This is an optimization exercise on Yosys and OpenROAD, whose aim is small area and a short achievable clock period, not a production implementation.
The RTL was checked by simulation tests, not by an equivalence proof against the original design.
Not every run is shown, and edits may drop behaviour that the tests do not exercise.
No activity file was given, so power comes from the tool's default toggle rates.

File: design.v
`timescale 1ns / 1ps
module gg_deblock_stage1
(
    input  logic [0:3][0:15][7:0] blki,
    input  logic [0:2][41:0]      thr,
    input  logic [0:2][0:1]       is4,
    input  logic [0:2][0:1]       is13,
    output logic [0:3][4:0]       vflg
);
    genvar ii;
    generate
        for (ii = 0; ii < 4; ii++) begin : g_v
            gg_deblock_dec _dec (
                .thr ( thr[0] ), .is4 ( is4[0][ii/2] ), .is13 ( is13[0][ii/2] ),
                .pi ( { blki[2][3+4*ii], blki[2][2+4*ii], blki[2][1+4*ii], blki[2][0+4*ii] } ),
                .qi ( { blki[3][0+4*ii], blki[3][1+4*ii], blki[3][2+4*ii], blki[3][3+4*ii] } ),
                .flags ( vflg[ii] )
            );
        end
    endgenerate
endmodule
module gg_deblock_stage2
(
    input  logic [0:3][0:15][7:0] blki,
    output logic [0:3][0:15][7:0] blkm,    
    input  logic [0:2][41:0]      thr,
    input  logic [0:2][0:1][14:0] tcs,
    input  logic [0:2][0:1]       is4,
    input  logic [0:2][0:1]       is13,
    input  logic                  ch_flag,
    input  logic [0:3][4:0]       vflg,
    output logic [0:7][4:0]       hflg,
    output logic [0:7][17:0]      hclp
);
    logic [0:15][7:0] cur_blk;
    logic [0:15][7:0] lef_blk;
    assign blkm[0] = blki[0];
    assign blkm[1] = blki[1];
    assign blkm[2] = lef_blk;
    assign blkm[3] = cur_blk;
    genvar ii;
    generate
        for (ii = 0; ii < 4; ii++) begin : g_v
            gg_deblock_dp #(.MODE(0)) _dp (
                .ch_flag ( ch_flag ), .tcs ( tcs[0][ii/2] ), .flags ( vflg[ii] ), .clp ( 18'd0 ),
                .pi ( { blki[2][3+4*ii], blki[2][2+4*ii], blki[2][1+4*ii], blki[2][0+4*ii] } ),
                .qi ( { blki[3][0+4*ii], blki[3][1+4*ii], blki[3][2+4*ii], blki[3][3+4*ii] } ),
                .po ( { lef_blk[3+4*ii], lef_blk[2+4*ii], lef_blk[1+4*ii], lef_blk[0+4*ii] } ),
                .qo ( { cur_blk[0+4*ii], cur_blk[1+4*ii], cur_blk[2+4*ii], cur_blk[3+4*ii] } )
            );
        end
        for (ii = 0; ii < 4; ii++) begin : g_h
            gg_deblock_dec _dec1 (
                .thr ( thr[1] ), .is4 ( is4[1][ii/2] ), .is13 ( is13[1][ii/2] ),
                .pi ( { blki[0][3*4+ii], blki[0][2*4+ii], blki[0][1*4+ii], blki[0][0*4+ii] } ),
                .qi ( { lef_blk[0*4+ii], lef_blk[1*4+ii], lef_blk[2*4+ii], lef_blk[3*4+ii] } ),
                .flags ( hflg[ii] )
            );
            gg_deblock_clip _clp1 (
                .ch_flag ( ch_flag ), .tcs ( tcs[1][ii/2] ), .flags ( hflg[ii] ),
                .pi ( { blki[0][3*4+ii], blki[0][2*4+ii], blki[0][1*4+ii], blki[0][0*4+ii] } ),
                .qi ( { lef_blk[0*4+ii], lef_blk[1*4+ii], lef_blk[2*4+ii], lef_blk[3*4+ii] } ),
                .clp ( hclp[ii] )
            );
            gg_deblock_dec _dec2 (
                .thr ( thr[2] ), .is4 ( is4[2][ii/2] ), .is13 ( is13[2][ii/2] ),
                .pi ( { blki[1][3*4+ii], blki[1][2*4+ii], blki[1][1*4+ii], blki[1][0*4+ii] } ),
                .qi ( { cur_blk[0*4+ii], cur_blk[1*4+ii], cur_blk[2*4+ii], cur_blk[3*4+ii] } ),
                .flags ( hflg[4+ii] )
            );
            gg_deblock_clip _clp2 (
                .ch_flag ( ch_flag ), .tcs ( tcs[2][ii/2] ), .flags ( hflg[4+ii] ),
                .pi ( { blki[1][3*4+ii], blki[1][2*4+ii], blki[1][1*4+ii], blki[1][0*4+ii] } ),
                .qi ( { cur_blk[0*4+ii], cur_blk[1*4+ii], cur_blk[2*4+ii], cur_blk[3*4+ii] } ),
                .clp ( hclp[4+ii] )
            );
        end
    endgenerate
endmodule
module gg_deblock_stage3
(
    input  logic [0:3][0:15][7:0] blkm,
    output logic [0:3][0:15][7:0] blko,
    input  logic [1:2][0:1][14:0] tcs,
    input  logic                  ch_flag,
    input  logic [0:7][4:0]       hflg,
    input  logic [0:7][17:0]      hclp
);
    genvar ii;
    generate
        for (ii = 0; ii < 4; ii++) begin : g_h
            gg_deblock_dp #(.MODE(2)) _dp1 (
                .ch_flag ( ch_flag ), .tcs ( tcs[1][ii/2] ), .flags ( hflg[ii] ), .clp ( hclp[ii] ),
                .pi ( { blkm[0][3*4+ii], blkm[0][2*4+ii], blkm[0][1*4+ii], blkm[0][0*4+ii] } ),
                .qi ( { blkm[2][0*4+ii], blkm[2][1*4+ii], blkm[2][2*4+ii], blkm[2][3*4+ii] } ),
                .po ( { blko[0][3*4+ii], blko[0][2*4+ii], blko[0][1*4+ii], blko[0][0*4+ii] } ),
                .qo ( { blko[2][0*4+ii], blko[2][1*4+ii], blko[2][2*4+ii], blko[2][3*4+ii] } )
            );
            gg_deblock_dp #(.MODE(2)) _dp2 (
                .ch_flag ( ch_flag ), .tcs ( tcs[2][ii/2] ), .flags ( hflg[4+ii] ), .clp ( hclp[4+ii] ),
                .pi ( { blkm[1][3*4+ii], blkm[1][2*4+ii], blkm[1][1*4+ii], blkm[1][0*4+ii] } ),
                .qi ( { blkm[3][0*4+ii], blkm[3][1*4+ii], blkm[3][2*4+ii], blkm[3][3*4+ii] } ),
                .po ( { blko[1][3*4+ii], blko[1][2*4+ii], blko[1][1*4+ii], blko[1][0*4+ii] } ),
                .qo ( { blko[3][0*4+ii], blko[3][1*4+ii], blko[3][2*4+ii], blko[3][3*4+ii] } )
            );
        end
    endgenerate
endmodule
module gg_deblock_index
(
    input  logic [0:3][5:0] qpz,
    input  logic [4:0] FilterOffsetA,
    input  logic [4:0] FilterOffsetB,
    input  logic ch_flag,
    output logic [0:2][6:0] tA,      
    output logic [0:2][6:0] tB
);
    function automatic logic [5:0] qpc(input logic [5:0] i);
        case (i)
            6'd0: qpc = 6'd0;
            6'd1: qpc = 6'd1;
            6'd2: qpc = 6'd2;
            6'd3: qpc = 6'd3;
            6'd4: qpc = 6'd4;
            6'd5: qpc = 6'd5;
            6'd6: qpc = 6'd6;
            6'd7: qpc = 6'd7;
            6'd8: qpc = 6'd8;
            6'd9: qpc = 6'd9;
            6'd10: qpc = 6'd10;
            6'd11: qpc = 6'd11;
            6'd12: qpc = 6'd12;
            6'd13: qpc = 6'd13;
            6'd14: qpc = 6'd14;
            6'd15: qpc = 6'd15;
            6'd16: qpc = 6'd16;
            6'd17: qpc = 6'd17;
            6'd18: qpc = 6'd18;
            6'd19: qpc = 6'd19;
            6'd20: qpc = 6'd20;
            6'd21: qpc = 6'd21;
            6'd22: qpc = 6'd22;
            6'd23: qpc = 6'd23;
            6'd24: qpc = 6'd24;
            6'd25: qpc = 6'd25;
            6'd26: qpc = 6'd26;
            6'd27: qpc = 6'd27;
            6'd28: qpc = 6'd28;
            6'd29: qpc = 6'd29;
            6'd30: qpc = 6'd29;
            6'd31: qpc = 6'd30;
            6'd32: qpc = 6'd31;
            6'd33: qpc = 6'd32;
            6'd34: qpc = 6'd32;
            6'd35: qpc = 6'd33;
            6'd36: qpc = 6'd34;
            6'd37: qpc = 6'd34;
            6'd38: qpc = 6'd35;
            6'd39: qpc = 6'd35;
            6'd40: qpc = 6'd36;
            6'd41: qpc = 6'd36;
            6'd42: qpc = 6'd37;
            6'd43: qpc = 6'd37;
            6'd44: qpc = 6'd37;
            6'd45: qpc = 6'd38;
            6'd46: qpc = 6'd38;
            6'd47: qpc = 6'd38;
            6'd48: qpc = 6'd39;
            6'd49: qpc = 6'd39;
            6'd50: qpc = 6'd39;
            6'd51: qpc = 6'd39;
            default: qpc = 6'd39;
        endcase
    endfunction
    function automatic logic [6:0] qsum(input logic [5:0] qa, input logic [5:0] qb, input logic [4:0] ofs);
        logic [7:0] a, b, c, s, cy, t;
        a = {2'b00, qa};
        b = {2'b00, qb};
        c = {ofs[4], ofs[4], ofs[4:0], 1'b1};         
        s  = a ^ b ^ c;
        cy = {(a[6:0] & b[6:0]) | (a[6:0] & c[6:0]) | (b[6:0] & c[6:0]), 1'b0};
        t = s + cy;
        qsum = t[7:1];
    endfunction
    logic [5:0] qa [0:3];
    always_comb begin
        for (int b = 0; b < 4; b++) qa[b] = ch_flag ? qpc(qpz[b]) : qpz[b];
        tA[0] = qsum(qa[2], qa[3], FilterOffsetA);  tB[0] = qsum(qa[2], qa[3], FilterOffsetB);
        tA[1] = qsum(qa[0], qa[2], FilterOffsetA);  tB[1] = qsum(qa[0], qa[2], FilterOffsetB);
        tA[2] = qsum(qa[1], qa[3], FilterOffsetA);  tB[2] = qsum(qa[1], qa[3], FilterOffsetB);
    end
endmodule
module gg_deblock_params
(
    input  logic [0:2][6:0] tA,
    input  logic [0:2][6:0] tB,
    input  logic [0:2][0:1][2:0] bs,
    output logic [0:2][41:0]      thr,
    output logic [0:2][0:1][14:0] tcs,
    output logic [0:2][0:1]       is4,
    output logic [0:2][0:1]       is13
);
    function automatic logic [7:0] alpha_f(input logic [5:0] i);
        case (i)
            6'd0: alpha_f = 8'd0;
            6'd1: alpha_f = 8'd0;
            6'd2: alpha_f = 8'd0;
            6'd3: alpha_f = 8'd0;
            6'd4: alpha_f = 8'd0;
            6'd5: alpha_f = 8'd0;
            6'd6: alpha_f = 8'd0;
            6'd7: alpha_f = 8'd0;
            6'd8: alpha_f = 8'd0;
            6'd9: alpha_f = 8'd0;
            6'd10: alpha_f = 8'd0;
            6'd11: alpha_f = 8'd0;
            6'd12: alpha_f = 8'd0;
            6'd13: alpha_f = 8'd0;
            6'd14: alpha_f = 8'd0;
            6'd15: alpha_f = 8'd0;
            6'd16: alpha_f = 8'd4;
            6'd17: alpha_f = 8'd4;
            6'd18: alpha_f = 8'd5;
            6'd19: alpha_f = 8'd6;
            6'd20: alpha_f = 8'd7;
            6'd21: alpha_f = 8'd8;
            6'd22: alpha_f = 8'd9;
            6'd23: alpha_f = 8'd10;
            6'd24: alpha_f = 8'd12;
            6'd25: alpha_f = 8'd13;
            6'd26: alpha_f = 8'd15;
            6'd27: alpha_f = 8'd17;
            6'd28: alpha_f = 8'd20;
            6'd29: alpha_f = 8'd22;
            6'd30: alpha_f = 8'd25;
            6'd31: alpha_f = 8'd28;
            6'd32: alpha_f = 8'd32;
            6'd33: alpha_f = 8'd36;
            6'd34: alpha_f = 8'd40;
            6'd35: alpha_f = 8'd45;
            6'd36: alpha_f = 8'd50;
            6'd37: alpha_f = 8'd56;
            6'd38: alpha_f = 8'd63;
            6'd39: alpha_f = 8'd71;
            6'd40: alpha_f = 8'd80;
            6'd41: alpha_f = 8'd90;
            6'd42: alpha_f = 8'd101;
            6'd43: alpha_f = 8'd113;
            6'd44: alpha_f = 8'd127;
            6'd45: alpha_f = 8'd144;
            6'd46: alpha_f = 8'd162;
            6'd47: alpha_f = 8'd182;
            6'd48: alpha_f = 8'd203;
            6'd49: alpha_f = 8'd226;
            6'd50: alpha_f = 8'd255;
            6'd51: alpha_f = 8'd255;
            default: alpha_f = 8'd255;
        endcase
    endfunction
    function automatic logic [7:0] alpha_m1_f(input logic [5:0] i);
        case (i)
            6'd0: alpha_m1_f = 8'd0;
            6'd1: alpha_m1_f = 8'd0;
            6'd2: alpha_m1_f = 8'd0;
            6'd3: alpha_m1_f = 8'd0;
            6'd4: alpha_m1_f = 8'd0;
            6'd5: alpha_m1_f = 8'd0;
            6'd6: alpha_m1_f = 8'd0;
            6'd7: alpha_m1_f = 8'd0;
            6'd8: alpha_m1_f = 8'd0;
            6'd9: alpha_m1_f = 8'd0;
            6'd10: alpha_m1_f = 8'd0;
            6'd11: alpha_m1_f = 8'd0;
            6'd12: alpha_m1_f = 8'd0;
            6'd13: alpha_m1_f = 8'd0;
            6'd14: alpha_m1_f = 8'd0;
            6'd15: alpha_m1_f = 8'd0;
            6'd16: alpha_m1_f = 8'd3;
            6'd17: alpha_m1_f = 8'd3;
            6'd18: alpha_m1_f = 8'd4;
            6'd19: alpha_m1_f = 8'd5;
            6'd20: alpha_m1_f = 8'd6;
            6'd21: alpha_m1_f = 8'd7;
            6'd22: alpha_m1_f = 8'd8;
            6'd23: alpha_m1_f = 8'd9;
            6'd24: alpha_m1_f = 8'd11;
            6'd25: alpha_m1_f = 8'd12;
            6'd26: alpha_m1_f = 8'd14;
            6'd27: alpha_m1_f = 8'd16;
            6'd28: alpha_m1_f = 8'd19;
            6'd29: alpha_m1_f = 8'd21;
            6'd30: alpha_m1_f = 8'd24;
            6'd31: alpha_m1_f = 8'd27;
            6'd32: alpha_m1_f = 8'd31;
            6'd33: alpha_m1_f = 8'd35;
            6'd34: alpha_m1_f = 8'd39;
            6'd35: alpha_m1_f = 8'd44;
            6'd36: alpha_m1_f = 8'd49;
            6'd37: alpha_m1_f = 8'd55;
            6'd38: alpha_m1_f = 8'd62;
            6'd39: alpha_m1_f = 8'd70;
            6'd40: alpha_m1_f = 8'd79;
            6'd41: alpha_m1_f = 8'd89;
            6'd42: alpha_m1_f = 8'd100;
            6'd43: alpha_m1_f = 8'd112;
            6'd44: alpha_m1_f = 8'd126;
            6'd45: alpha_m1_f = 8'd143;
            6'd46: alpha_m1_f = 8'd161;
            6'd47: alpha_m1_f = 8'd181;
            6'd48: alpha_m1_f = 8'd202;
            6'd49: alpha_m1_f = 8'd225;
            6'd50: alpha_m1_f = 8'd254;
            6'd51: alpha_m1_f = 8'd254;
            default: alpha_m1_f = 8'd254;
        endcase
    endfunction
    function automatic logic [6:0] alpha4_f(input logic [5:0] i);
        case (i)
            6'd0: alpha4_f = 7'd2;
            6'd1: alpha4_f = 7'd2;
            6'd2: alpha4_f = 7'd2;
            6'd3: alpha4_f = 7'd2;
            6'd4: alpha4_f = 7'd2;
            6'd5: alpha4_f = 7'd2;
            6'd6: alpha4_f = 7'd2;
            6'd7: alpha4_f = 7'd2;
            6'd8: alpha4_f = 7'd2;
            6'd9: alpha4_f = 7'd2;
            6'd10: alpha4_f = 7'd2;
            6'd11: alpha4_f = 7'd2;
            6'd12: alpha4_f = 7'd2;
            6'd13: alpha4_f = 7'd2;
            6'd14: alpha4_f = 7'd2;
            6'd15: alpha4_f = 7'd2;
            6'd16: alpha4_f = 7'd3;
            6'd17: alpha4_f = 7'd3;
            6'd18: alpha4_f = 7'd3;
            6'd19: alpha4_f = 7'd3;
            6'd20: alpha4_f = 7'd3;
            6'd21: alpha4_f = 7'd4;
            6'd22: alpha4_f = 7'd4;
            6'd23: alpha4_f = 7'd4;
            6'd24: alpha4_f = 7'd5;
            6'd25: alpha4_f = 7'd5;
            6'd26: alpha4_f = 7'd5;
            6'd27: alpha4_f = 7'd6;
            6'd28: alpha4_f = 7'd7;
            6'd29: alpha4_f = 7'd7;
            6'd30: alpha4_f = 7'd8;
            6'd31: alpha4_f = 7'd9;
            6'd32: alpha4_f = 7'd10;
            6'd33: alpha4_f = 7'd11;
            6'd34: alpha4_f = 7'd12;
            6'd35: alpha4_f = 7'd13;
            6'd36: alpha4_f = 7'd14;
            6'd37: alpha4_f = 7'd16;
            6'd38: alpha4_f = 7'd17;
            6'd39: alpha4_f = 7'd19;
            6'd40: alpha4_f = 7'd22;
            6'd41: alpha4_f = 7'd24;
            6'd42: alpha4_f = 7'd27;
            6'd43: alpha4_f = 7'd30;
            6'd44: alpha4_f = 7'd33;
            6'd45: alpha4_f = 7'd38;
            6'd46: alpha4_f = 7'd42;
            6'd47: alpha4_f = 7'd47;
            6'd48: alpha4_f = 7'd52;
            6'd49: alpha4_f = 7'd58;
            6'd50: alpha4_f = 7'd65;
            6'd51: alpha4_f = 7'd65;
            default: alpha4_f = 7'd65;
        endcase
    endfunction
    function automatic logic [6:0] alpha4_m1_f(input logic [5:0] i);
        case (i)
            6'd0: alpha4_m1_f = 7'd1;
            6'd1: alpha4_m1_f = 7'd1;
            6'd2: alpha4_m1_f = 7'd1;
            6'd3: alpha4_m1_f = 7'd1;
            6'd4: alpha4_m1_f = 7'd1;
            6'd5: alpha4_m1_f = 7'd1;
            6'd6: alpha4_m1_f = 7'd1;
            6'd7: alpha4_m1_f = 7'd1;
            6'd8: alpha4_m1_f = 7'd1;
            6'd9: alpha4_m1_f = 7'd1;
            6'd10: alpha4_m1_f = 7'd1;
            6'd11: alpha4_m1_f = 7'd1;
            6'd12: alpha4_m1_f = 7'd1;
            6'd13: alpha4_m1_f = 7'd1;
            6'd14: alpha4_m1_f = 7'd1;
            6'd15: alpha4_m1_f = 7'd1;
            6'd16: alpha4_m1_f = 7'd2;
            6'd17: alpha4_m1_f = 7'd2;
            6'd18: alpha4_m1_f = 7'd2;
            6'd19: alpha4_m1_f = 7'd2;
            6'd20: alpha4_m1_f = 7'd2;
            6'd21: alpha4_m1_f = 7'd3;
            6'd22: alpha4_m1_f = 7'd3;
            6'd23: alpha4_m1_f = 7'd3;
            6'd24: alpha4_m1_f = 7'd4;
            6'd25: alpha4_m1_f = 7'd4;
            6'd26: alpha4_m1_f = 7'd4;
            6'd27: alpha4_m1_f = 7'd5;
            6'd28: alpha4_m1_f = 7'd6;
            6'd29: alpha4_m1_f = 7'd6;
            6'd30: alpha4_m1_f = 7'd7;
            6'd31: alpha4_m1_f = 7'd8;
            6'd32: alpha4_m1_f = 7'd9;
            6'd33: alpha4_m1_f = 7'd10;
            6'd34: alpha4_m1_f = 7'd11;
            6'd35: alpha4_m1_f = 7'd12;
            6'd36: alpha4_m1_f = 7'd13;
            6'd37: alpha4_m1_f = 7'd15;
            6'd38: alpha4_m1_f = 7'd16;
            6'd39: alpha4_m1_f = 7'd18;
            6'd40: alpha4_m1_f = 7'd21;
            6'd41: alpha4_m1_f = 7'd23;
            6'd42: alpha4_m1_f = 7'd26;
            6'd43: alpha4_m1_f = 7'd29;
            6'd44: alpha4_m1_f = 7'd32;
            6'd45: alpha4_m1_f = 7'd37;
            6'd46: alpha4_m1_f = 7'd41;
            6'd47: alpha4_m1_f = 7'd46;
            6'd48: alpha4_m1_f = 7'd51;
            6'd49: alpha4_m1_f = 7'd57;
            6'd50: alpha4_m1_f = 7'd64;
            6'd51: alpha4_m1_f = 7'd64;
            default: alpha4_m1_f = 7'd64;
        endcase
    endfunction
    function automatic logic [4:0] beta_f(input logic [5:0] i);
        case (i)
            6'd0: beta_f = 5'd0;
            6'd1: beta_f = 5'd0;
            6'd2: beta_f = 5'd0;
            6'd3: beta_f = 5'd0;
            6'd4: beta_f = 5'd0;
            6'd5: beta_f = 5'd0;
            6'd6: beta_f = 5'd0;
            6'd7: beta_f = 5'd0;
            6'd8: beta_f = 5'd0;
            6'd9: beta_f = 5'd0;
            6'd10: beta_f = 5'd0;
            6'd11: beta_f = 5'd0;
            6'd12: beta_f = 5'd0;
            6'd13: beta_f = 5'd0;
            6'd14: beta_f = 5'd0;
            6'd15: beta_f = 5'd0;
            6'd16: beta_f = 5'd2;
            6'd17: beta_f = 5'd2;
            6'd18: beta_f = 5'd2;
            6'd19: beta_f = 5'd3;
            6'd20: beta_f = 5'd3;
            6'd21: beta_f = 5'd3;
            6'd22: beta_f = 5'd3;
            6'd23: beta_f = 5'd4;
            6'd24: beta_f = 5'd4;
            6'd25: beta_f = 5'd4;
            6'd26: beta_f = 5'd6;
            6'd27: beta_f = 5'd6;
            6'd28: beta_f = 5'd7;
            6'd29: beta_f = 5'd7;
            6'd30: beta_f = 5'd8;
            6'd31: beta_f = 5'd8;
            6'd32: beta_f = 5'd9;
            6'd33: beta_f = 5'd9;
            6'd34: beta_f = 5'd10;
            6'd35: beta_f = 5'd10;
            6'd36: beta_f = 5'd11;
            6'd37: beta_f = 5'd11;
            6'd38: beta_f = 5'd12;
            6'd39: beta_f = 5'd12;
            6'd40: beta_f = 5'd13;
            6'd41: beta_f = 5'd13;
            6'd42: beta_f = 5'd14;
            6'd43: beta_f = 5'd14;
            6'd44: beta_f = 5'd15;
            6'd45: beta_f = 5'd15;
            6'd46: beta_f = 5'd16;
            6'd47: beta_f = 5'd16;
            6'd48: beta_f = 5'd17;
            6'd49: beta_f = 5'd17;
            6'd50: beta_f = 5'd18;
            6'd51: beta_f = 5'd18;
            default: beta_f = 5'd18;
        endcase
    endfunction
    function automatic logic [4:0] beta_m1_f(input logic [5:0] i);
        case (i)
            6'd0: beta_m1_f = 5'd0;
            6'd1: beta_m1_f = 5'd0;
            6'd2: beta_m1_f = 5'd0;
            6'd3: beta_m1_f = 5'd0;
            6'd4: beta_m1_f = 5'd0;
            6'd5: beta_m1_f = 5'd0;
            6'd6: beta_m1_f = 5'd0;
            6'd7: beta_m1_f = 5'd0;
            6'd8: beta_m1_f = 5'd0;
            6'd9: beta_m1_f = 5'd0;
            6'd10: beta_m1_f = 5'd0;
            6'd11: beta_m1_f = 5'd0;
            6'd12: beta_m1_f = 5'd0;
            6'd13: beta_m1_f = 5'd0;
            6'd14: beta_m1_f = 5'd0;
            6'd15: beta_m1_f = 5'd0;
            6'd16: beta_m1_f = 5'd1;
            6'd17: beta_m1_f = 5'd1;
            6'd18: beta_m1_f = 5'd1;
            6'd19: beta_m1_f = 5'd2;
            6'd20: beta_m1_f = 5'd2;
            6'd21: beta_m1_f = 5'd2;
            6'd22: beta_m1_f = 5'd2;
            6'd23: beta_m1_f = 5'd3;
            6'd24: beta_m1_f = 5'd3;
            6'd25: beta_m1_f = 5'd3;
            6'd26: beta_m1_f = 5'd5;
            6'd27: beta_m1_f = 5'd5;
            6'd28: beta_m1_f = 5'd6;
            6'd29: beta_m1_f = 5'd6;
            6'd30: beta_m1_f = 5'd7;
            6'd31: beta_m1_f = 5'd7;
            6'd32: beta_m1_f = 5'd8;
            6'd33: beta_m1_f = 5'd8;
            6'd34: beta_m1_f = 5'd9;
            6'd35: beta_m1_f = 5'd9;
            6'd36: beta_m1_f = 5'd10;
            6'd37: beta_m1_f = 5'd10;
            6'd38: beta_m1_f = 5'd11;
            6'd39: beta_m1_f = 5'd11;
            6'd40: beta_m1_f = 5'd12;
            6'd41: beta_m1_f = 5'd12;
            6'd42: beta_m1_f = 5'd13;
            6'd43: beta_m1_f = 5'd13;
            6'd44: beta_m1_f = 5'd14;
            6'd45: beta_m1_f = 5'd14;
            6'd46: beta_m1_f = 5'd15;
            6'd47: beta_m1_f = 5'd15;
            6'd48: beta_m1_f = 5'd16;
            6'd49: beta_m1_f = 5'd16;
            6'd50: beta_m1_f = 5'd17;
            6'd51: beta_m1_f = 5'd17;
            default: beta_m1_f = 5'd17;
        endcase
    endfunction
    function automatic logic [4:0] tc0_r0_f(input logic [5:0] i);
        case (i)
            6'd0: tc0_r0_f = 5'd0;
            6'd1: tc0_r0_f = 5'd0;
            6'd2: tc0_r0_f = 5'd0;
            6'd3: tc0_r0_f = 5'd0;
            6'd4: tc0_r0_f = 5'd0;
            6'd5: tc0_r0_f = 5'd0;
            6'd6: tc0_r0_f = 5'd0;
            6'd7: tc0_r0_f = 5'd0;
            6'd8: tc0_r0_f = 5'd0;
            6'd9: tc0_r0_f = 5'd0;
            6'd10: tc0_r0_f = 5'd0;
            6'd11: tc0_r0_f = 5'd0;
            6'd12: tc0_r0_f = 5'd0;
            6'd13: tc0_r0_f = 5'd0;
            6'd14: tc0_r0_f = 5'd0;
            6'd15: tc0_r0_f = 5'd0;
            6'd16: tc0_r0_f = 5'd0;
            6'd17: tc0_r0_f = 5'd0;
            6'd18: tc0_r0_f = 5'd0;
            6'd19: tc0_r0_f = 5'd0;
            6'd20: tc0_r0_f = 5'd0;
            6'd21: tc0_r0_f = 5'd0;
            6'd22: tc0_r0_f = 5'd0;
            6'd23: tc0_r0_f = 5'd1;
            6'd24: tc0_r0_f = 5'd1;
            6'd25: tc0_r0_f = 5'd1;
            6'd26: tc0_r0_f = 5'd1;
            6'd27: tc0_r0_f = 5'd1;
            6'd28: tc0_r0_f = 5'd1;
            6'd29: tc0_r0_f = 5'd1;
            6'd30: tc0_r0_f = 5'd1;
            6'd31: tc0_r0_f = 5'd1;
            6'd32: tc0_r0_f = 5'd1;
            6'd33: tc0_r0_f = 5'd2;
            6'd34: tc0_r0_f = 5'd2;
            6'd35: tc0_r0_f = 5'd2;
            6'd36: tc0_r0_f = 5'd2;
            6'd37: tc0_r0_f = 5'd3;
            6'd38: tc0_r0_f = 5'd3;
            6'd39: tc0_r0_f = 5'd3;
            6'd40: tc0_r0_f = 5'd4;
            6'd41: tc0_r0_f = 5'd4;
            6'd42: tc0_r0_f = 5'd4;
            6'd43: tc0_r0_f = 5'd5;
            6'd44: tc0_r0_f = 5'd6;
            6'd45: tc0_r0_f = 5'd6;
            6'd46: tc0_r0_f = 5'd7;
            6'd47: tc0_r0_f = 5'd8;
            6'd48: tc0_r0_f = 5'd9;
            6'd49: tc0_r0_f = 5'd10;
            6'd50: tc0_r0_f = 5'd11;
            6'd51: tc0_r0_f = 5'd13;
            default: tc0_r0_f = 5'd13;
        endcase
    endfunction
    function automatic logic [4:0] tc0_r1_f(input logic [5:0] i);
        case (i)
            6'd0: tc0_r1_f = 5'd0;
            6'd1: tc0_r1_f = 5'd0;
            6'd2: tc0_r1_f = 5'd0;
            6'd3: tc0_r1_f = 5'd0;
            6'd4: tc0_r1_f = 5'd0;
            6'd5: tc0_r1_f = 5'd0;
            6'd6: tc0_r1_f = 5'd0;
            6'd7: tc0_r1_f = 5'd0;
            6'd8: tc0_r1_f = 5'd0;
            6'd9: tc0_r1_f = 5'd0;
            6'd10: tc0_r1_f = 5'd0;
            6'd11: tc0_r1_f = 5'd0;
            6'd12: tc0_r1_f = 5'd0;
            6'd13: tc0_r1_f = 5'd0;
            6'd14: tc0_r1_f = 5'd0;
            6'd15: tc0_r1_f = 5'd0;
            6'd16: tc0_r1_f = 5'd0;
            6'd17: tc0_r1_f = 5'd0;
            6'd18: tc0_r1_f = 5'd0;
            6'd19: tc0_r1_f = 5'd0;
            6'd20: tc0_r1_f = 5'd0;
            6'd21: tc0_r1_f = 5'd1;
            6'd22: tc0_r1_f = 5'd1;
            6'd23: tc0_r1_f = 5'd1;
            6'd24: tc0_r1_f = 5'd1;
            6'd25: tc0_r1_f = 5'd1;
            6'd26: tc0_r1_f = 5'd1;
            6'd27: tc0_r1_f = 5'd1;
            6'd28: tc0_r1_f = 5'd1;
            6'd29: tc0_r1_f = 5'd1;
            6'd30: tc0_r1_f = 5'd1;
            6'd31: tc0_r1_f = 5'd2;
            6'd32: tc0_r1_f = 5'd2;
            6'd33: tc0_r1_f = 5'd2;
            6'd34: tc0_r1_f = 5'd2;
            6'd35: tc0_r1_f = 5'd3;
            6'd36: tc0_r1_f = 5'd3;
            6'd37: tc0_r1_f = 5'd3;
            6'd38: tc0_r1_f = 5'd4;
            6'd39: tc0_r1_f = 5'd4;
            6'd40: tc0_r1_f = 5'd5;
            6'd41: tc0_r1_f = 5'd5;
            6'd42: tc0_r1_f = 5'd6;
            6'd43: tc0_r1_f = 5'd7;
            6'd44: tc0_r1_f = 5'd8;
            6'd45: tc0_r1_f = 5'd8;
            6'd46: tc0_r1_f = 5'd10;
            6'd47: tc0_r1_f = 5'd11;
            6'd48: tc0_r1_f = 5'd12;
            6'd49: tc0_r1_f = 5'd13;
            6'd50: tc0_r1_f = 5'd15;
            6'd51: tc0_r1_f = 5'd17;
            default: tc0_r1_f = 5'd17;
        endcase
    endfunction
    function automatic logic [4:0] tc0_r2_f(input logic [5:0] i);
        case (i)
            6'd0: tc0_r2_f = 5'd0;
            6'd1: tc0_r2_f = 5'd0;
            6'd2: tc0_r2_f = 5'd0;
            6'd3: tc0_r2_f = 5'd0;
            6'd4: tc0_r2_f = 5'd0;
            6'd5: tc0_r2_f = 5'd0;
            6'd6: tc0_r2_f = 5'd0;
            6'd7: tc0_r2_f = 5'd0;
            6'd8: tc0_r2_f = 5'd0;
            6'd9: tc0_r2_f = 5'd0;
            6'd10: tc0_r2_f = 5'd0;
            6'd11: tc0_r2_f = 5'd0;
            6'd12: tc0_r2_f = 5'd0;
            6'd13: tc0_r2_f = 5'd0;
            6'd14: tc0_r2_f = 5'd0;
            6'd15: tc0_r2_f = 5'd0;
            6'd16: tc0_r2_f = 5'd0;
            6'd17: tc0_r2_f = 5'd1;
            6'd18: tc0_r2_f = 5'd1;
            6'd19: tc0_r2_f = 5'd1;
            6'd20: tc0_r2_f = 5'd1;
            6'd21: tc0_r2_f = 5'd1;
            6'd22: tc0_r2_f = 5'd1;
            6'd23: tc0_r2_f = 5'd1;
            6'd24: tc0_r2_f = 5'd1;
            6'd25: tc0_r2_f = 5'd1;
            6'd26: tc0_r2_f = 5'd1;
            6'd27: tc0_r2_f = 5'd2;
            6'd28: tc0_r2_f = 5'd2;
            6'd29: tc0_r2_f = 5'd2;
            6'd30: tc0_r2_f = 5'd2;
            6'd31: tc0_r2_f = 5'd3;
            6'd32: tc0_r2_f = 5'd3;
            6'd33: tc0_r2_f = 5'd3;
            6'd34: tc0_r2_f = 5'd4;
            6'd35: tc0_r2_f = 5'd4;
            6'd36: tc0_r2_f = 5'd4;
            6'd37: tc0_r2_f = 5'd5;
            6'd38: tc0_r2_f = 5'd6;
            6'd39: tc0_r2_f = 5'd6;
            6'd40: tc0_r2_f = 5'd7;
            6'd41: tc0_r2_f = 5'd8;
            6'd42: tc0_r2_f = 5'd9;
            6'd43: tc0_r2_f = 5'd10;
            6'd44: tc0_r2_f = 5'd11;
            6'd45: tc0_r2_f = 5'd13;
            6'd46: tc0_r2_f = 5'd14;
            6'd47: tc0_r2_f = 5'd16;
            6'd48: tc0_r2_f = 5'd18;
            6'd49: tc0_r2_f = 5'd20;
            6'd50: tc0_r2_f = 5'd23;
            6'd51: tc0_r2_f = 5'd25;
            default: tc0_r2_f = 5'd25;
        endcase
    endfunction
    function automatic logic [5:0] clip_idx(input logic [6:0] t);
        clip_idx = t[6] ? 6'd0 : (t[5:0] > 6'd51) ? 6'd51 : t[5:0];
    endfunction
    function automatic logic [14:0] tcs_f(input logic [1:0] r, input logic [5:0] i);
        logic [4:0] v;
        v = (r == 2'd1) ? tc0_r1_f(i) : (r == 2'd2) ? tc0_r2_f(i) : tc0_r0_f(i);
        tcs_f = { v, v + 5'd1, v + 5'd2 };
    endfunction
    logic [5:0] idxA, idxB;
    logic [1:0] r0, r1;
    always_comb begin
        for (int e = 0; e < 3; e++) begin
            idxA = clip_idx(tA[e]);
            idxB = clip_idx(tB[e]);
            thr[e] = { alpha_f(idxA), alpha_m1_f(idxA), 1'b0, alpha4_f(idxA), 1'b0, alpha4_m1_f(idxA),
                       beta_f(idxB), beta_m1_f(idxB) };
            r0 = (bs[e][0] == 3'd3) ? 2'd2 : 2'd0;
            r1 = (bs[e][0] == 3'd0 && bs[e][1] == 3'd2) ? 2'd1 : (bs[e][1] == 3'd3) ? 2'd2 : 2'd0;
            tcs[e][0] = tcs_f(r0, idxA);
            tcs[e][1] = tcs_f(r1, idxA);
            for (int h = 0; h < 2; h++) begin
                is4[e][h]  = bs[e][h] == 3'd4;
                is13[e][h] = bs[e][h] != 3'd4 && bs[e][h] != 3'd0;
            end
        end
    end
endmodule
module gg_deblock_dec
(
    input  logic [41:0] thr,
    input  logic is4,
    input  logic is13,
    input  logic [0:3][7:0] pi,
    input  logic [0:3][7:0] qi,
    output logic [4:0] flags
);
    function automatic logic absd_lt5(input logic [7:0] a, input logic [7:0] b,
                                      input logic [4:0] t, input logic [4:0] t_m1);
        logic [5:0] d;
        logic eq, up, dn, pos, neg;
        d  = {1'b0, a[4:0]} - {1'b0, b[4:0]};           
        eq = a[7:5] == b[7:5];
        up = {1'b0, a[7:5]} == {1'b0, b[7:5]} + 4'd1;
        dn = {1'b0, a[7:5]} + 4'd1 == {1'b0, b[7:5]};
        pos = d[5] ? up : eq;                           
        neg = d[5] ? eq : dn;                           
        absd_lt5 = (pos && (d[4:0] < t)) || (neg && (~d[4:0] < t_m1));
    endfunction
    logic [7:0] alpha, alpha_m1;
    logic [6:0] alpha4, alpha4_m1;
    logic [4:0] beta, beta_m1;
    logic [8:0] d0;
    logic [7:0] m8;
    logic [6:0] m7;
    logic f, ap1, aq1, ap2, aq2, pq_a, pq_a4;
    always_comb begin
        alpha     = thr[41:34];
        alpha_m1  = thr[33:26];
        alpha4    = thr[24:18];
        alpha4_m1 = thr[16:10];
        beta      = thr[9:5];
        beta_m1   = thr[4:0];
        d0  = {1'b0, qi[0]} - {1'b0, pi[0]};
        m8  = d0[7:0] ^ {8{d0[8]}};
        m7  = m8[6:0];
        pq_a  = d0[8] ? (m8 < alpha_m1) : (m8 < alpha);
        pq_a4 = (d0[8:7] == {2{d0[8]}}) && (d0[8] ? (m7 < alpha4_m1) : (m7 < alpha4));
        ap1   = absd_lt5(pi[1], pi[0], beta, beta_m1);
        aq1   = absd_lt5(qi[1], qi[0], beta, beta_m1);
        ap2   = absd_lt5(pi[2], pi[0], beta, beta_m1);
        aq2   = absd_lt5(qi[2], qi[0], beta, beta_m1);
        f = pq_a & ap1 & aq1;
        flags = { f & is4, f & is13, ap2, aq2, pq_a4 };
    end
endmodule
module gg_deblock_dp
#(
    parameter int MODE = 0
)
(
    input  logic ch_flag,
    input  logic [14:0] tcs,         
    input  logic [4:0] flags,
    input  logic [17:0] clp,         
    input  logic [0:3][7:0] pi,
    input  logic [0:3][7:0] qi,
    output logic [0:3][7:0] po,
    output logic [0:3][7:0] qo
);
    function automatic logic [11:0] csa_s(input logic [11:0] a, input logic [11:0] b, input logic [11:0] c);
        csa_s = a ^ b ^ c;
    endfunction
    function automatic logic [11:0] csa_c(input logic [11:0] a, input logic [11:0] b, input logic [11:0] c);
        csa_c = ((a & b) | (a & c) | (b & c)) << 1;
    endfunction
    logic [11:0] p0, p1, p2, p3, q0, q1, q2, q3;
    assign p0 = {4'd0, pi[0]};  assign p1 = {4'd0, pi[1]};  assign p2 = {4'd0, pi[2]};  assign p3 = {4'd0, pi[3]};
    assign q0 = {4'd0, qi[0]};  assign q1 = {4'd0, qi[1]};  assign q2 = {4'd0, qi[2]};  assign q3 = {4'd0, qi[3]};
    logic str_en, nrm_en, ap2, aq2, sm, pstr, qstr;
    logic [4:0] tc0, tc;
    logic [11:0] ts, tcy, tqs, tqcy;                  
    logic [11:0] a1, b1, a2, b2, a3, b3;
    logic [11:0] dnum, ynum, yqnum, X, Xq, p1d, q1d;
    logic [11:0] C2, Cq2, p0f, q0f, p2f, q2f, p0cf, q0cf;
    logic [8:0] dsh;
    logic hi, lo, p1neg, q1neg, p1big, q1big;
    logic [5:0] dclip, k1, k1q;
    logic [7:0] p0n, q0n, p1n, q1n;
    always_comb begin
        { str_en, nrm_en, ap2, aq2, sm } = flags;
        pstr = ap2 & sm & !ch_flag;
        qstr = aq2 & sm & !ch_flag;
        tc0 = tcs[14:10];
        tc  = ch_flag ? tcs[9:5] : (ap2 & aq2) ? tcs[4:0] : (ap2 | aq2) ? tcs[9:5] : tcs[14:10];
        a1 = csa_s((q0 << 2) | 12'd3, (~p0 << 2) | 12'd3, p1);  b1 = csa_c((q0 << 2) | 12'd3, (~p0 << 2) | 12'd3, p1);
        a2 = csa_s(a1, b1 | 12'd1, ~q1);  b2 = csa_c(a1, b1 | 12'd1, ~q1);
        dnum = a2 + (b2 | 12'd1) + 12'd1;
        dsh = dnum[11:3];
        hi = !dsh[8] && (dsh[7:0] > {3'd0, tc});
        lo =  dsh[8] && (~dsh[7:0] >= {3'd0, tc});
        if (MODE == 1) begin
            a1 = csa_s((p0 << 2) | 12'd3, (q0 << 2) | 12'd1, p1);  b1 = csa_c((p0 << 2) | 12'd3, (q0 << 2) | 12'd1, p1);
            a2 = csa_s(a1, b1 | 12'd1, ~q1);  b2 = csa_c(a1, b1 | 12'd1, ~q1);
            ynum = a2 + b2;
            a1 = csa_s((p0 << 2) | 12'd3, q0 << 2, q1);  b1 = csa_c((p0 << 2) | 12'd3, q0 << 2, q1);
            a2 = csa_s(a1, b1 | 12'd1, ~p1);  b2 = csa_c(a1, b1 | 12'd1, ~p1);
            yqnum = a2 + b2;
            p0n = hi ? pi[0] + {3'd0, tc} : lo ? pi[0] - {3'd0, tc} : ynum[10:3];
            q0n = hi ? qi[0] - {3'd0, tc} : lo ? qi[0] + {3'd0, tc} : yqnum[10:3];
        end else begin
            ynum = 12'd0;
            yqnum = 12'd0;
            dclip = (MODE == 2) ? clp[17:12] : hi ? {1'b0, tc} : lo ? (6'd0 - {1'b0, tc}) : dsh[5:0];
            p0n = pi[0] + {{2{dclip[5]}}, dclip};
            q0n = qi[0] - {{2{dclip[5]}}, dclip};
        end
        X   = csa_s((p2 << 1) | 12'd1, p0, q0) + csa_c((p2 << 1) | 12'd1, p0, q0);
        Xq  = csa_s((q2 << 1) | 12'd1, p0, q0) + csa_c((q2 << 1) | 12'd1, p0, q0);
        a1 = csa_s((p2 << 1) | 12'd1, p0, q0);  b1 = csa_c((p2 << 1) | 12'd1, p0, q0);
        a2 = csa_s(a1, b1 | 12'd1, (~p1 << 2) | 12'd3);  b2 = csa_c(a1, b1 | 12'd1, (~p1 << 2) | 12'd3);
        p1d = a2 + b2;
        a1 = csa_s((q2 << 1) | 12'd1, p0, q0);  b1 = csa_c((q2 << 1) | 12'd1, p0, q0);
        a2 = csa_s(a1, b1 | 12'd1, (~q1 << 2) | 12'd3);  b2 = csa_c(a1, b1 | 12'd1, (~q1 << 2) | 12'd3);
        q1d = a2 + b2;
        p1neg = p1d[11];
        q1neg = q1d[11];
        p1big = p1d[10:2] > {4'd0, tc0};
        q1big = q1d[10:2] > {4'd0, tc0};
        if (MODE == 1) begin
            p1n = p1neg ? pi[1] - {3'd0, tc0} : p1big ? pi[1] + {3'd0, tc0} : X[9:2];
            q1n = q1neg ? qi[1] - {3'd0, tc0} : q1big ? qi[1] + {3'd0, tc0} : Xq[9:2];
        end else begin
            k1  = (MODE == 2) ? clp[11:6] : p1neg ? (6'd0 - {1'b0, tc0}) : p1big ? {1'b0, tc0} : p1d[7:2];
            k1q = (MODE == 2) ? clp[5:0]  : q1neg ? (6'd0 - {1'b0, tc0}) : q1big ? {1'b0, tc0} : q1d[7:2];
            p1n = pi[1] + {{2{k1[5]}}, k1};
            q1n = qi[1] + {{2{k1q[5]}}, k1q};
        end
        ts   = csa_s(p1, p0, q0);  tcy  = csa_c(p1, p0, q0);
        tqs  = csa_s(q1, p0, q0);  tqcy = csa_c(q1, p0, q0);
        C2  = csa_s(ts, tcy | 12'd1, p2) + (csa_c(ts, tcy | 12'd1, p2) | 12'd1);
        Cq2 = csa_s(tqs, tqcy | 12'd1, q2) + (csa_c(tqs, tqcy | 12'd1, q2) | 12'd1);
        a1 = csa_s(p2, q1, (ts << 1) | 12'd1);  b1 = csa_c(p2, q1, (ts << 1) | 12'd1);
        a2 = csa_s(a1, b1 | 12'd1, (tcy << 1) | 12'd2);  b2 = csa_c(a1, b1 | 12'd1, (tcy << 1) | 12'd2);
        p0f = a2 + b2;
        a1 = csa_s(q2, p1, (tqs << 1) | 12'd1);  b1 = csa_c(q2, p1, (tqs << 1) | 12'd1);
        a2 = csa_s(a1, b1 | 12'd1, (tqcy << 1) | 12'd2);  b2 = csa_c(a1, b1 | 12'd1, (tqcy << 1) | 12'd2);
        q0f = a2 + b2;
        a1 = csa_s((p3 << 1) | 12'd1, (p2 << 1) | 12'd1, p2);  b1 = csa_c((p3 << 1) | 12'd1, (p2 << 1) | 12'd1, p2);
        a2 = csa_s(a1, b1 | 12'd1, ts);  b2 = csa_c(a1, b1 | 12'd1, ts);
        a3 = csa_s(a2, b2 | 12'd1, tcy);  b3 = csa_c(a2, b2 | 12'd1, tcy);
        p2f = a3 + b3;
        a1 = csa_s((q3 << 1) | 12'd1, (q2 << 1) | 12'd1, q2);  b1 = csa_c((q3 << 1) | 12'd1, (q2 << 1) | 12'd1, q2);
        a2 = csa_s(a1, b1 | 12'd1, tqs);  b2 = csa_c(a1, b1 | 12'd1, tqs);
        a3 = csa_s(a2, b2 | 12'd1, tqcy);  b3 = csa_c(a2, b2 | 12'd1, tqcy);
        q2f = a3 + b3;
        p0cf = csa_s((p1 << 1) | 12'd1, p0, q1) + (csa_c((p1 << 1) | 12'd1, p0, q1) | 12'd1);
        q0cf = csa_s((q1 << 1) | 12'd1, q0, p1) + (csa_c((q1 << 1) | 12'd1, q0, p1) | 12'd1);
        po = pi;
        qo = qi;
        if (str_en) begin
            if (pstr) begin
                po[0] = p0f[10:3]; po[1] = C2[9:2]; po[2] = p2f[10:3];
            end else
                po[0] = p0cf[9:2];
            if (qstr) begin
                qo[0] = q0f[10:3]; qo[1] = Cq2[9:2]; qo[2] = q2f[10:3];
            end else
                qo[0] = q0cf[9:2];
        end else if (nrm_en) begin
            po[0] = p0n;
            qo[0] = q0n;
            if (ap2 && !ch_flag) po[1] = p1n;
            if (aq2 && !ch_flag) qo[1] = q1n;
        end
    end
endmodule
module gg_deblock_clip
(
    input  logic ch_flag,
    input  logic [14:0] tcs,         
    input  logic [4:0] flags,
    input  logic [0:3][7:0] pi,
    input  logic [0:3][7:0] qi,
    output logic [17:0] clp
);
    function automatic logic [11:0] csa_s(input logic [11:0] a, input logic [11:0] b, input logic [11:0] c);
        csa_s = a ^ b ^ c;
    endfunction
    function automatic logic [11:0] csa_c(input logic [11:0] a, input logic [11:0] b, input logic [11:0] c);
        csa_c = ((a & b) | (a & c) | (b & c)) << 1;
    endfunction
    logic [11:0] p0, p1, p2, q0, q1, q2;
    assign p0 = {4'd0, pi[0]};  assign p1 = {4'd0, pi[1]};  assign p2 = {4'd0, pi[2]};
    assign q0 = {4'd0, qi[0]};  assign q1 = {4'd0, qi[1]};  assign q2 = {4'd0, qi[2]};
    logic ap2, aq2;
    logic [4:0] tc0, tc;
    logic [11:0] a1, b1, a2, b2, dnum, p1d, q1d;
    logic [8:0] dsh;
    logic hi, lo;
    always_comb begin
        ap2 = flags[2];
        aq2 = flags[1];
        tc0 = tcs[14:10];
        tc  = ch_flag ? tcs[9:5] : (ap2 & aq2) ? tcs[4:0] : (ap2 | aq2) ? tcs[9:5] : tcs[14:10];
        a1 = csa_s((q0 << 2) | 12'd3, (~p0 << 2) | 12'd3, p1);  b1 = csa_c((q0 << 2) | 12'd3, (~p0 << 2) | 12'd3, p1);
        a2 = csa_s(a1, b1 | 12'd1, ~q1);  b2 = csa_c(a1, b1 | 12'd1, ~q1);
        dnum = a2 + (b2 | 12'd1) + 12'd1;
        dsh = dnum[11:3];
        a1 = csa_s((p2 << 1) | 12'd1, p0, q0);  b1 = csa_c((p2 << 1) | 12'd1, p0, q0);
        a2 = csa_s(a1, b1 | 12'd1, (~p1 << 2) | 12'd3);  b2 = csa_c(a1, b1 | 12'd1, (~p1 << 2) | 12'd3);
        p1d = a2 + b2;
        a1 = csa_s((q2 << 1) | 12'd1, p0, q0);  b1 = csa_c((q2 << 1) | 12'd1, p0, q0);
        a2 = csa_s(a1, b1 | 12'd1, (~q1 << 2) | 12'd3);  b2 = csa_c(a1, b1 | 12'd1, (~q1 << 2) | 12'd3);
        q1d = a2 + b2;
        hi = !dsh[8] && (dsh[7:0] > {3'd0, tc});
        lo =  dsh[8] && (~dsh[7:0] >= {3'd0, tc});
        clp[17:12] = hi ? {1'b0, tc} : lo ? (6'd0 - {1'b0, tc}) : dsh[5:0];
        clp[11:6]  = p1d[11] ? (6'd0 - {1'b0, tc0}) : (p1d[10:2] > {4'd0, tc0}) ? {1'b0, tc0} : p1d[7:2];
        clp[5:0]   = q1d[11] ? (6'd0 - {1'b0, tc0}) : (q1d[10:2] > {4'd0, tc0}) ? {1'b0, tc0} : q1d[7:2];
    end
endmodule
`timescale 1ns / 1ps
module gg_deblock_filter_top (
    input  logic         clk,
    input  logic [511:0] blki_d,
    input  logic [17:0]  bs_d,
    input  logic [23:0]  qpz_d,
    input  logic [4:0]   FilterOffsetA_d,
    input  logic [4:0]   FilterOffsetB_d,
    input  logic         ch_flag_d,
    output logic [511:0] blko_q
);
    logic [0:3][0:15][7:0] blki_w;
    logic [0:3][5:0]       qpz_w;
    logic [0:2][0:1][2:0]  bs_w;
    logic [0:2][6:0]       tA_w, tB_w;
    logic [0:2][41:0]      thr_w;
    logic [0:2][0:1][14:0] tcs_w;
    logic [0:2][0:1]       is4_w, is13_w;
    logic [0:3][4:0]       vflg_w;
    assign blki_w = blki_d;
    assign qpz_w  = qpz_d;
    assign bs_w   = bs_d;
    gg_deblock_index _idx (
        .qpz(qpz_w), .FilterOffsetA(FilterOffsetA_d), .FilterOffsetB(FilterOffsetB_d),
        .ch_flag(ch_flag_d), .tA(tA_w), .tB(tB_w)
    );
    gg_deblock_params _par1 (
        .tA(tA_w), .tB(tB_w), .bs(bs_w),
        .thr(thr_w), .tcs(tcs_w), .is4(is4_w), .is13(is13_w)
    );
    gg_deblock_stage1 _st1 (
        .blki ( blki_w ), .thr ( thr_w ), .is4 ( is4_w ), .is13 ( is13_w ), .vflg ( vflg_w )
    );
    logic [0:3][0:15][7:0] blki;
    logic [0:2][6:0]       tA, tB;
    logic [0:2][0:1][2:0]  bs;
    logic                  ch_flag;
    logic [0:3][4:0]       vflg;
    logic [0:1][14:0]      tcs0;
    always_ff @(posedge clk) begin
        blki    <= blki_d;
        tA      <= tA_w;
        tB      <= tB_w;
        bs      <= bs_d;
        ch_flag <= ch_flag_d;
        vflg    <= vflg_w;
        tcs0    <= tcs_w[0];
    end
    logic [0:2][41:0]      thr;
    logic [0:2][0:1][14:0] tcs, tcs_s2;
    logic [0:2][0:1]       is4, is13;
    logic [0:3][0:15][7:0] blkm_w;
    logic [0:7][4:0]       hflg_w;
    logic [0:7][17:0]      hclp_w;
    gg_deblock_params _par2 (
        .tA(tA), .tB(tB), .bs(bs),
        .thr(thr), .tcs(tcs), .is4(is4), .is13(is13)
    );
    assign tcs_s2 = { tcs0, tcs[1], tcs[2] };
    gg_deblock_stage2 _st2 (
        .blki ( blki ), .blkm ( blkm_w ),
        .thr ( thr ), .tcs ( tcs_s2 ), .is4 ( is4 ), .is13 ( is13 ),
        .ch_flag ( ch_flag ), .vflg ( vflg ), .hflg ( hflg_w ), .hclp ( hclp_w )
    );
    logic [0:3][0:15][7:0] blkm;
    logic [0:7][4:0]       hflg;
    logic [0:7][17:0]      hclp;
    logic [1:2][0:1][14:0] tcs_h;
    logic                  ch_flag_h;
    always_ff @(posedge clk) begin
        blkm      <= blkm_w;
        hflg      <= hflg_w;
        hclp      <= hclp_w;
        tcs_h     <= tcs[1:2];
        ch_flag_h <= ch_flag;
    end
    logic [0:3][0:15][7:0] blko;
    gg_deblock_stage3 _st3 (
        .blkm ( blkm ), .blko ( blko ), .tcs ( tcs_h ), .ch_flag ( ch_flag_h ),
        .hflg ( hflg ), .hclp ( hclp )
    );
    assign blko_q = blko;
endmodule
File: run.sh
#!/bin/bash
# synth_recipe.tcl (not shown) runs the flow's synth.tcl, then flattens the netlist and writes it again
# the make line also repeats each setting of config.mk as NAME=value (left out here)
make -C /OpenROAD-flow-scripts/flow DESIGN_CONFIG=/design/flow/config.mk WORK_HOME=/design/flow/orfs CLKGATE_MAP_FILE= SYNTH_SCRIPT=/design/flow/synth_recipe.tcl finish
File: config.mk
export PLATFORM = sky130hd
export DESIGN_NAME = gg_deblock_filter_top
export DESIGN_NICKNAME = gg_deblock_filter_top
export VERILOG_FILES = /design/flow/design.v
export SDC_FILE = /design/flow/constraint.sdc
export NUM_CORES = 4
export LEC_CHECK = 0
export ABC_AREA = 1
export CAP_MARGIN = 20
export CORE_MARGIN = 2
export CORE_UTILIZATION = 30
export PLACE_DENSITY = 0.35
export SLEW_MARGIN = 20
File: constraint.sdc
create_clock -name core_clock -period 27.0 [get_ports {clk}]
set_input_delay 5.4000 -clock core_clock [delete_from_list [all_inputs] [get_ports {clk}]]
set_output_delay 5.4000 -clock core_clock [all_outputs]
set_load 0.01 [all_outputs]
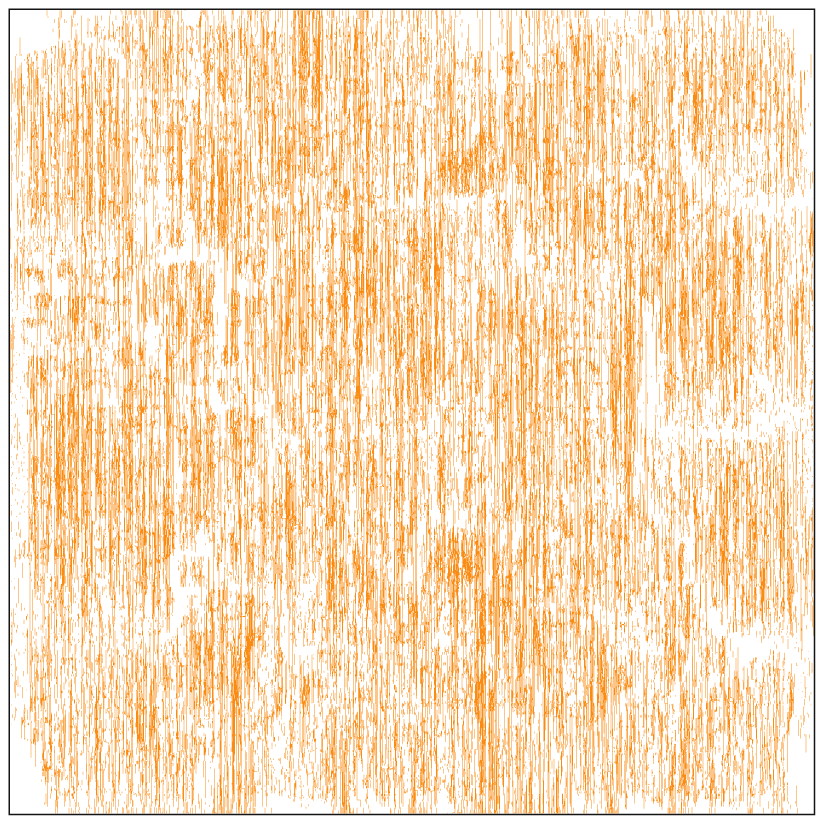
Run 1: signal wires on met2
Drawn at 1 px/um.
- longest straight run: 259 um
- nets with wire on the layer: 24520
- main direction: vertical
final wirelength: 898000 um
met2 GRT Util: 41.5%
vias: 167000

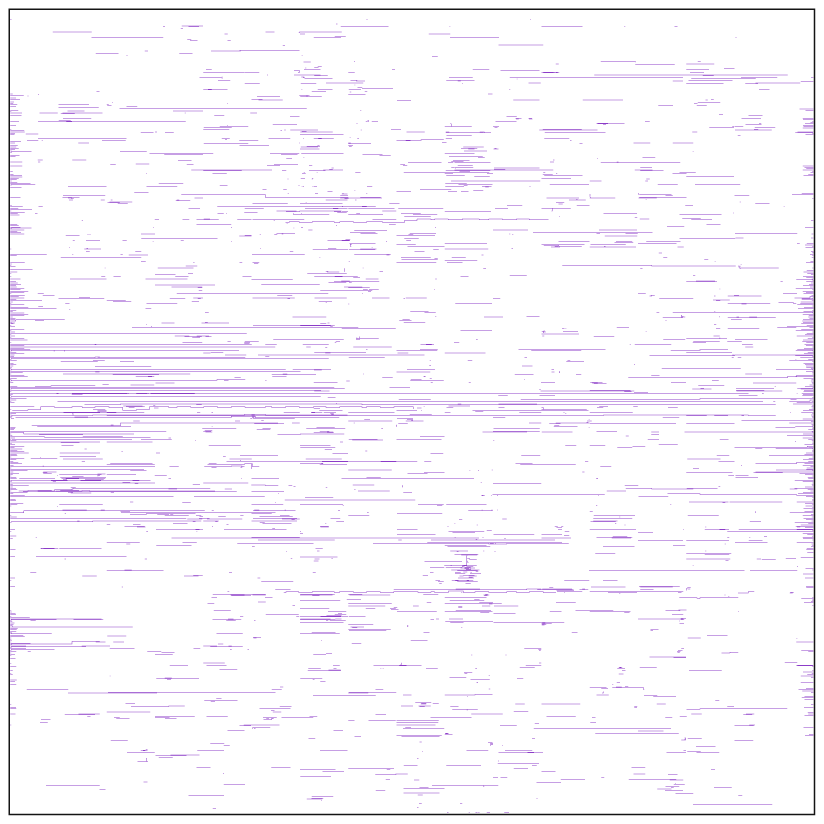
Run 1: met3 routing
Drawn at 1 px/um.
- main direction: horizontal
- share of all routed wire: 5.3%
- wire length on this layer: 48.0 mm
- longest straight run: 705 um
- nets with wire on the layer: 1756
met3 Use GR: 3.79%

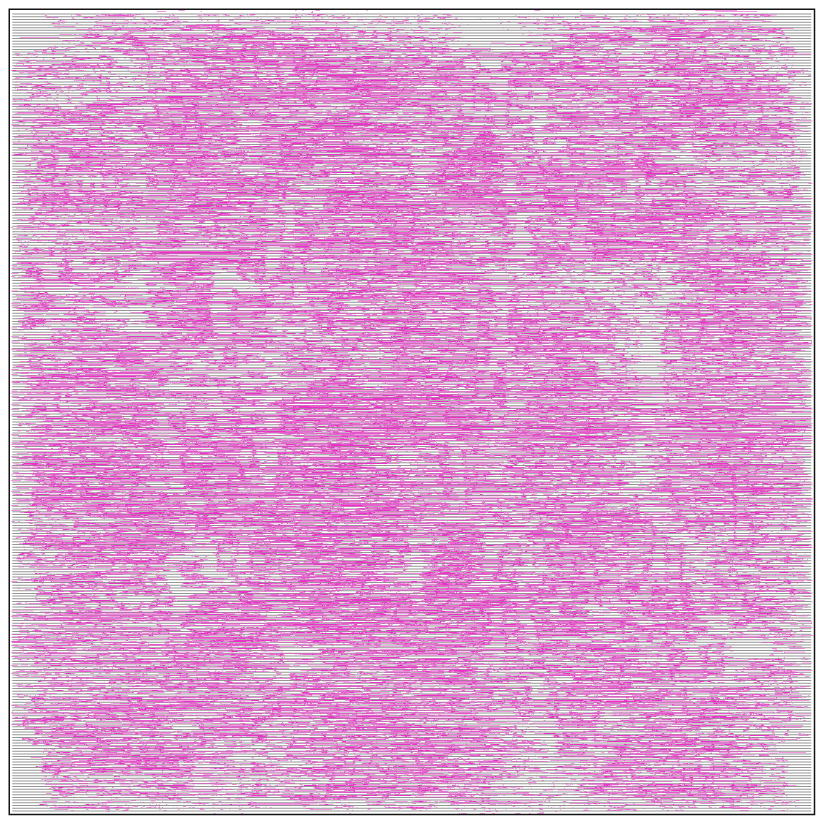
Run 1: met1 routing
Drawn at 1 px/um. Supply wires on this layer in grey.
- main direction: horizontal
- longest straight run: 181 um
- nets with wire on the layer: 29988
- share of all routed wire: 50%
- wire length on this layer: 452 mm
met1 Resource Use GR: 41.0%

==> results_dict.tcl, run 1 <==
set metrics [dict create \
    dr.pass1.iters 6 \
    dp_hpwl_um 773000 \
    start_util_pct 30.1 \
    worst-path-buf-inv 7 \
    areaGrowthSynthToFinish_pct 15.4 \
    fp-row-count 293 \
    slowest_stage "clkdlybuf4s50_1" \
    grt_max_degree 54 \
    ir_drop_v 0.0000560 \
    synth.most_common_cell "inv_1" \
    netlist_top_cells_area "fa_1 21%, ha_1 20%, dfxtp_1 14%" \
    reg2reg_depth 63 \
    setup_viol 0 \
    min_delay_path_depth 0 \
    worst_pin_slew_ns 1.30 \
    path_depth 30 \
    ys_seq_area_share_pct 13.5 \
    synth_edf_count 0 \
    worstSkewPairLatency_ns 1.00 \
    fp.dieArea_um2 646000 \
    relSlewSlack_pct 13.4 \
    fin_tns_setup_ns 0 \
    die_w_um 804 \
    die_y_um 804 \
    drc 0 \
    overflow 0 \
    boundaryPins 1078 \
    postCtsSetupRepairBufs 0 \
    layout-drive-gt1-share_pct 4.16 \
    final_core_util_pct 34.8 \
    cts_hold_buffers 0 \
    cts_buffers 197 \
    p_leak_nw 110 \
    ys_warn_count 8 \
    status "complete, no violations" \
    yosysTopAreaCell "fa_1" \
    nets 31500 \
    antenna_found_initial 204 \
    synth_cells 24600 \
    worst_setup_path_end_kind "flip-flop" \
    fin_crit_ns 12.41 \
    finalClockSkew_ns 0.0434 \
    crit_family "compound AO/OA/AOI/OAI gates" \
]
run 1: per-layer routing:
metal / up-vias / share of wire (%) / GRT usage, %
met4: 58 / 1.8 / 4.54
met1: 80600 / 50 / 41.0
met3: 613 / 5.3 / 3.79
li1: 81500 / - / -
met5: - / 0.042 / 0
met2: 3757 / 43 / 41.5
run 1: registers in the layout, summed over array words and instances (netlist names):
signal / count
vflg: 20
blkm: 512
ch_flag_h: 1
bs: 12
tcs0: 28
hflg: 40
blki: 512
ch_flag: 1
tA: 14
tB: 14
hclp: 144
run 1: layout by cell type, fill, tap and decap left out, drive strengths merged, types with 177 or more instances in the layout:
cell type         n
buf             379
nand3           510
xor2            734
clkdlybuf4s50  1077
nand4           177
o21ai          1597
nor3            234
ha             3134
a21oi          1598
nand2          3417
fa             2036
o211ai          184
a211oi          189
nor2           2296
clkbuf          251
xnor2           359
dfxtp          1298
inv            5143
run 1: where the power goes:
| group | switching (W) | internal (W) | total [W] |
|---|---|---|---|
| combinational | 0.00826 | 0.00479 | 0.0130 |
| sequential | 0.000429 | 0.00218 | 0.00261 |
| clock | 0.00122 | 0.00163 | 0.00285 |
run 1: metrics by stage:
step	instances	hold WS, ns	total power (W)	setup slack (ns)
finish	34500	0.317	0.0185	14.59
global route	34400	0.327	0.0206	13.98
CTS	34400	0.320	0.0186	14.64
detailed placement	34000	0.312	0.0156	13.55
global placement	34000	0.310	0.0156	13.58
floorplan	24600	0.310	0.0115	16.08
run 1: worst paths after layout:
path	end	slack (ns)	start
setup / recovery	vflg[18]	14.59	ch_flag_d
hold / removal	blkm[352]	0.32	blki[352]
setup reg to reg	hclp[70]	15.24	blki[171]
hold reg to reg	blkm[352]	0.32	blki[352]
run 1: logic make-up after synthesis:
group                      count (synthesis)  share of synthesized area [%]
AOI/OAI and AO/OA                       4555                           13.9
xor gates and xnor gates                1093                           5.00
adders and majority gates               5170                           41.7
buffers and inverters                   5557                           11.1
DFF                                     1298                           13.5
muxes                                     19                          0.107
and+or+nand+nor                         6860                           14.7
run 1: worst register-to-register path, delay by kind of cell, from the launching register on:
kind / cells / cell delay [ns]
AO/OA/AOI/OAI: 16 / 3.53
XOR/XNOR: 2 / 0.54
AND/OR/NAND/NOR: 27 / 2.49
adder cells (fa/ha/maj): 9 / 3.39
buffers and inverters: 9 / 1.17
flip-flops: 1 / 0.57
run 1: final cells by class:
type                    count  area, um2  area share [%]
clock buffers             250       5370            2.42
flip-flops and latches   1298      26000            11.7
multi-input cells       17700     145000            65.5
repair buffers           1457      13700            6.17
inverters                5162      19400            8.75
diodes                     79        198          0.0893
clock inverters           108       1380           0.622
well taps                8407      10500            4.75
Run 1, metal 4:
Drawn at 1 px/um. Supply wires on this layer in grey.
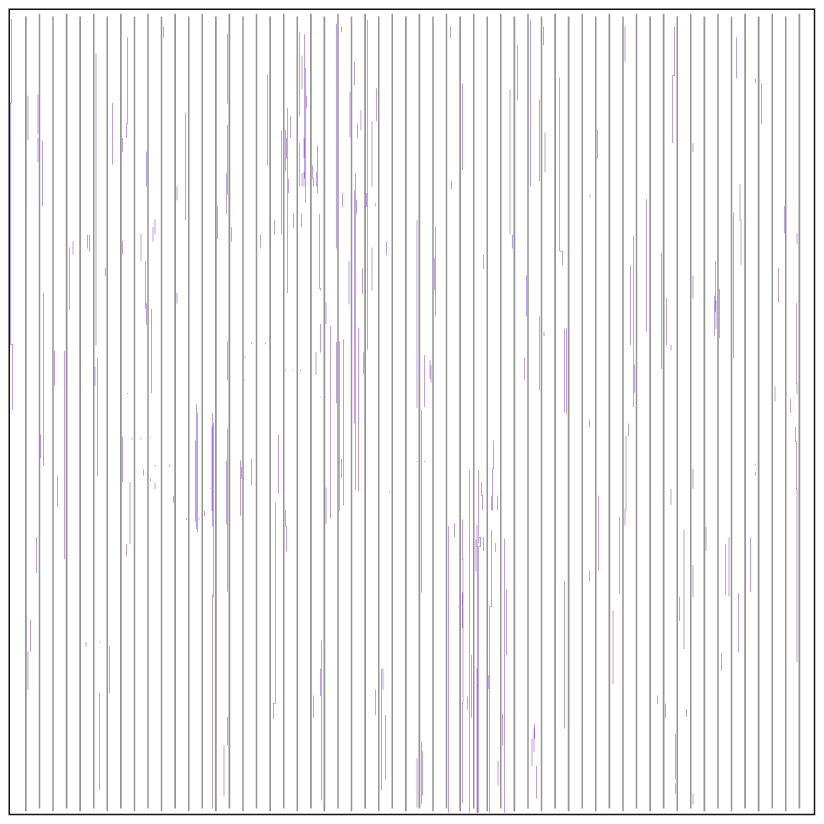

## Run 2: what changed since run 1
--- a/design.v
+++ b/design.v
@@ -7,3 +7,4 @@
     input  logic [0:2][0:1]       is13,
-    output logic [0:3][4:0]       vflg
+    output logic [0:3][4:0]       vflg,
+    output logic [0:3][28:0]      vunc
 );
@@ -18,2 +19,7 @@
             );
+            gg_deblock_unc _unc (
+                .pi ( { blki[2][3+4*ii], blki[2][2+4*ii], blki[2][1+4*ii], blki[2][0+4*ii] } ),
+                .qi ( { blki[3][0+4*ii], blki[3][1+4*ii], blki[3][2+4*ii], blki[3][3+4*ii] } ),
+                .unc ( vunc[ii] )
+            );
         end
@@ -31,2 +37,3 @@
     input  logic [0:3][4:0]       vflg,
+    input  logic [0:3][28:0]      vunc,
     output logic [0:7][4:0]       hflg,
@@ -43,4 +50,4 @@
         for (ii = 0; ii < 4; ii++) begin : g_v
-            gg_deblock_dp #(.MODE(0)) _dp (
-                .ch_flag ( ch_flag ), .tcs ( tcs[0][ii/2] ), .flags ( vflg[ii] ), .clp ( 18'd0 ),
+            gg_deblock_dp #(.MODE(3)) _dp (
+                .ch_flag ( ch_flag ), .tcs ( tcs[0][ii/2] ), .flags ( vflg[ii] ), .clp ( 18'd0 ), .unc ( vunc[ii] ),
                 .pi ( { blki[2][3+4*ii], blki[2][2+4*ii], blki[2][1+4*ii], blki[2][0+4*ii] } ),
@@ -92,3 +99,3 @@
             gg_deblock_dp #(.MODE(2)) _dp1 (
-                .ch_flag ( ch_flag ), .tcs ( tcs[1][ii/2] ), .flags ( hflg[ii] ), .clp ( hclp[ii] ),
+                .ch_flag ( ch_flag ), .tcs ( tcs[1][ii/2] ), .flags ( hflg[ii] ), .clp ( hclp[ii] ), .unc ( 29'd0 ),
                 .pi ( { blkm[0][3*4+ii], blkm[0][2*4+ii], blkm[0][1*4+ii], blkm[0][0*4+ii] } ),
@@ -99,3 +106,3 @@
             gg_deblock_dp #(.MODE(2)) _dp2 (
-                .ch_flag ( ch_flag ), .tcs ( tcs[2][ii/2] ), .flags ( hflg[4+ii] ), .clp ( hclp[4+ii] ),
+                .ch_flag ( ch_flag ), .tcs ( tcs[2][ii/2] ), .flags ( hflg[4+ii] ), .clp ( hclp[4+ii] ), .unc ( 29'd0 ),
                 .pi ( { blkm[1][3*4+ii], blkm[1][2*4+ii], blkm[1][1*4+ii], blkm[1][0*4+ii] } ),
@@ -799,2 +806,3 @@
     input  logic [17:0] clp,         
+    input  logic [28:0] unc,         
     input  logic [0:3][7:0] pi,
@@ -832,3 +840,3 @@
         dnum = a2 + (b2 | 12'd1) + 12'd1;
-        dsh = dnum[11:3];
+        dsh = (MODE == 3) ? unc[28:20] : dnum[11:3];
         hi = !dsh[8] && (dsh[7:0] > {3'd0, tc});
@@ -859,2 +867,6 @@
         q1d = a2 + b2;
+        if (MODE == 3) begin
+            p1d = {unc[19:10], 2'b00};
+            q1d = {unc[9:0], 2'b00};
+        end
         p1neg = p1d[11];
@@ -956,2 +968,31 @@
 endmodule
+module gg_deblock_unc
+(
+    input  logic [0:3][7:0] pi,
+    input  logic [0:3][7:0] qi,
+    output logic [28:0] unc
+);
+    function automatic logic [11:0] csa_s(input logic [11:0] a, input logic [11:0] b, input logic [11:0] c);
+        csa_s = a ^ b ^ c;
+    endfunction
+    function automatic logic [11:0] csa_c(input logic [11:0] a, input logic [11:0] b, input logic [11:0] c);
+        csa_c = ((a & b) | (a & c) | (b & c)) << 1;
+    endfunction
+    logic [11:0] p0, p1, p2, q0, q1, q2;
+    assign p0 = {4'd0, pi[0]};  assign p1 = {4'd0, pi[1]};  assign p2 = {4'd0, pi[2]};
+    assign q0 = {4'd0, qi[0]};  assign q1 = {4'd0, qi[1]};  assign q2 = {4'd0, qi[2]};
+    logic [11:0] a1, b1, a2, b2, dnum, p1d, q1d;
+    always_comb begin
+        a1 = csa_s((q0 << 2) | 12'd3, (~p0 << 2) | 12'd3, p1);  b1 = csa_c((q0 << 2) | 12'd3, (~p0 << 2) | 12'd3, p1);
+        a2 = csa_s(a1, b1 | 12'd1, ~q1);  b2 = csa_c(a1, b1 | 12'd1, ~q1);
+        dnum = a2 + (b2 | 12'd1) + 12'd1;
+        a1 = csa_s((p2 << 1) | 12'd1, p0, q0);  b1 = csa_c((p2 << 1) | 12'd1, p0, q0);
+        a2 = csa_s(a1, b1 | 12'd1, (~p1 << 2) | 12'd3);  b2 = csa_c(a1, b1 | 12'd1, (~p1 << 2) | 12'd3);
+        p1d = a2 + b2;
+        a1 = csa_s((q2 << 1) | 12'd1, p0, q0);  b1 = csa_c((q2 << 1) | 12'd1, p0, q0);
+        a2 = csa_s(a1, b1 | 12'd1, (~q1 << 2) | 12'd3);  b2 = csa_c(a1, b1 | 12'd1, (~q1 << 2) | 12'd3);
+        q1d = a2 + b2;
+        unc = { dnum[11:3], p1d[11:2], q1d[11:2] };
+    end
+endmodule
 `timescale 1ns / 1ps
@@ -975,2 +1016,3 @@
     logic [0:3][4:0]       vflg_w;
+    logic [0:3][28:0]      vunc_w;
     assign blki_w = blki_d;
@@ -987,3 +1029,3 @@
     gg_deblock_stage1 _st1 (
-        .blki ( blki_w ), .thr ( thr_w ), .is4 ( is4_w ), .is13 ( is13_w ), .vflg ( vflg_w )
+        .blki ( blki_w ), .thr ( thr_w ), .is4 ( is4_w ), .is13 ( is13_w ), .vflg ( vflg_w ), .vunc ( vunc_w )
     );
@@ -995,2 +1037,3 @@
     logic [0:1][14:0]      tcs0;
+    logic [0:3][28:0]      vunc;
     always_ff @(posedge clk) begin
@@ -1003,2 +1046,3 @@
         tcs0    <= tcs_w[0];
+        vunc    <= vunc_w;
     end
@@ -1018,3 +1062,3 @@
         .thr ( thr ), .tcs ( tcs_s2 ), .is4 ( is4 ), .is13 ( is13 ),
-        .ch_flag ( ch_flag ), .vflg ( vflg ), .hflg ( hflg_w ), .hclp ( hclp_w )
+        .ch_flag ( ch_flag ), .vflg ( vflg ), .vunc ( vunc ), .hflg ( hflg_w ), .hclp ( hclp_w )
     );
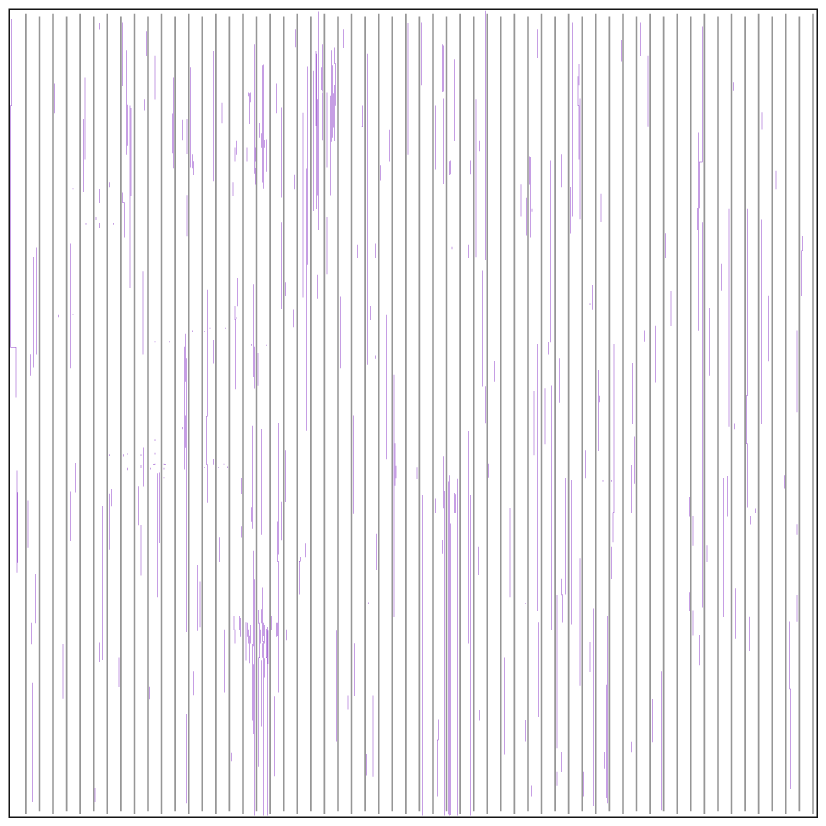
Run 2: metal 4
Drawn at 1 px/um. Supply wires on this layer in grey.
- longest straight run: 385 um
- share of all routed wire: 2.4%
- nets with wire on the layer: 214
- wire length on this layer: 21.6 mm
- main direction: vertical
final wirelength: 892000 um
vias: 166000

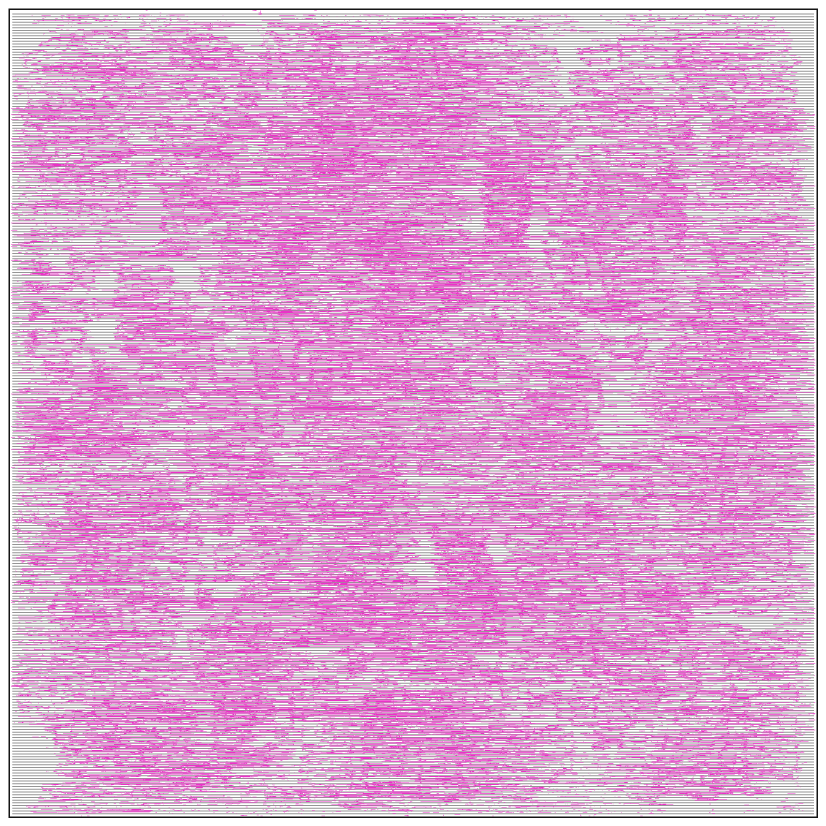
Run 2: met1 routing
Drawn at 1 px/um. Supply wires on this layer in grey.
- wire length on this layer: 436 mm
- longest straight run: 323 um
- main direction: horizontal
- share of all routed wire: 49%
met1 Resource Use GR: 39.4%

==> results_dict.tcl, run 2 <==
set metrics [dict create \
    relSlewSlack_pct 11.3 \
    p_leak_nw 111 \
    dr.pass1.iters 5 \
    nets 31400 \
    layout-drive-gt1-share_pct 4.23 \
    ys_seq_area_share_pct 14.7 \
    areaGrowthSynthToFinish_pct 15.7 \
    yosysTopAreaCell "fa_1" \
    start_util_pct 30.1 \
    die_w_um 806 \
    path_depth 32 \
    fin_crit_ns 12.65 \
    drc 0 \
    dp_hpwl_um 766000 \
    synth_top_family_by_area "adder cells" \
    ir_drop_v 0.0000623 \
    postLayoutSetupSlackWorst_ns 14.35 \
    synth_edf_count 0 \
    status "complete, no violations" \
    cts_hold_buffers 0 \
    synth_cells 24400 \
    grt_max_degree 61 \
    netlist_top_cells_area "fa_1 21%, ha_1 20%, dfxtp_1 15%" \
    worst-path-buf-inv 4 \
    synth_compound_area_share_pct 13.7 \
    reg2reg_from "ch_flag" \
    boundaryPins 1078 \
    hp-start "blki[353]" \
    final_common_cell "inv_1" \
    min_delay_path_depth 0 \
    pre_cts_ws_ns 13.51 \
    worstSkewPairLatency_ns 1.05 \
    synth.most_common_cell "inv_1" \
    fin_cells 34600 \
    finalClockSkew_ns 0.0901 \
    synthAdderAreaFrac_pct 41.3 \
    top_regs "blki (512), blkm (512), hclp (144)" \
    startpoint "ch_flag_d" \
    multi_input_area_um2 144000 \
    worst_pin_slew_ns 1.32 \
    ys_warn_count 9 \
    crit_family "compound AO/OA/AOI/OAI gates" \
    die_y_um 806 \
    overflow 0 \
    cts_buffers 211 \
    fin_tns_setup_ns 0 \
    slowest_stage "clkdlybuf4s50_1" \
]
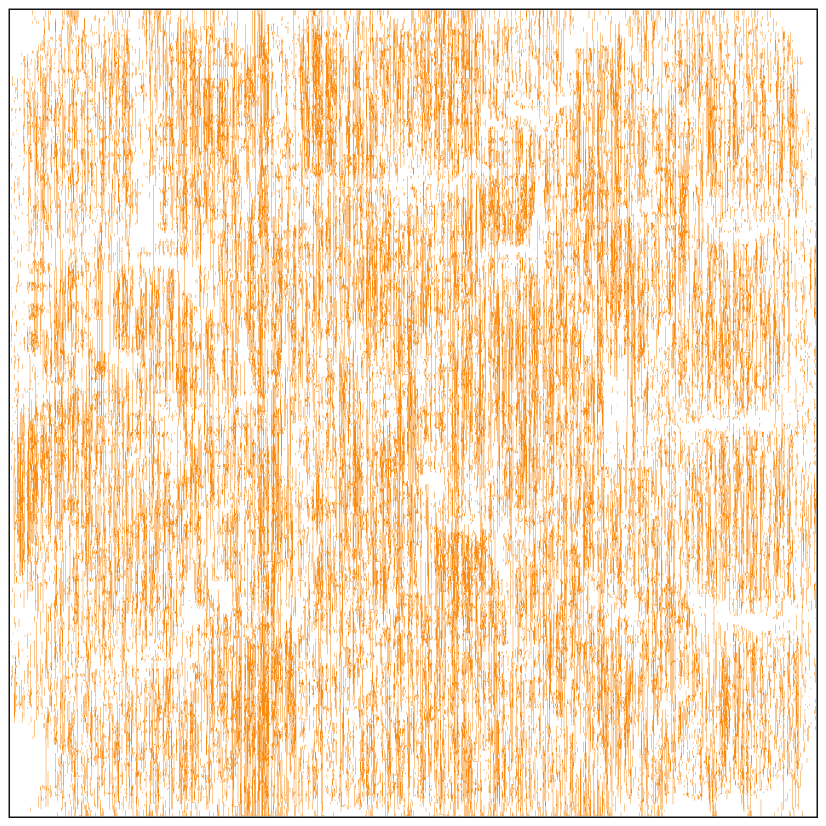
Run 2: signal wires on met2
Drawn at 1 px/um.
- longest straight run: 310 um
- nets with wire on the layer: 24396
- wire length on this layer: 385 mm
met2 GRT Util: 41.6%

## run 2: kinds of logic (layout without fill, tap and decap cells)
group | Yosys count | count (layout)
muxes | 19 | 19
buffers and inverters | 5490 | 6903
other | 0 | 154
adders and majority gates | 5158 | 5158
DFF | 1414 | 1414
xor gates and xnor gates | 1095 | 1095
and+or+nand+nor | 6698 | 6698
AOI/OAI and AO/OA | 4556 | 4556
## run 2: power breakdown
part / leakage, nW / total [W] / switching (W) / internal, W
Clock: 3.60 / 0.00311 / 0.00128 / 0.00182
Combinational: 95.0 / 0.0122 / 0.00769 / 0.00450
Sequential: 11.9 / 0.00295 / 0.000513 / 0.00244
Total: 111 / 0.0183 / 0.00949 / 0.00876
## run 2: path summary, 6_finish.rpt
path / slack, ns / endpoint
worst min register to register: 0.29 / blkm[353]
worst max-delay path: 14.35 / vflg[14]
worst max register to register: 16.48 / hclp[69]
worst min-delay path: 0.29 / blkm[353]
## run 2: final cells by class
cell class | count | area share (%)
Multi-Input combinational cell | 17500 | 64.5
Tap cell | 8584 | 4.81
Sequential cell | 1414 | 12.7
Inverter | 5109 | 8.59
Timing Repair Buffer | 1408 | 5.93
Antenna cell | 154 | 0.172
Clock buffer | 269 | 2.63
Clock inverter | 117 | 0.722
## run 2: through the flow
stage	utilization [%]	total power [W]	hold WS, ns
after floorplan	-	0.0112	0.310
after global placement	33.6	0.0151	0.310
after detailed placement	33.6	0.0151	0.312
after CTS	34.8	0.0184	0.305
after global routing	34.8	0.0203	0.308
final	34.9	0.0183	0.294
## run 2: routing by layer
metal	part of all wire [%]	track usage (%)	wire, um	vias to the layer above
met4	2.4	6.09	21600	68
met2	43	41.6	385000	3872
met5	0.046	0	408	-
met1	49	39.4	436000	79700
met3	5.5	3.74	49200	726
li1	-	-	-	81100
Run 2, met3 routing:
Drawn at 1 px/um.
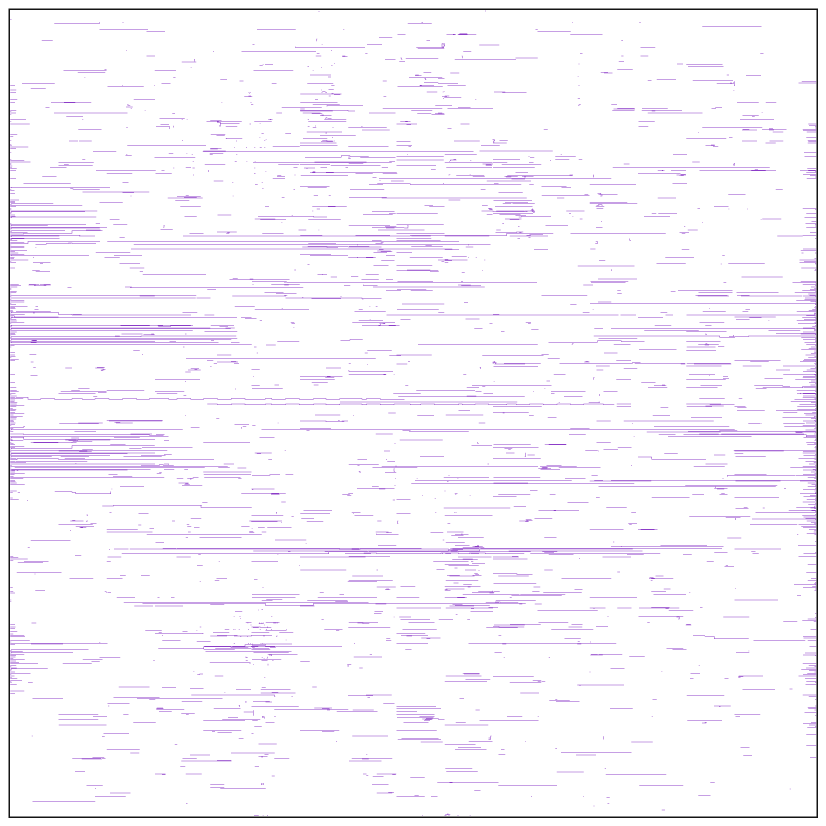

## Run 3: what changed since run 2
--- a/design.v
+++ b/design.v
@@ -30,3 +30,3 @@
     input  logic [0:3][0:15][7:0] blki,
-    output logic [0:3][0:15][7:0] blkm,    
+    output logic [0:3][0:15][7:0] blkb,    
     input  logic [0:2][41:0]      thr,
@@ -38,4 +38,3 @@
     input  logic [0:3][28:0]      vunc,
-    output logic [0:7][4:0]       hflg,
-    output logic [0:7][17:0]      hclp
+    output logic [0:7][17:0]      hadd     
 );
@@ -43,6 +42,4 @@
     logic [0:15][7:0] lef_blk;
-    assign blkm[0] = blki[0];
-    assign blkm[1] = blki[1];
-    assign blkm[2] = lef_blk;
-    assign blkm[3] = cur_blk;
+    logic [0:7][4:0]  hflg;
+    logic [0:7][17:0] hclp;
     genvar ii;
@@ -83,2 +80,21 @@
             );
+            gg_deblock_dp #(.MODE(2)) _bas1 (
+                .ch_flag ( ch_flag ), .tcs ( 15'd0 ), .flags ( hflg[ii] & 5'b10111 ), .clp ( 18'd0 ), .unc ( 29'd0 ),
+                .pi ( { blki[0][3*4+ii], blki[0][2*4+ii], blki[0][1*4+ii], blki[0][0*4+ii] } ),
+                .qi ( { lef_blk[0*4+ii], lef_blk[1*4+ii], lef_blk[2*4+ii], lef_blk[3*4+ii] } ),
+                .po ( { blkb[0][3*4+ii], blkb[0][2*4+ii], blkb[0][1*4+ii], blkb[0][0*4+ii] } ),
+                .qo ( { blkb[2][0*4+ii], blkb[2][1*4+ii], blkb[2][2*4+ii], blkb[2][3*4+ii] } )
+            );
+            gg_deblock_dp #(.MODE(2)) _bas2 (
+                .ch_flag ( ch_flag ), .tcs ( 15'd0 ), .flags ( hflg[4+ii] & 5'b10111 ), .clp ( 18'd0 ), .unc ( 29'd0 ),
+                .pi ( { blki[1][3*4+ii], blki[1][2*4+ii], blki[1][1*4+ii], blki[1][0*4+ii] } ),
+                .qi ( { cur_blk[0*4+ii], cur_blk[1*4+ii], cur_blk[2*4+ii], cur_blk[3*4+ii] } ),
+                .po ( { blkb[1][3*4+ii], blkb[1][2*4+ii], blkb[1][1*4+ii], blkb[1][0*4+ii] } ),
+                .qo ( { blkb[3][0*4+ii], blkb[3][1*4+ii], blkb[3][2*4+ii], blkb[3][3*4+ii] } )
+            );
+        end
+        for (ii = 0; ii < 8; ii++) begin : g_add
+            assign hadd[ii][17:12] = hflg[ii][3] ? hclp[ii][17:12] : 6'd0;
+            assign hadd[ii][11:6]  = (hflg[ii][3] && hflg[ii][2] && !ch_flag) ? hclp[ii][11:6] : 6'd0;
+            assign hadd[ii][5:0]   = (hflg[ii][3] && hflg[ii][1] && !ch_flag) ? hclp[ii][5:0]  : 6'd0;
         end
@@ -88,28 +104,21 @@
 (
-    input  logic [0:3][0:15][7:0] blkm,
+    input  logic [0:3][0:15][7:0] blkb,
     output logic [0:3][0:15][7:0] blko,
-    input  logic [1:2][0:1][14:0] tcs,
-    input  logic                  ch_flag,
-    input  logic [0:7][4:0]       hflg,
-    input  logic [0:7][17:0]      hclp
+    input  logic [0:7][17:0]      hadd
 );
-    genvar ii;
-    generate
-        for (ii = 0; ii < 4; ii++) begin : g_h
-            gg_deblock_dp #(.MODE(2)) _dp1 (
-                .ch_flag ( ch_flag ), .tcs ( tcs[1][ii/2] ), .flags ( hflg[ii] ), .clp ( hclp[ii] ), .unc ( 29'd0 ),
-                .pi ( { blkm[0][3*4+ii], blkm[0][2*4+ii], blkm[0][1*4+ii], blkm[0][0*4+ii] } ),
-                .qi ( { blkm[2][0*4+ii], blkm[2][1*4+ii], blkm[2][2*4+ii], blkm[2][3*4+ii] } ),
-                .po ( { blko[0][3*4+ii], blko[0][2*4+ii], blko[0][1*4+ii], blko[0][0*4+ii] } ),
-                .qo ( { blko[2][0*4+ii], blko[2][1*4+ii], blko[2][2*4+ii], blko[2][3*4+ii] } )
-            );
-            gg_deblock_dp #(.MODE(2)) _dp2 (
-                .ch_flag ( ch_flag ), .tcs ( tcs[2][ii/2] ), .flags ( hflg[4+ii] ), .clp ( hclp[4+ii] ), .unc ( 29'd0 ),
-                .pi ( { blkm[1][3*4+ii], blkm[1][2*4+ii], blkm[1][1*4+ii], blkm[1][0*4+ii] } ),
-                .qi ( { blkm[3][0*4+ii], blkm[3][1*4+ii], blkm[3][2*4+ii], blkm[3][3*4+ii] } ),
-                .po ( { blko[1][3*4+ii], blko[1][2*4+ii], blko[1][1*4+ii], blko[1][0*4+ii] } ),
-                .qo ( { blko[3][0*4+ii], blko[3][1*4+ii], blko[3][2*4+ii], blko[3][3*4+ii] } )
-            );
+    function automatic logic [31:0] addc(input logic [31:0] pq, input logic [17:0] c);
+        logic [7:0] p0, p1, q0, q1;
+        { p1, p0, q0, q1 } = pq;
+        addc = { p1 + {{2{c[11]}}, c[11:6]}, p0 + {{2{c[17]}}, c[17:12]},
+                 q0 - {{2{c[17]}}, c[17:12]}, q1 + {{2{c[5]}}, c[5:0]} };
+    endfunction
+    always_comb begin
+        blko = blkb;
+        for (int ii = 0; ii < 4; ii++) begin
+            { blko[0][2*4+ii], blko[0][3*4+ii], blko[2][0*4+ii], blko[2][1*4+ii] } =
+                addc({ blkb[0][2*4+ii], blkb[0][3*4+ii], blkb[2][0*4+ii], blkb[2][1*4+ii] }, hadd[ii]);
+            { blko[1][2*4+ii], blko[1][3*4+ii], blko[3][0*4+ii], blko[3][1*4+ii] } =
+                addc({ blkb[1][2*4+ii], blkb[1][3*4+ii], blkb[3][0*4+ii], blkb[3][1*4+ii] }, hadd[4+ii]);
         end
-    endgenerate
+    end
 endmodule
@@ -1051,5 +1060,4 @@
     logic [0:2][0:1]       is4, is13;
-    logic [0:3][0:15][7:0] blkm_w;
-    logic [0:7][4:0]       hflg_w;
-    logic [0:7][17:0]      hclp_w;
+    logic [0:3][0:15][7:0] blkb_w;
+    logic [0:7][17:0]      hadd_w;
     gg_deblock_params _par2 (
@@ -1060,17 +1068,11 @@
     gg_deblock_stage2 _st2 (
-        .blki ( blki ), .blkm ( blkm_w ),
+        .blki ( blki ), .blkb ( blkb_w ),
         .thr ( thr ), .tcs ( tcs_s2 ), .is4 ( is4 ), .is13 ( is13 ),
-        .ch_flag ( ch_flag ), .vflg ( vflg ), .vunc ( vunc ), .hflg ( hflg_w ), .hclp ( hclp_w )
+        .ch_flag ( ch_flag ), .vflg ( vflg ), .vunc ( vunc ), .hadd ( hadd_w )
     );
-    logic [0:3][0:15][7:0] blkm;
-    logic [0:7][4:0]       hflg;
-    logic [0:7][17:0]      hclp;
-    logic [1:2][0:1][14:0] tcs_h;
-    logic                  ch_flag_h;
+    logic [0:3][0:15][7:0] blkb;
+    logic [0:7][17:0]      hadd;
     always_ff @(posedge clk) begin
-        blkm      <= blkm_w;
-        hflg      <= hflg_w;
-        hclp      <= hclp_w;
-        tcs_h     <= tcs[1:2];
-        ch_flag_h <= ch_flag;
+        blkb <= blkb_w;
+        hadd <= hadd_w;
     end
@@ -1078,4 +1080,3 @@
     gg_deblock_stage3 _st3 (
-        .blkm ( blkm ), .blko ( blko ), .tcs ( tcs_h ), .ch_flag ( ch_flag_h ),
-        .hflg ( hflg ), .hclp ( hclp )
+        .blkb ( blkb ), .blko ( blko ), .hadd ( hadd )
     );
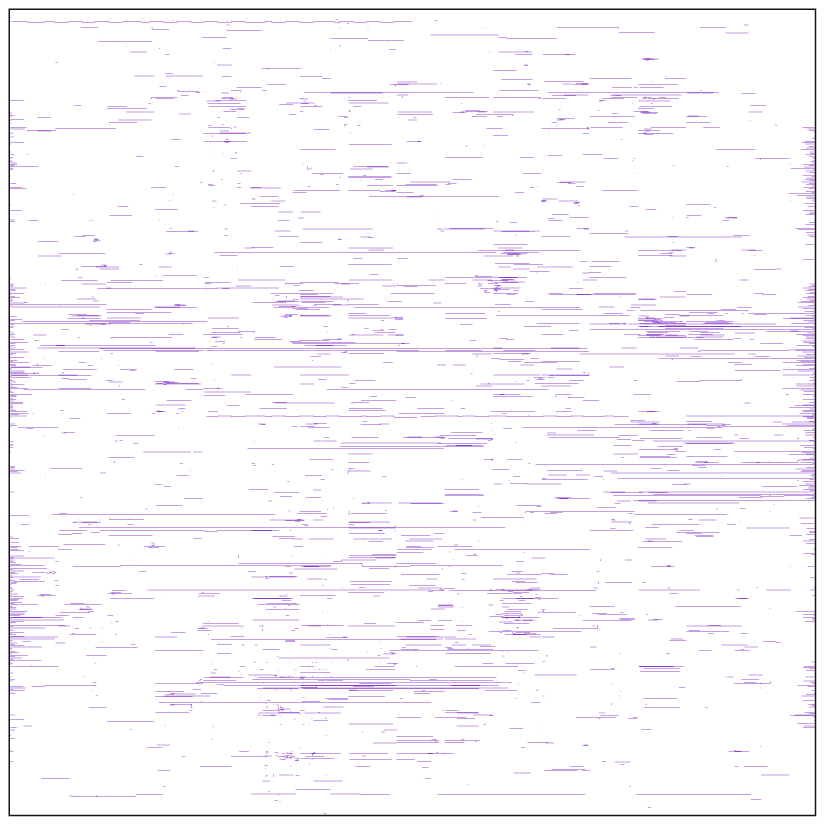
Run 3: met3 routing
Drawn at 1 px/um.
- share of all routed wire: 4.9%
- main direction: horizontal
- nets with wire on the layer: 1684
- wire length on this layer: 43.5 mm
met3 Use GR: 3.33%
final wirelength: 890000 um
vias: 161000

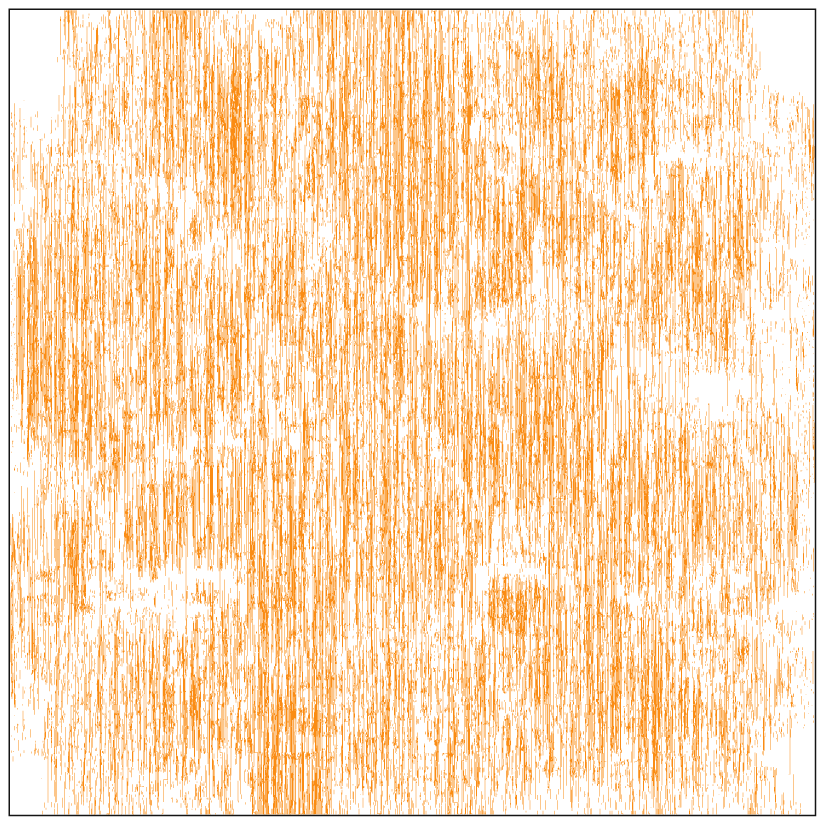
Run 3: signal wires on met2
Drawn at 1 px/um.
- wire length on this layer: 389 mm
- nets with wire on the layer: 23984
- longest straight run: 337 um
- share of all routed wire: 44%
met2 GRT Util: 42.5%

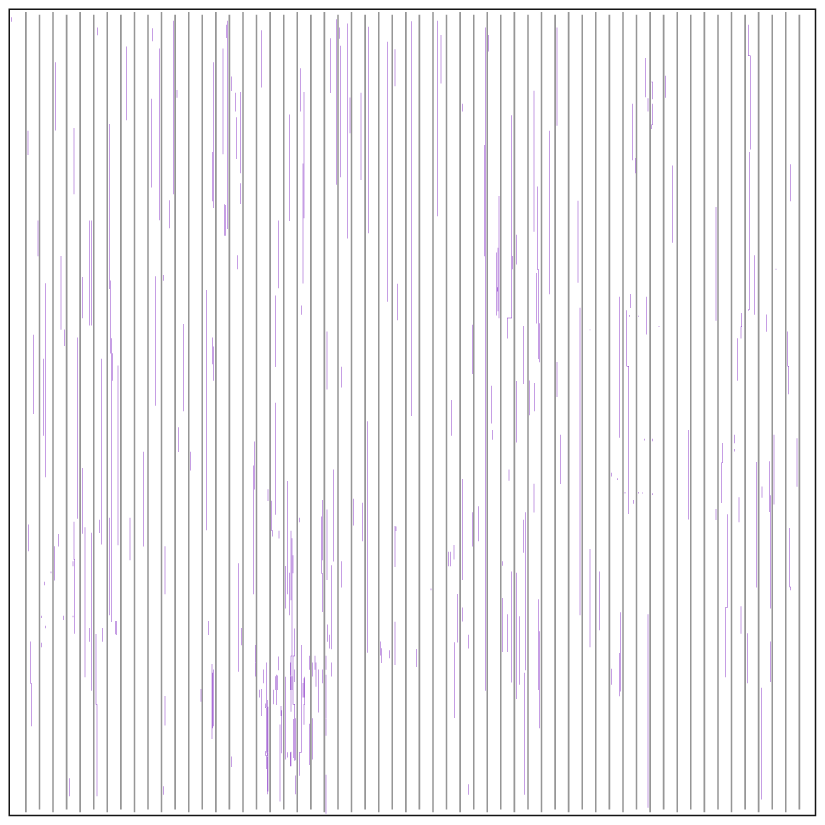
Run 3: metal 4
Drawn at 1 px/um. Supply wires on this layer in grey.
- wire length on this layer: 18200 um
- nets with wire on the layer: 205
- share of all routed wire: 2.1%

==> results_dict.tcl, run 3 <==
set metrics [dict create \
    boundaryPins 1078 \
    relSlewSlack_pct 17.4 \
    slowest_stage "clkdlybuf4s50_1" \
    setup_viol 0 \
    mostFrequentLayoutCells "5276 x inv_1, 3195 x ha_1, 3112 x nand2_1, 2040 x fa_1, 1689 x nor2_1" \
    antenna_found_initial 216 \
    fin_cells 33800 \
    layout-drive-gt1-share_pct 4.49 \
    nets 30900 \
    overflow 0 \
    drc 0 \
    dr.pass1.iters 6 \
    worstSkewPairLatency_ns 1.02 \
    fin_crit_ns 13.18 \
    ir_drop_v 0.0000602 \
    crit_family "compound AO/OA/AOI/OAI gates" \
    die_w_um 805 \
    holdWs_ns 0.350 \
    worst-path-buf-inv 4 \
    regArea_um2 27500 \
    die_y_um 805 \
    fp.dieArea_um2 648000 \
    areaGrowthSynthToFinish_pct 15.1 \
    final_common_cell "inv_1" \
    finalClockSkew_ns 0.0828 \
    top_regs "blkb (512), blki (512), hadd (144)" \
    ys_warn_count 10 \
    ys_seq_area_share_pct 14.3 \
    synth.most_common_cell "inv_1" \
    yosysTopAreaCell "fa_1" \
    synth_edf_count 0 \
    p_leak_nw 112 \
    grt_max_degree 41 \
    dp_hpwl_um 761000 \
    status "complete, no violations" \
    start_util_pct 30.1 \
    synth_cells 23900 \
]
[run 3: worst reg2reg max path: cells and delay by family, from the launching register on]
family                     cells  cell delay (ns)
buffers and inverters          9             2.52
AOI/OAI and AO/OA             13             3.13
xor gates and xnor gates       2             0.68
adders and majority gates      6             2.30
and+or+nand+nor               11             1.89
DFF                            1             0.46
[run 3: cells by family (layout without fill, tap and decap cells)]
logic type      count (synthesis)  count (layout)  synth area share, %
simple gates                 5960            5960                 12.9
fa+ha+maj                    5235            5235                 42.0
flops                        1373            1373                 14.3
other cells                     0             110                    0
mux                            25              25                0.131
compound gates               4118            4118                 12.4
buf+inv                      5814            7185                 12.0
xor+xnor                     1396            1396                 6.36
[run 3: per-layer routing]
layer / track usage, % / wire length, um / vias up
li1: - / - / 78500
met1: 39.6 / 439000 / 78400
met2: 42.5 / 389000 / 3832
met3: 3.33 / 43500 / 670
met4: 4.93 / 18200 / 40
met5: 0 / 250 / -
[run 3: final cells by class]
class	count	share of cell area, %
diodes	110	0.124
repair buffers	1482	6.25
inverters	5355	9.08
multi-input cells	16700	64.3
clock inverters	104	0.620
clock buffers	244	2.42
well taps	8436	4.77
flip-flops and latches	1373	12.4
[run 3: where the power goes]
part | switching (W) | internal, W
combinational | 0.00770 | 0.00448
clock | 0.00117 | 0.00165
sequential | 0.000298 | 0.00225
total | 0.00916 | 0.00838
[run 3: final timing paths]
path | startpoint | to | slack (ns) | depth (start not counted)
worst max-delay path | ch_flag_d | vflg[18] | 13.82 | 25
worst min-delay path | blki[486] | blkb[486] | 0.35 | 0
worst max register to register | ch_flag | blkb[416] | 15.88 | 41
worst min register to register | blki[486] | blkb[486] | 0.35 | 0
[run 3: stage by stage]
step	power, W	setup WS, ns	cell area (um2)
2_1_floorplan	0.0108	15.73	192000
3_3_place_gp	0.0147	12.76	214000
3_5_place_dp	0.0147	12.82	214000
4_1_cts	0.0177	13.86	221000
5_1_grt	0.0194	12.97	221000
6_report	0.0175	13.82	221000

separate check: timing with driven ports:
No port has a modelled driver above. Below, the same layouts with a new extraction and two added sets of constraints.
Step 1 (the two cells are an assumption about what drives the block):
set clk [get_ports {clk}]
set_driving_cell -lib_cell sky130_fd_sc_hd__clkbuf_16 $clk
set_driving_cell -lib_cell sky130_fd_sc_hd__buf_2 [delete_from_list [all_inputs] $clk]
Step 2, shift: input delay + t, output delay - t, t = (earliest + latest rising clock arrival at the registers) / 2. This alone moves slack from input paths to output paths.
a / b / c = ideal ports / drivers / drivers and shift; a / b = the first two.
run	t (ns)	setup WS [ns]	worst setup path at the end	cell pins on the clock port's net
run 1	1.123	14.592 / 14.706 / 13.583	input to register	1
run 2	1.133	14.351 / 14.459 / 13.326	input to register	1
run 3	1.131	13.821 / 13.954 / 12.823	input to register	1
After both steps every run listed still meets setup and hold. The setup slack of run 2, which loses most, moves by +0.108 ns with the drivers and by -1.025 ns with both steps.
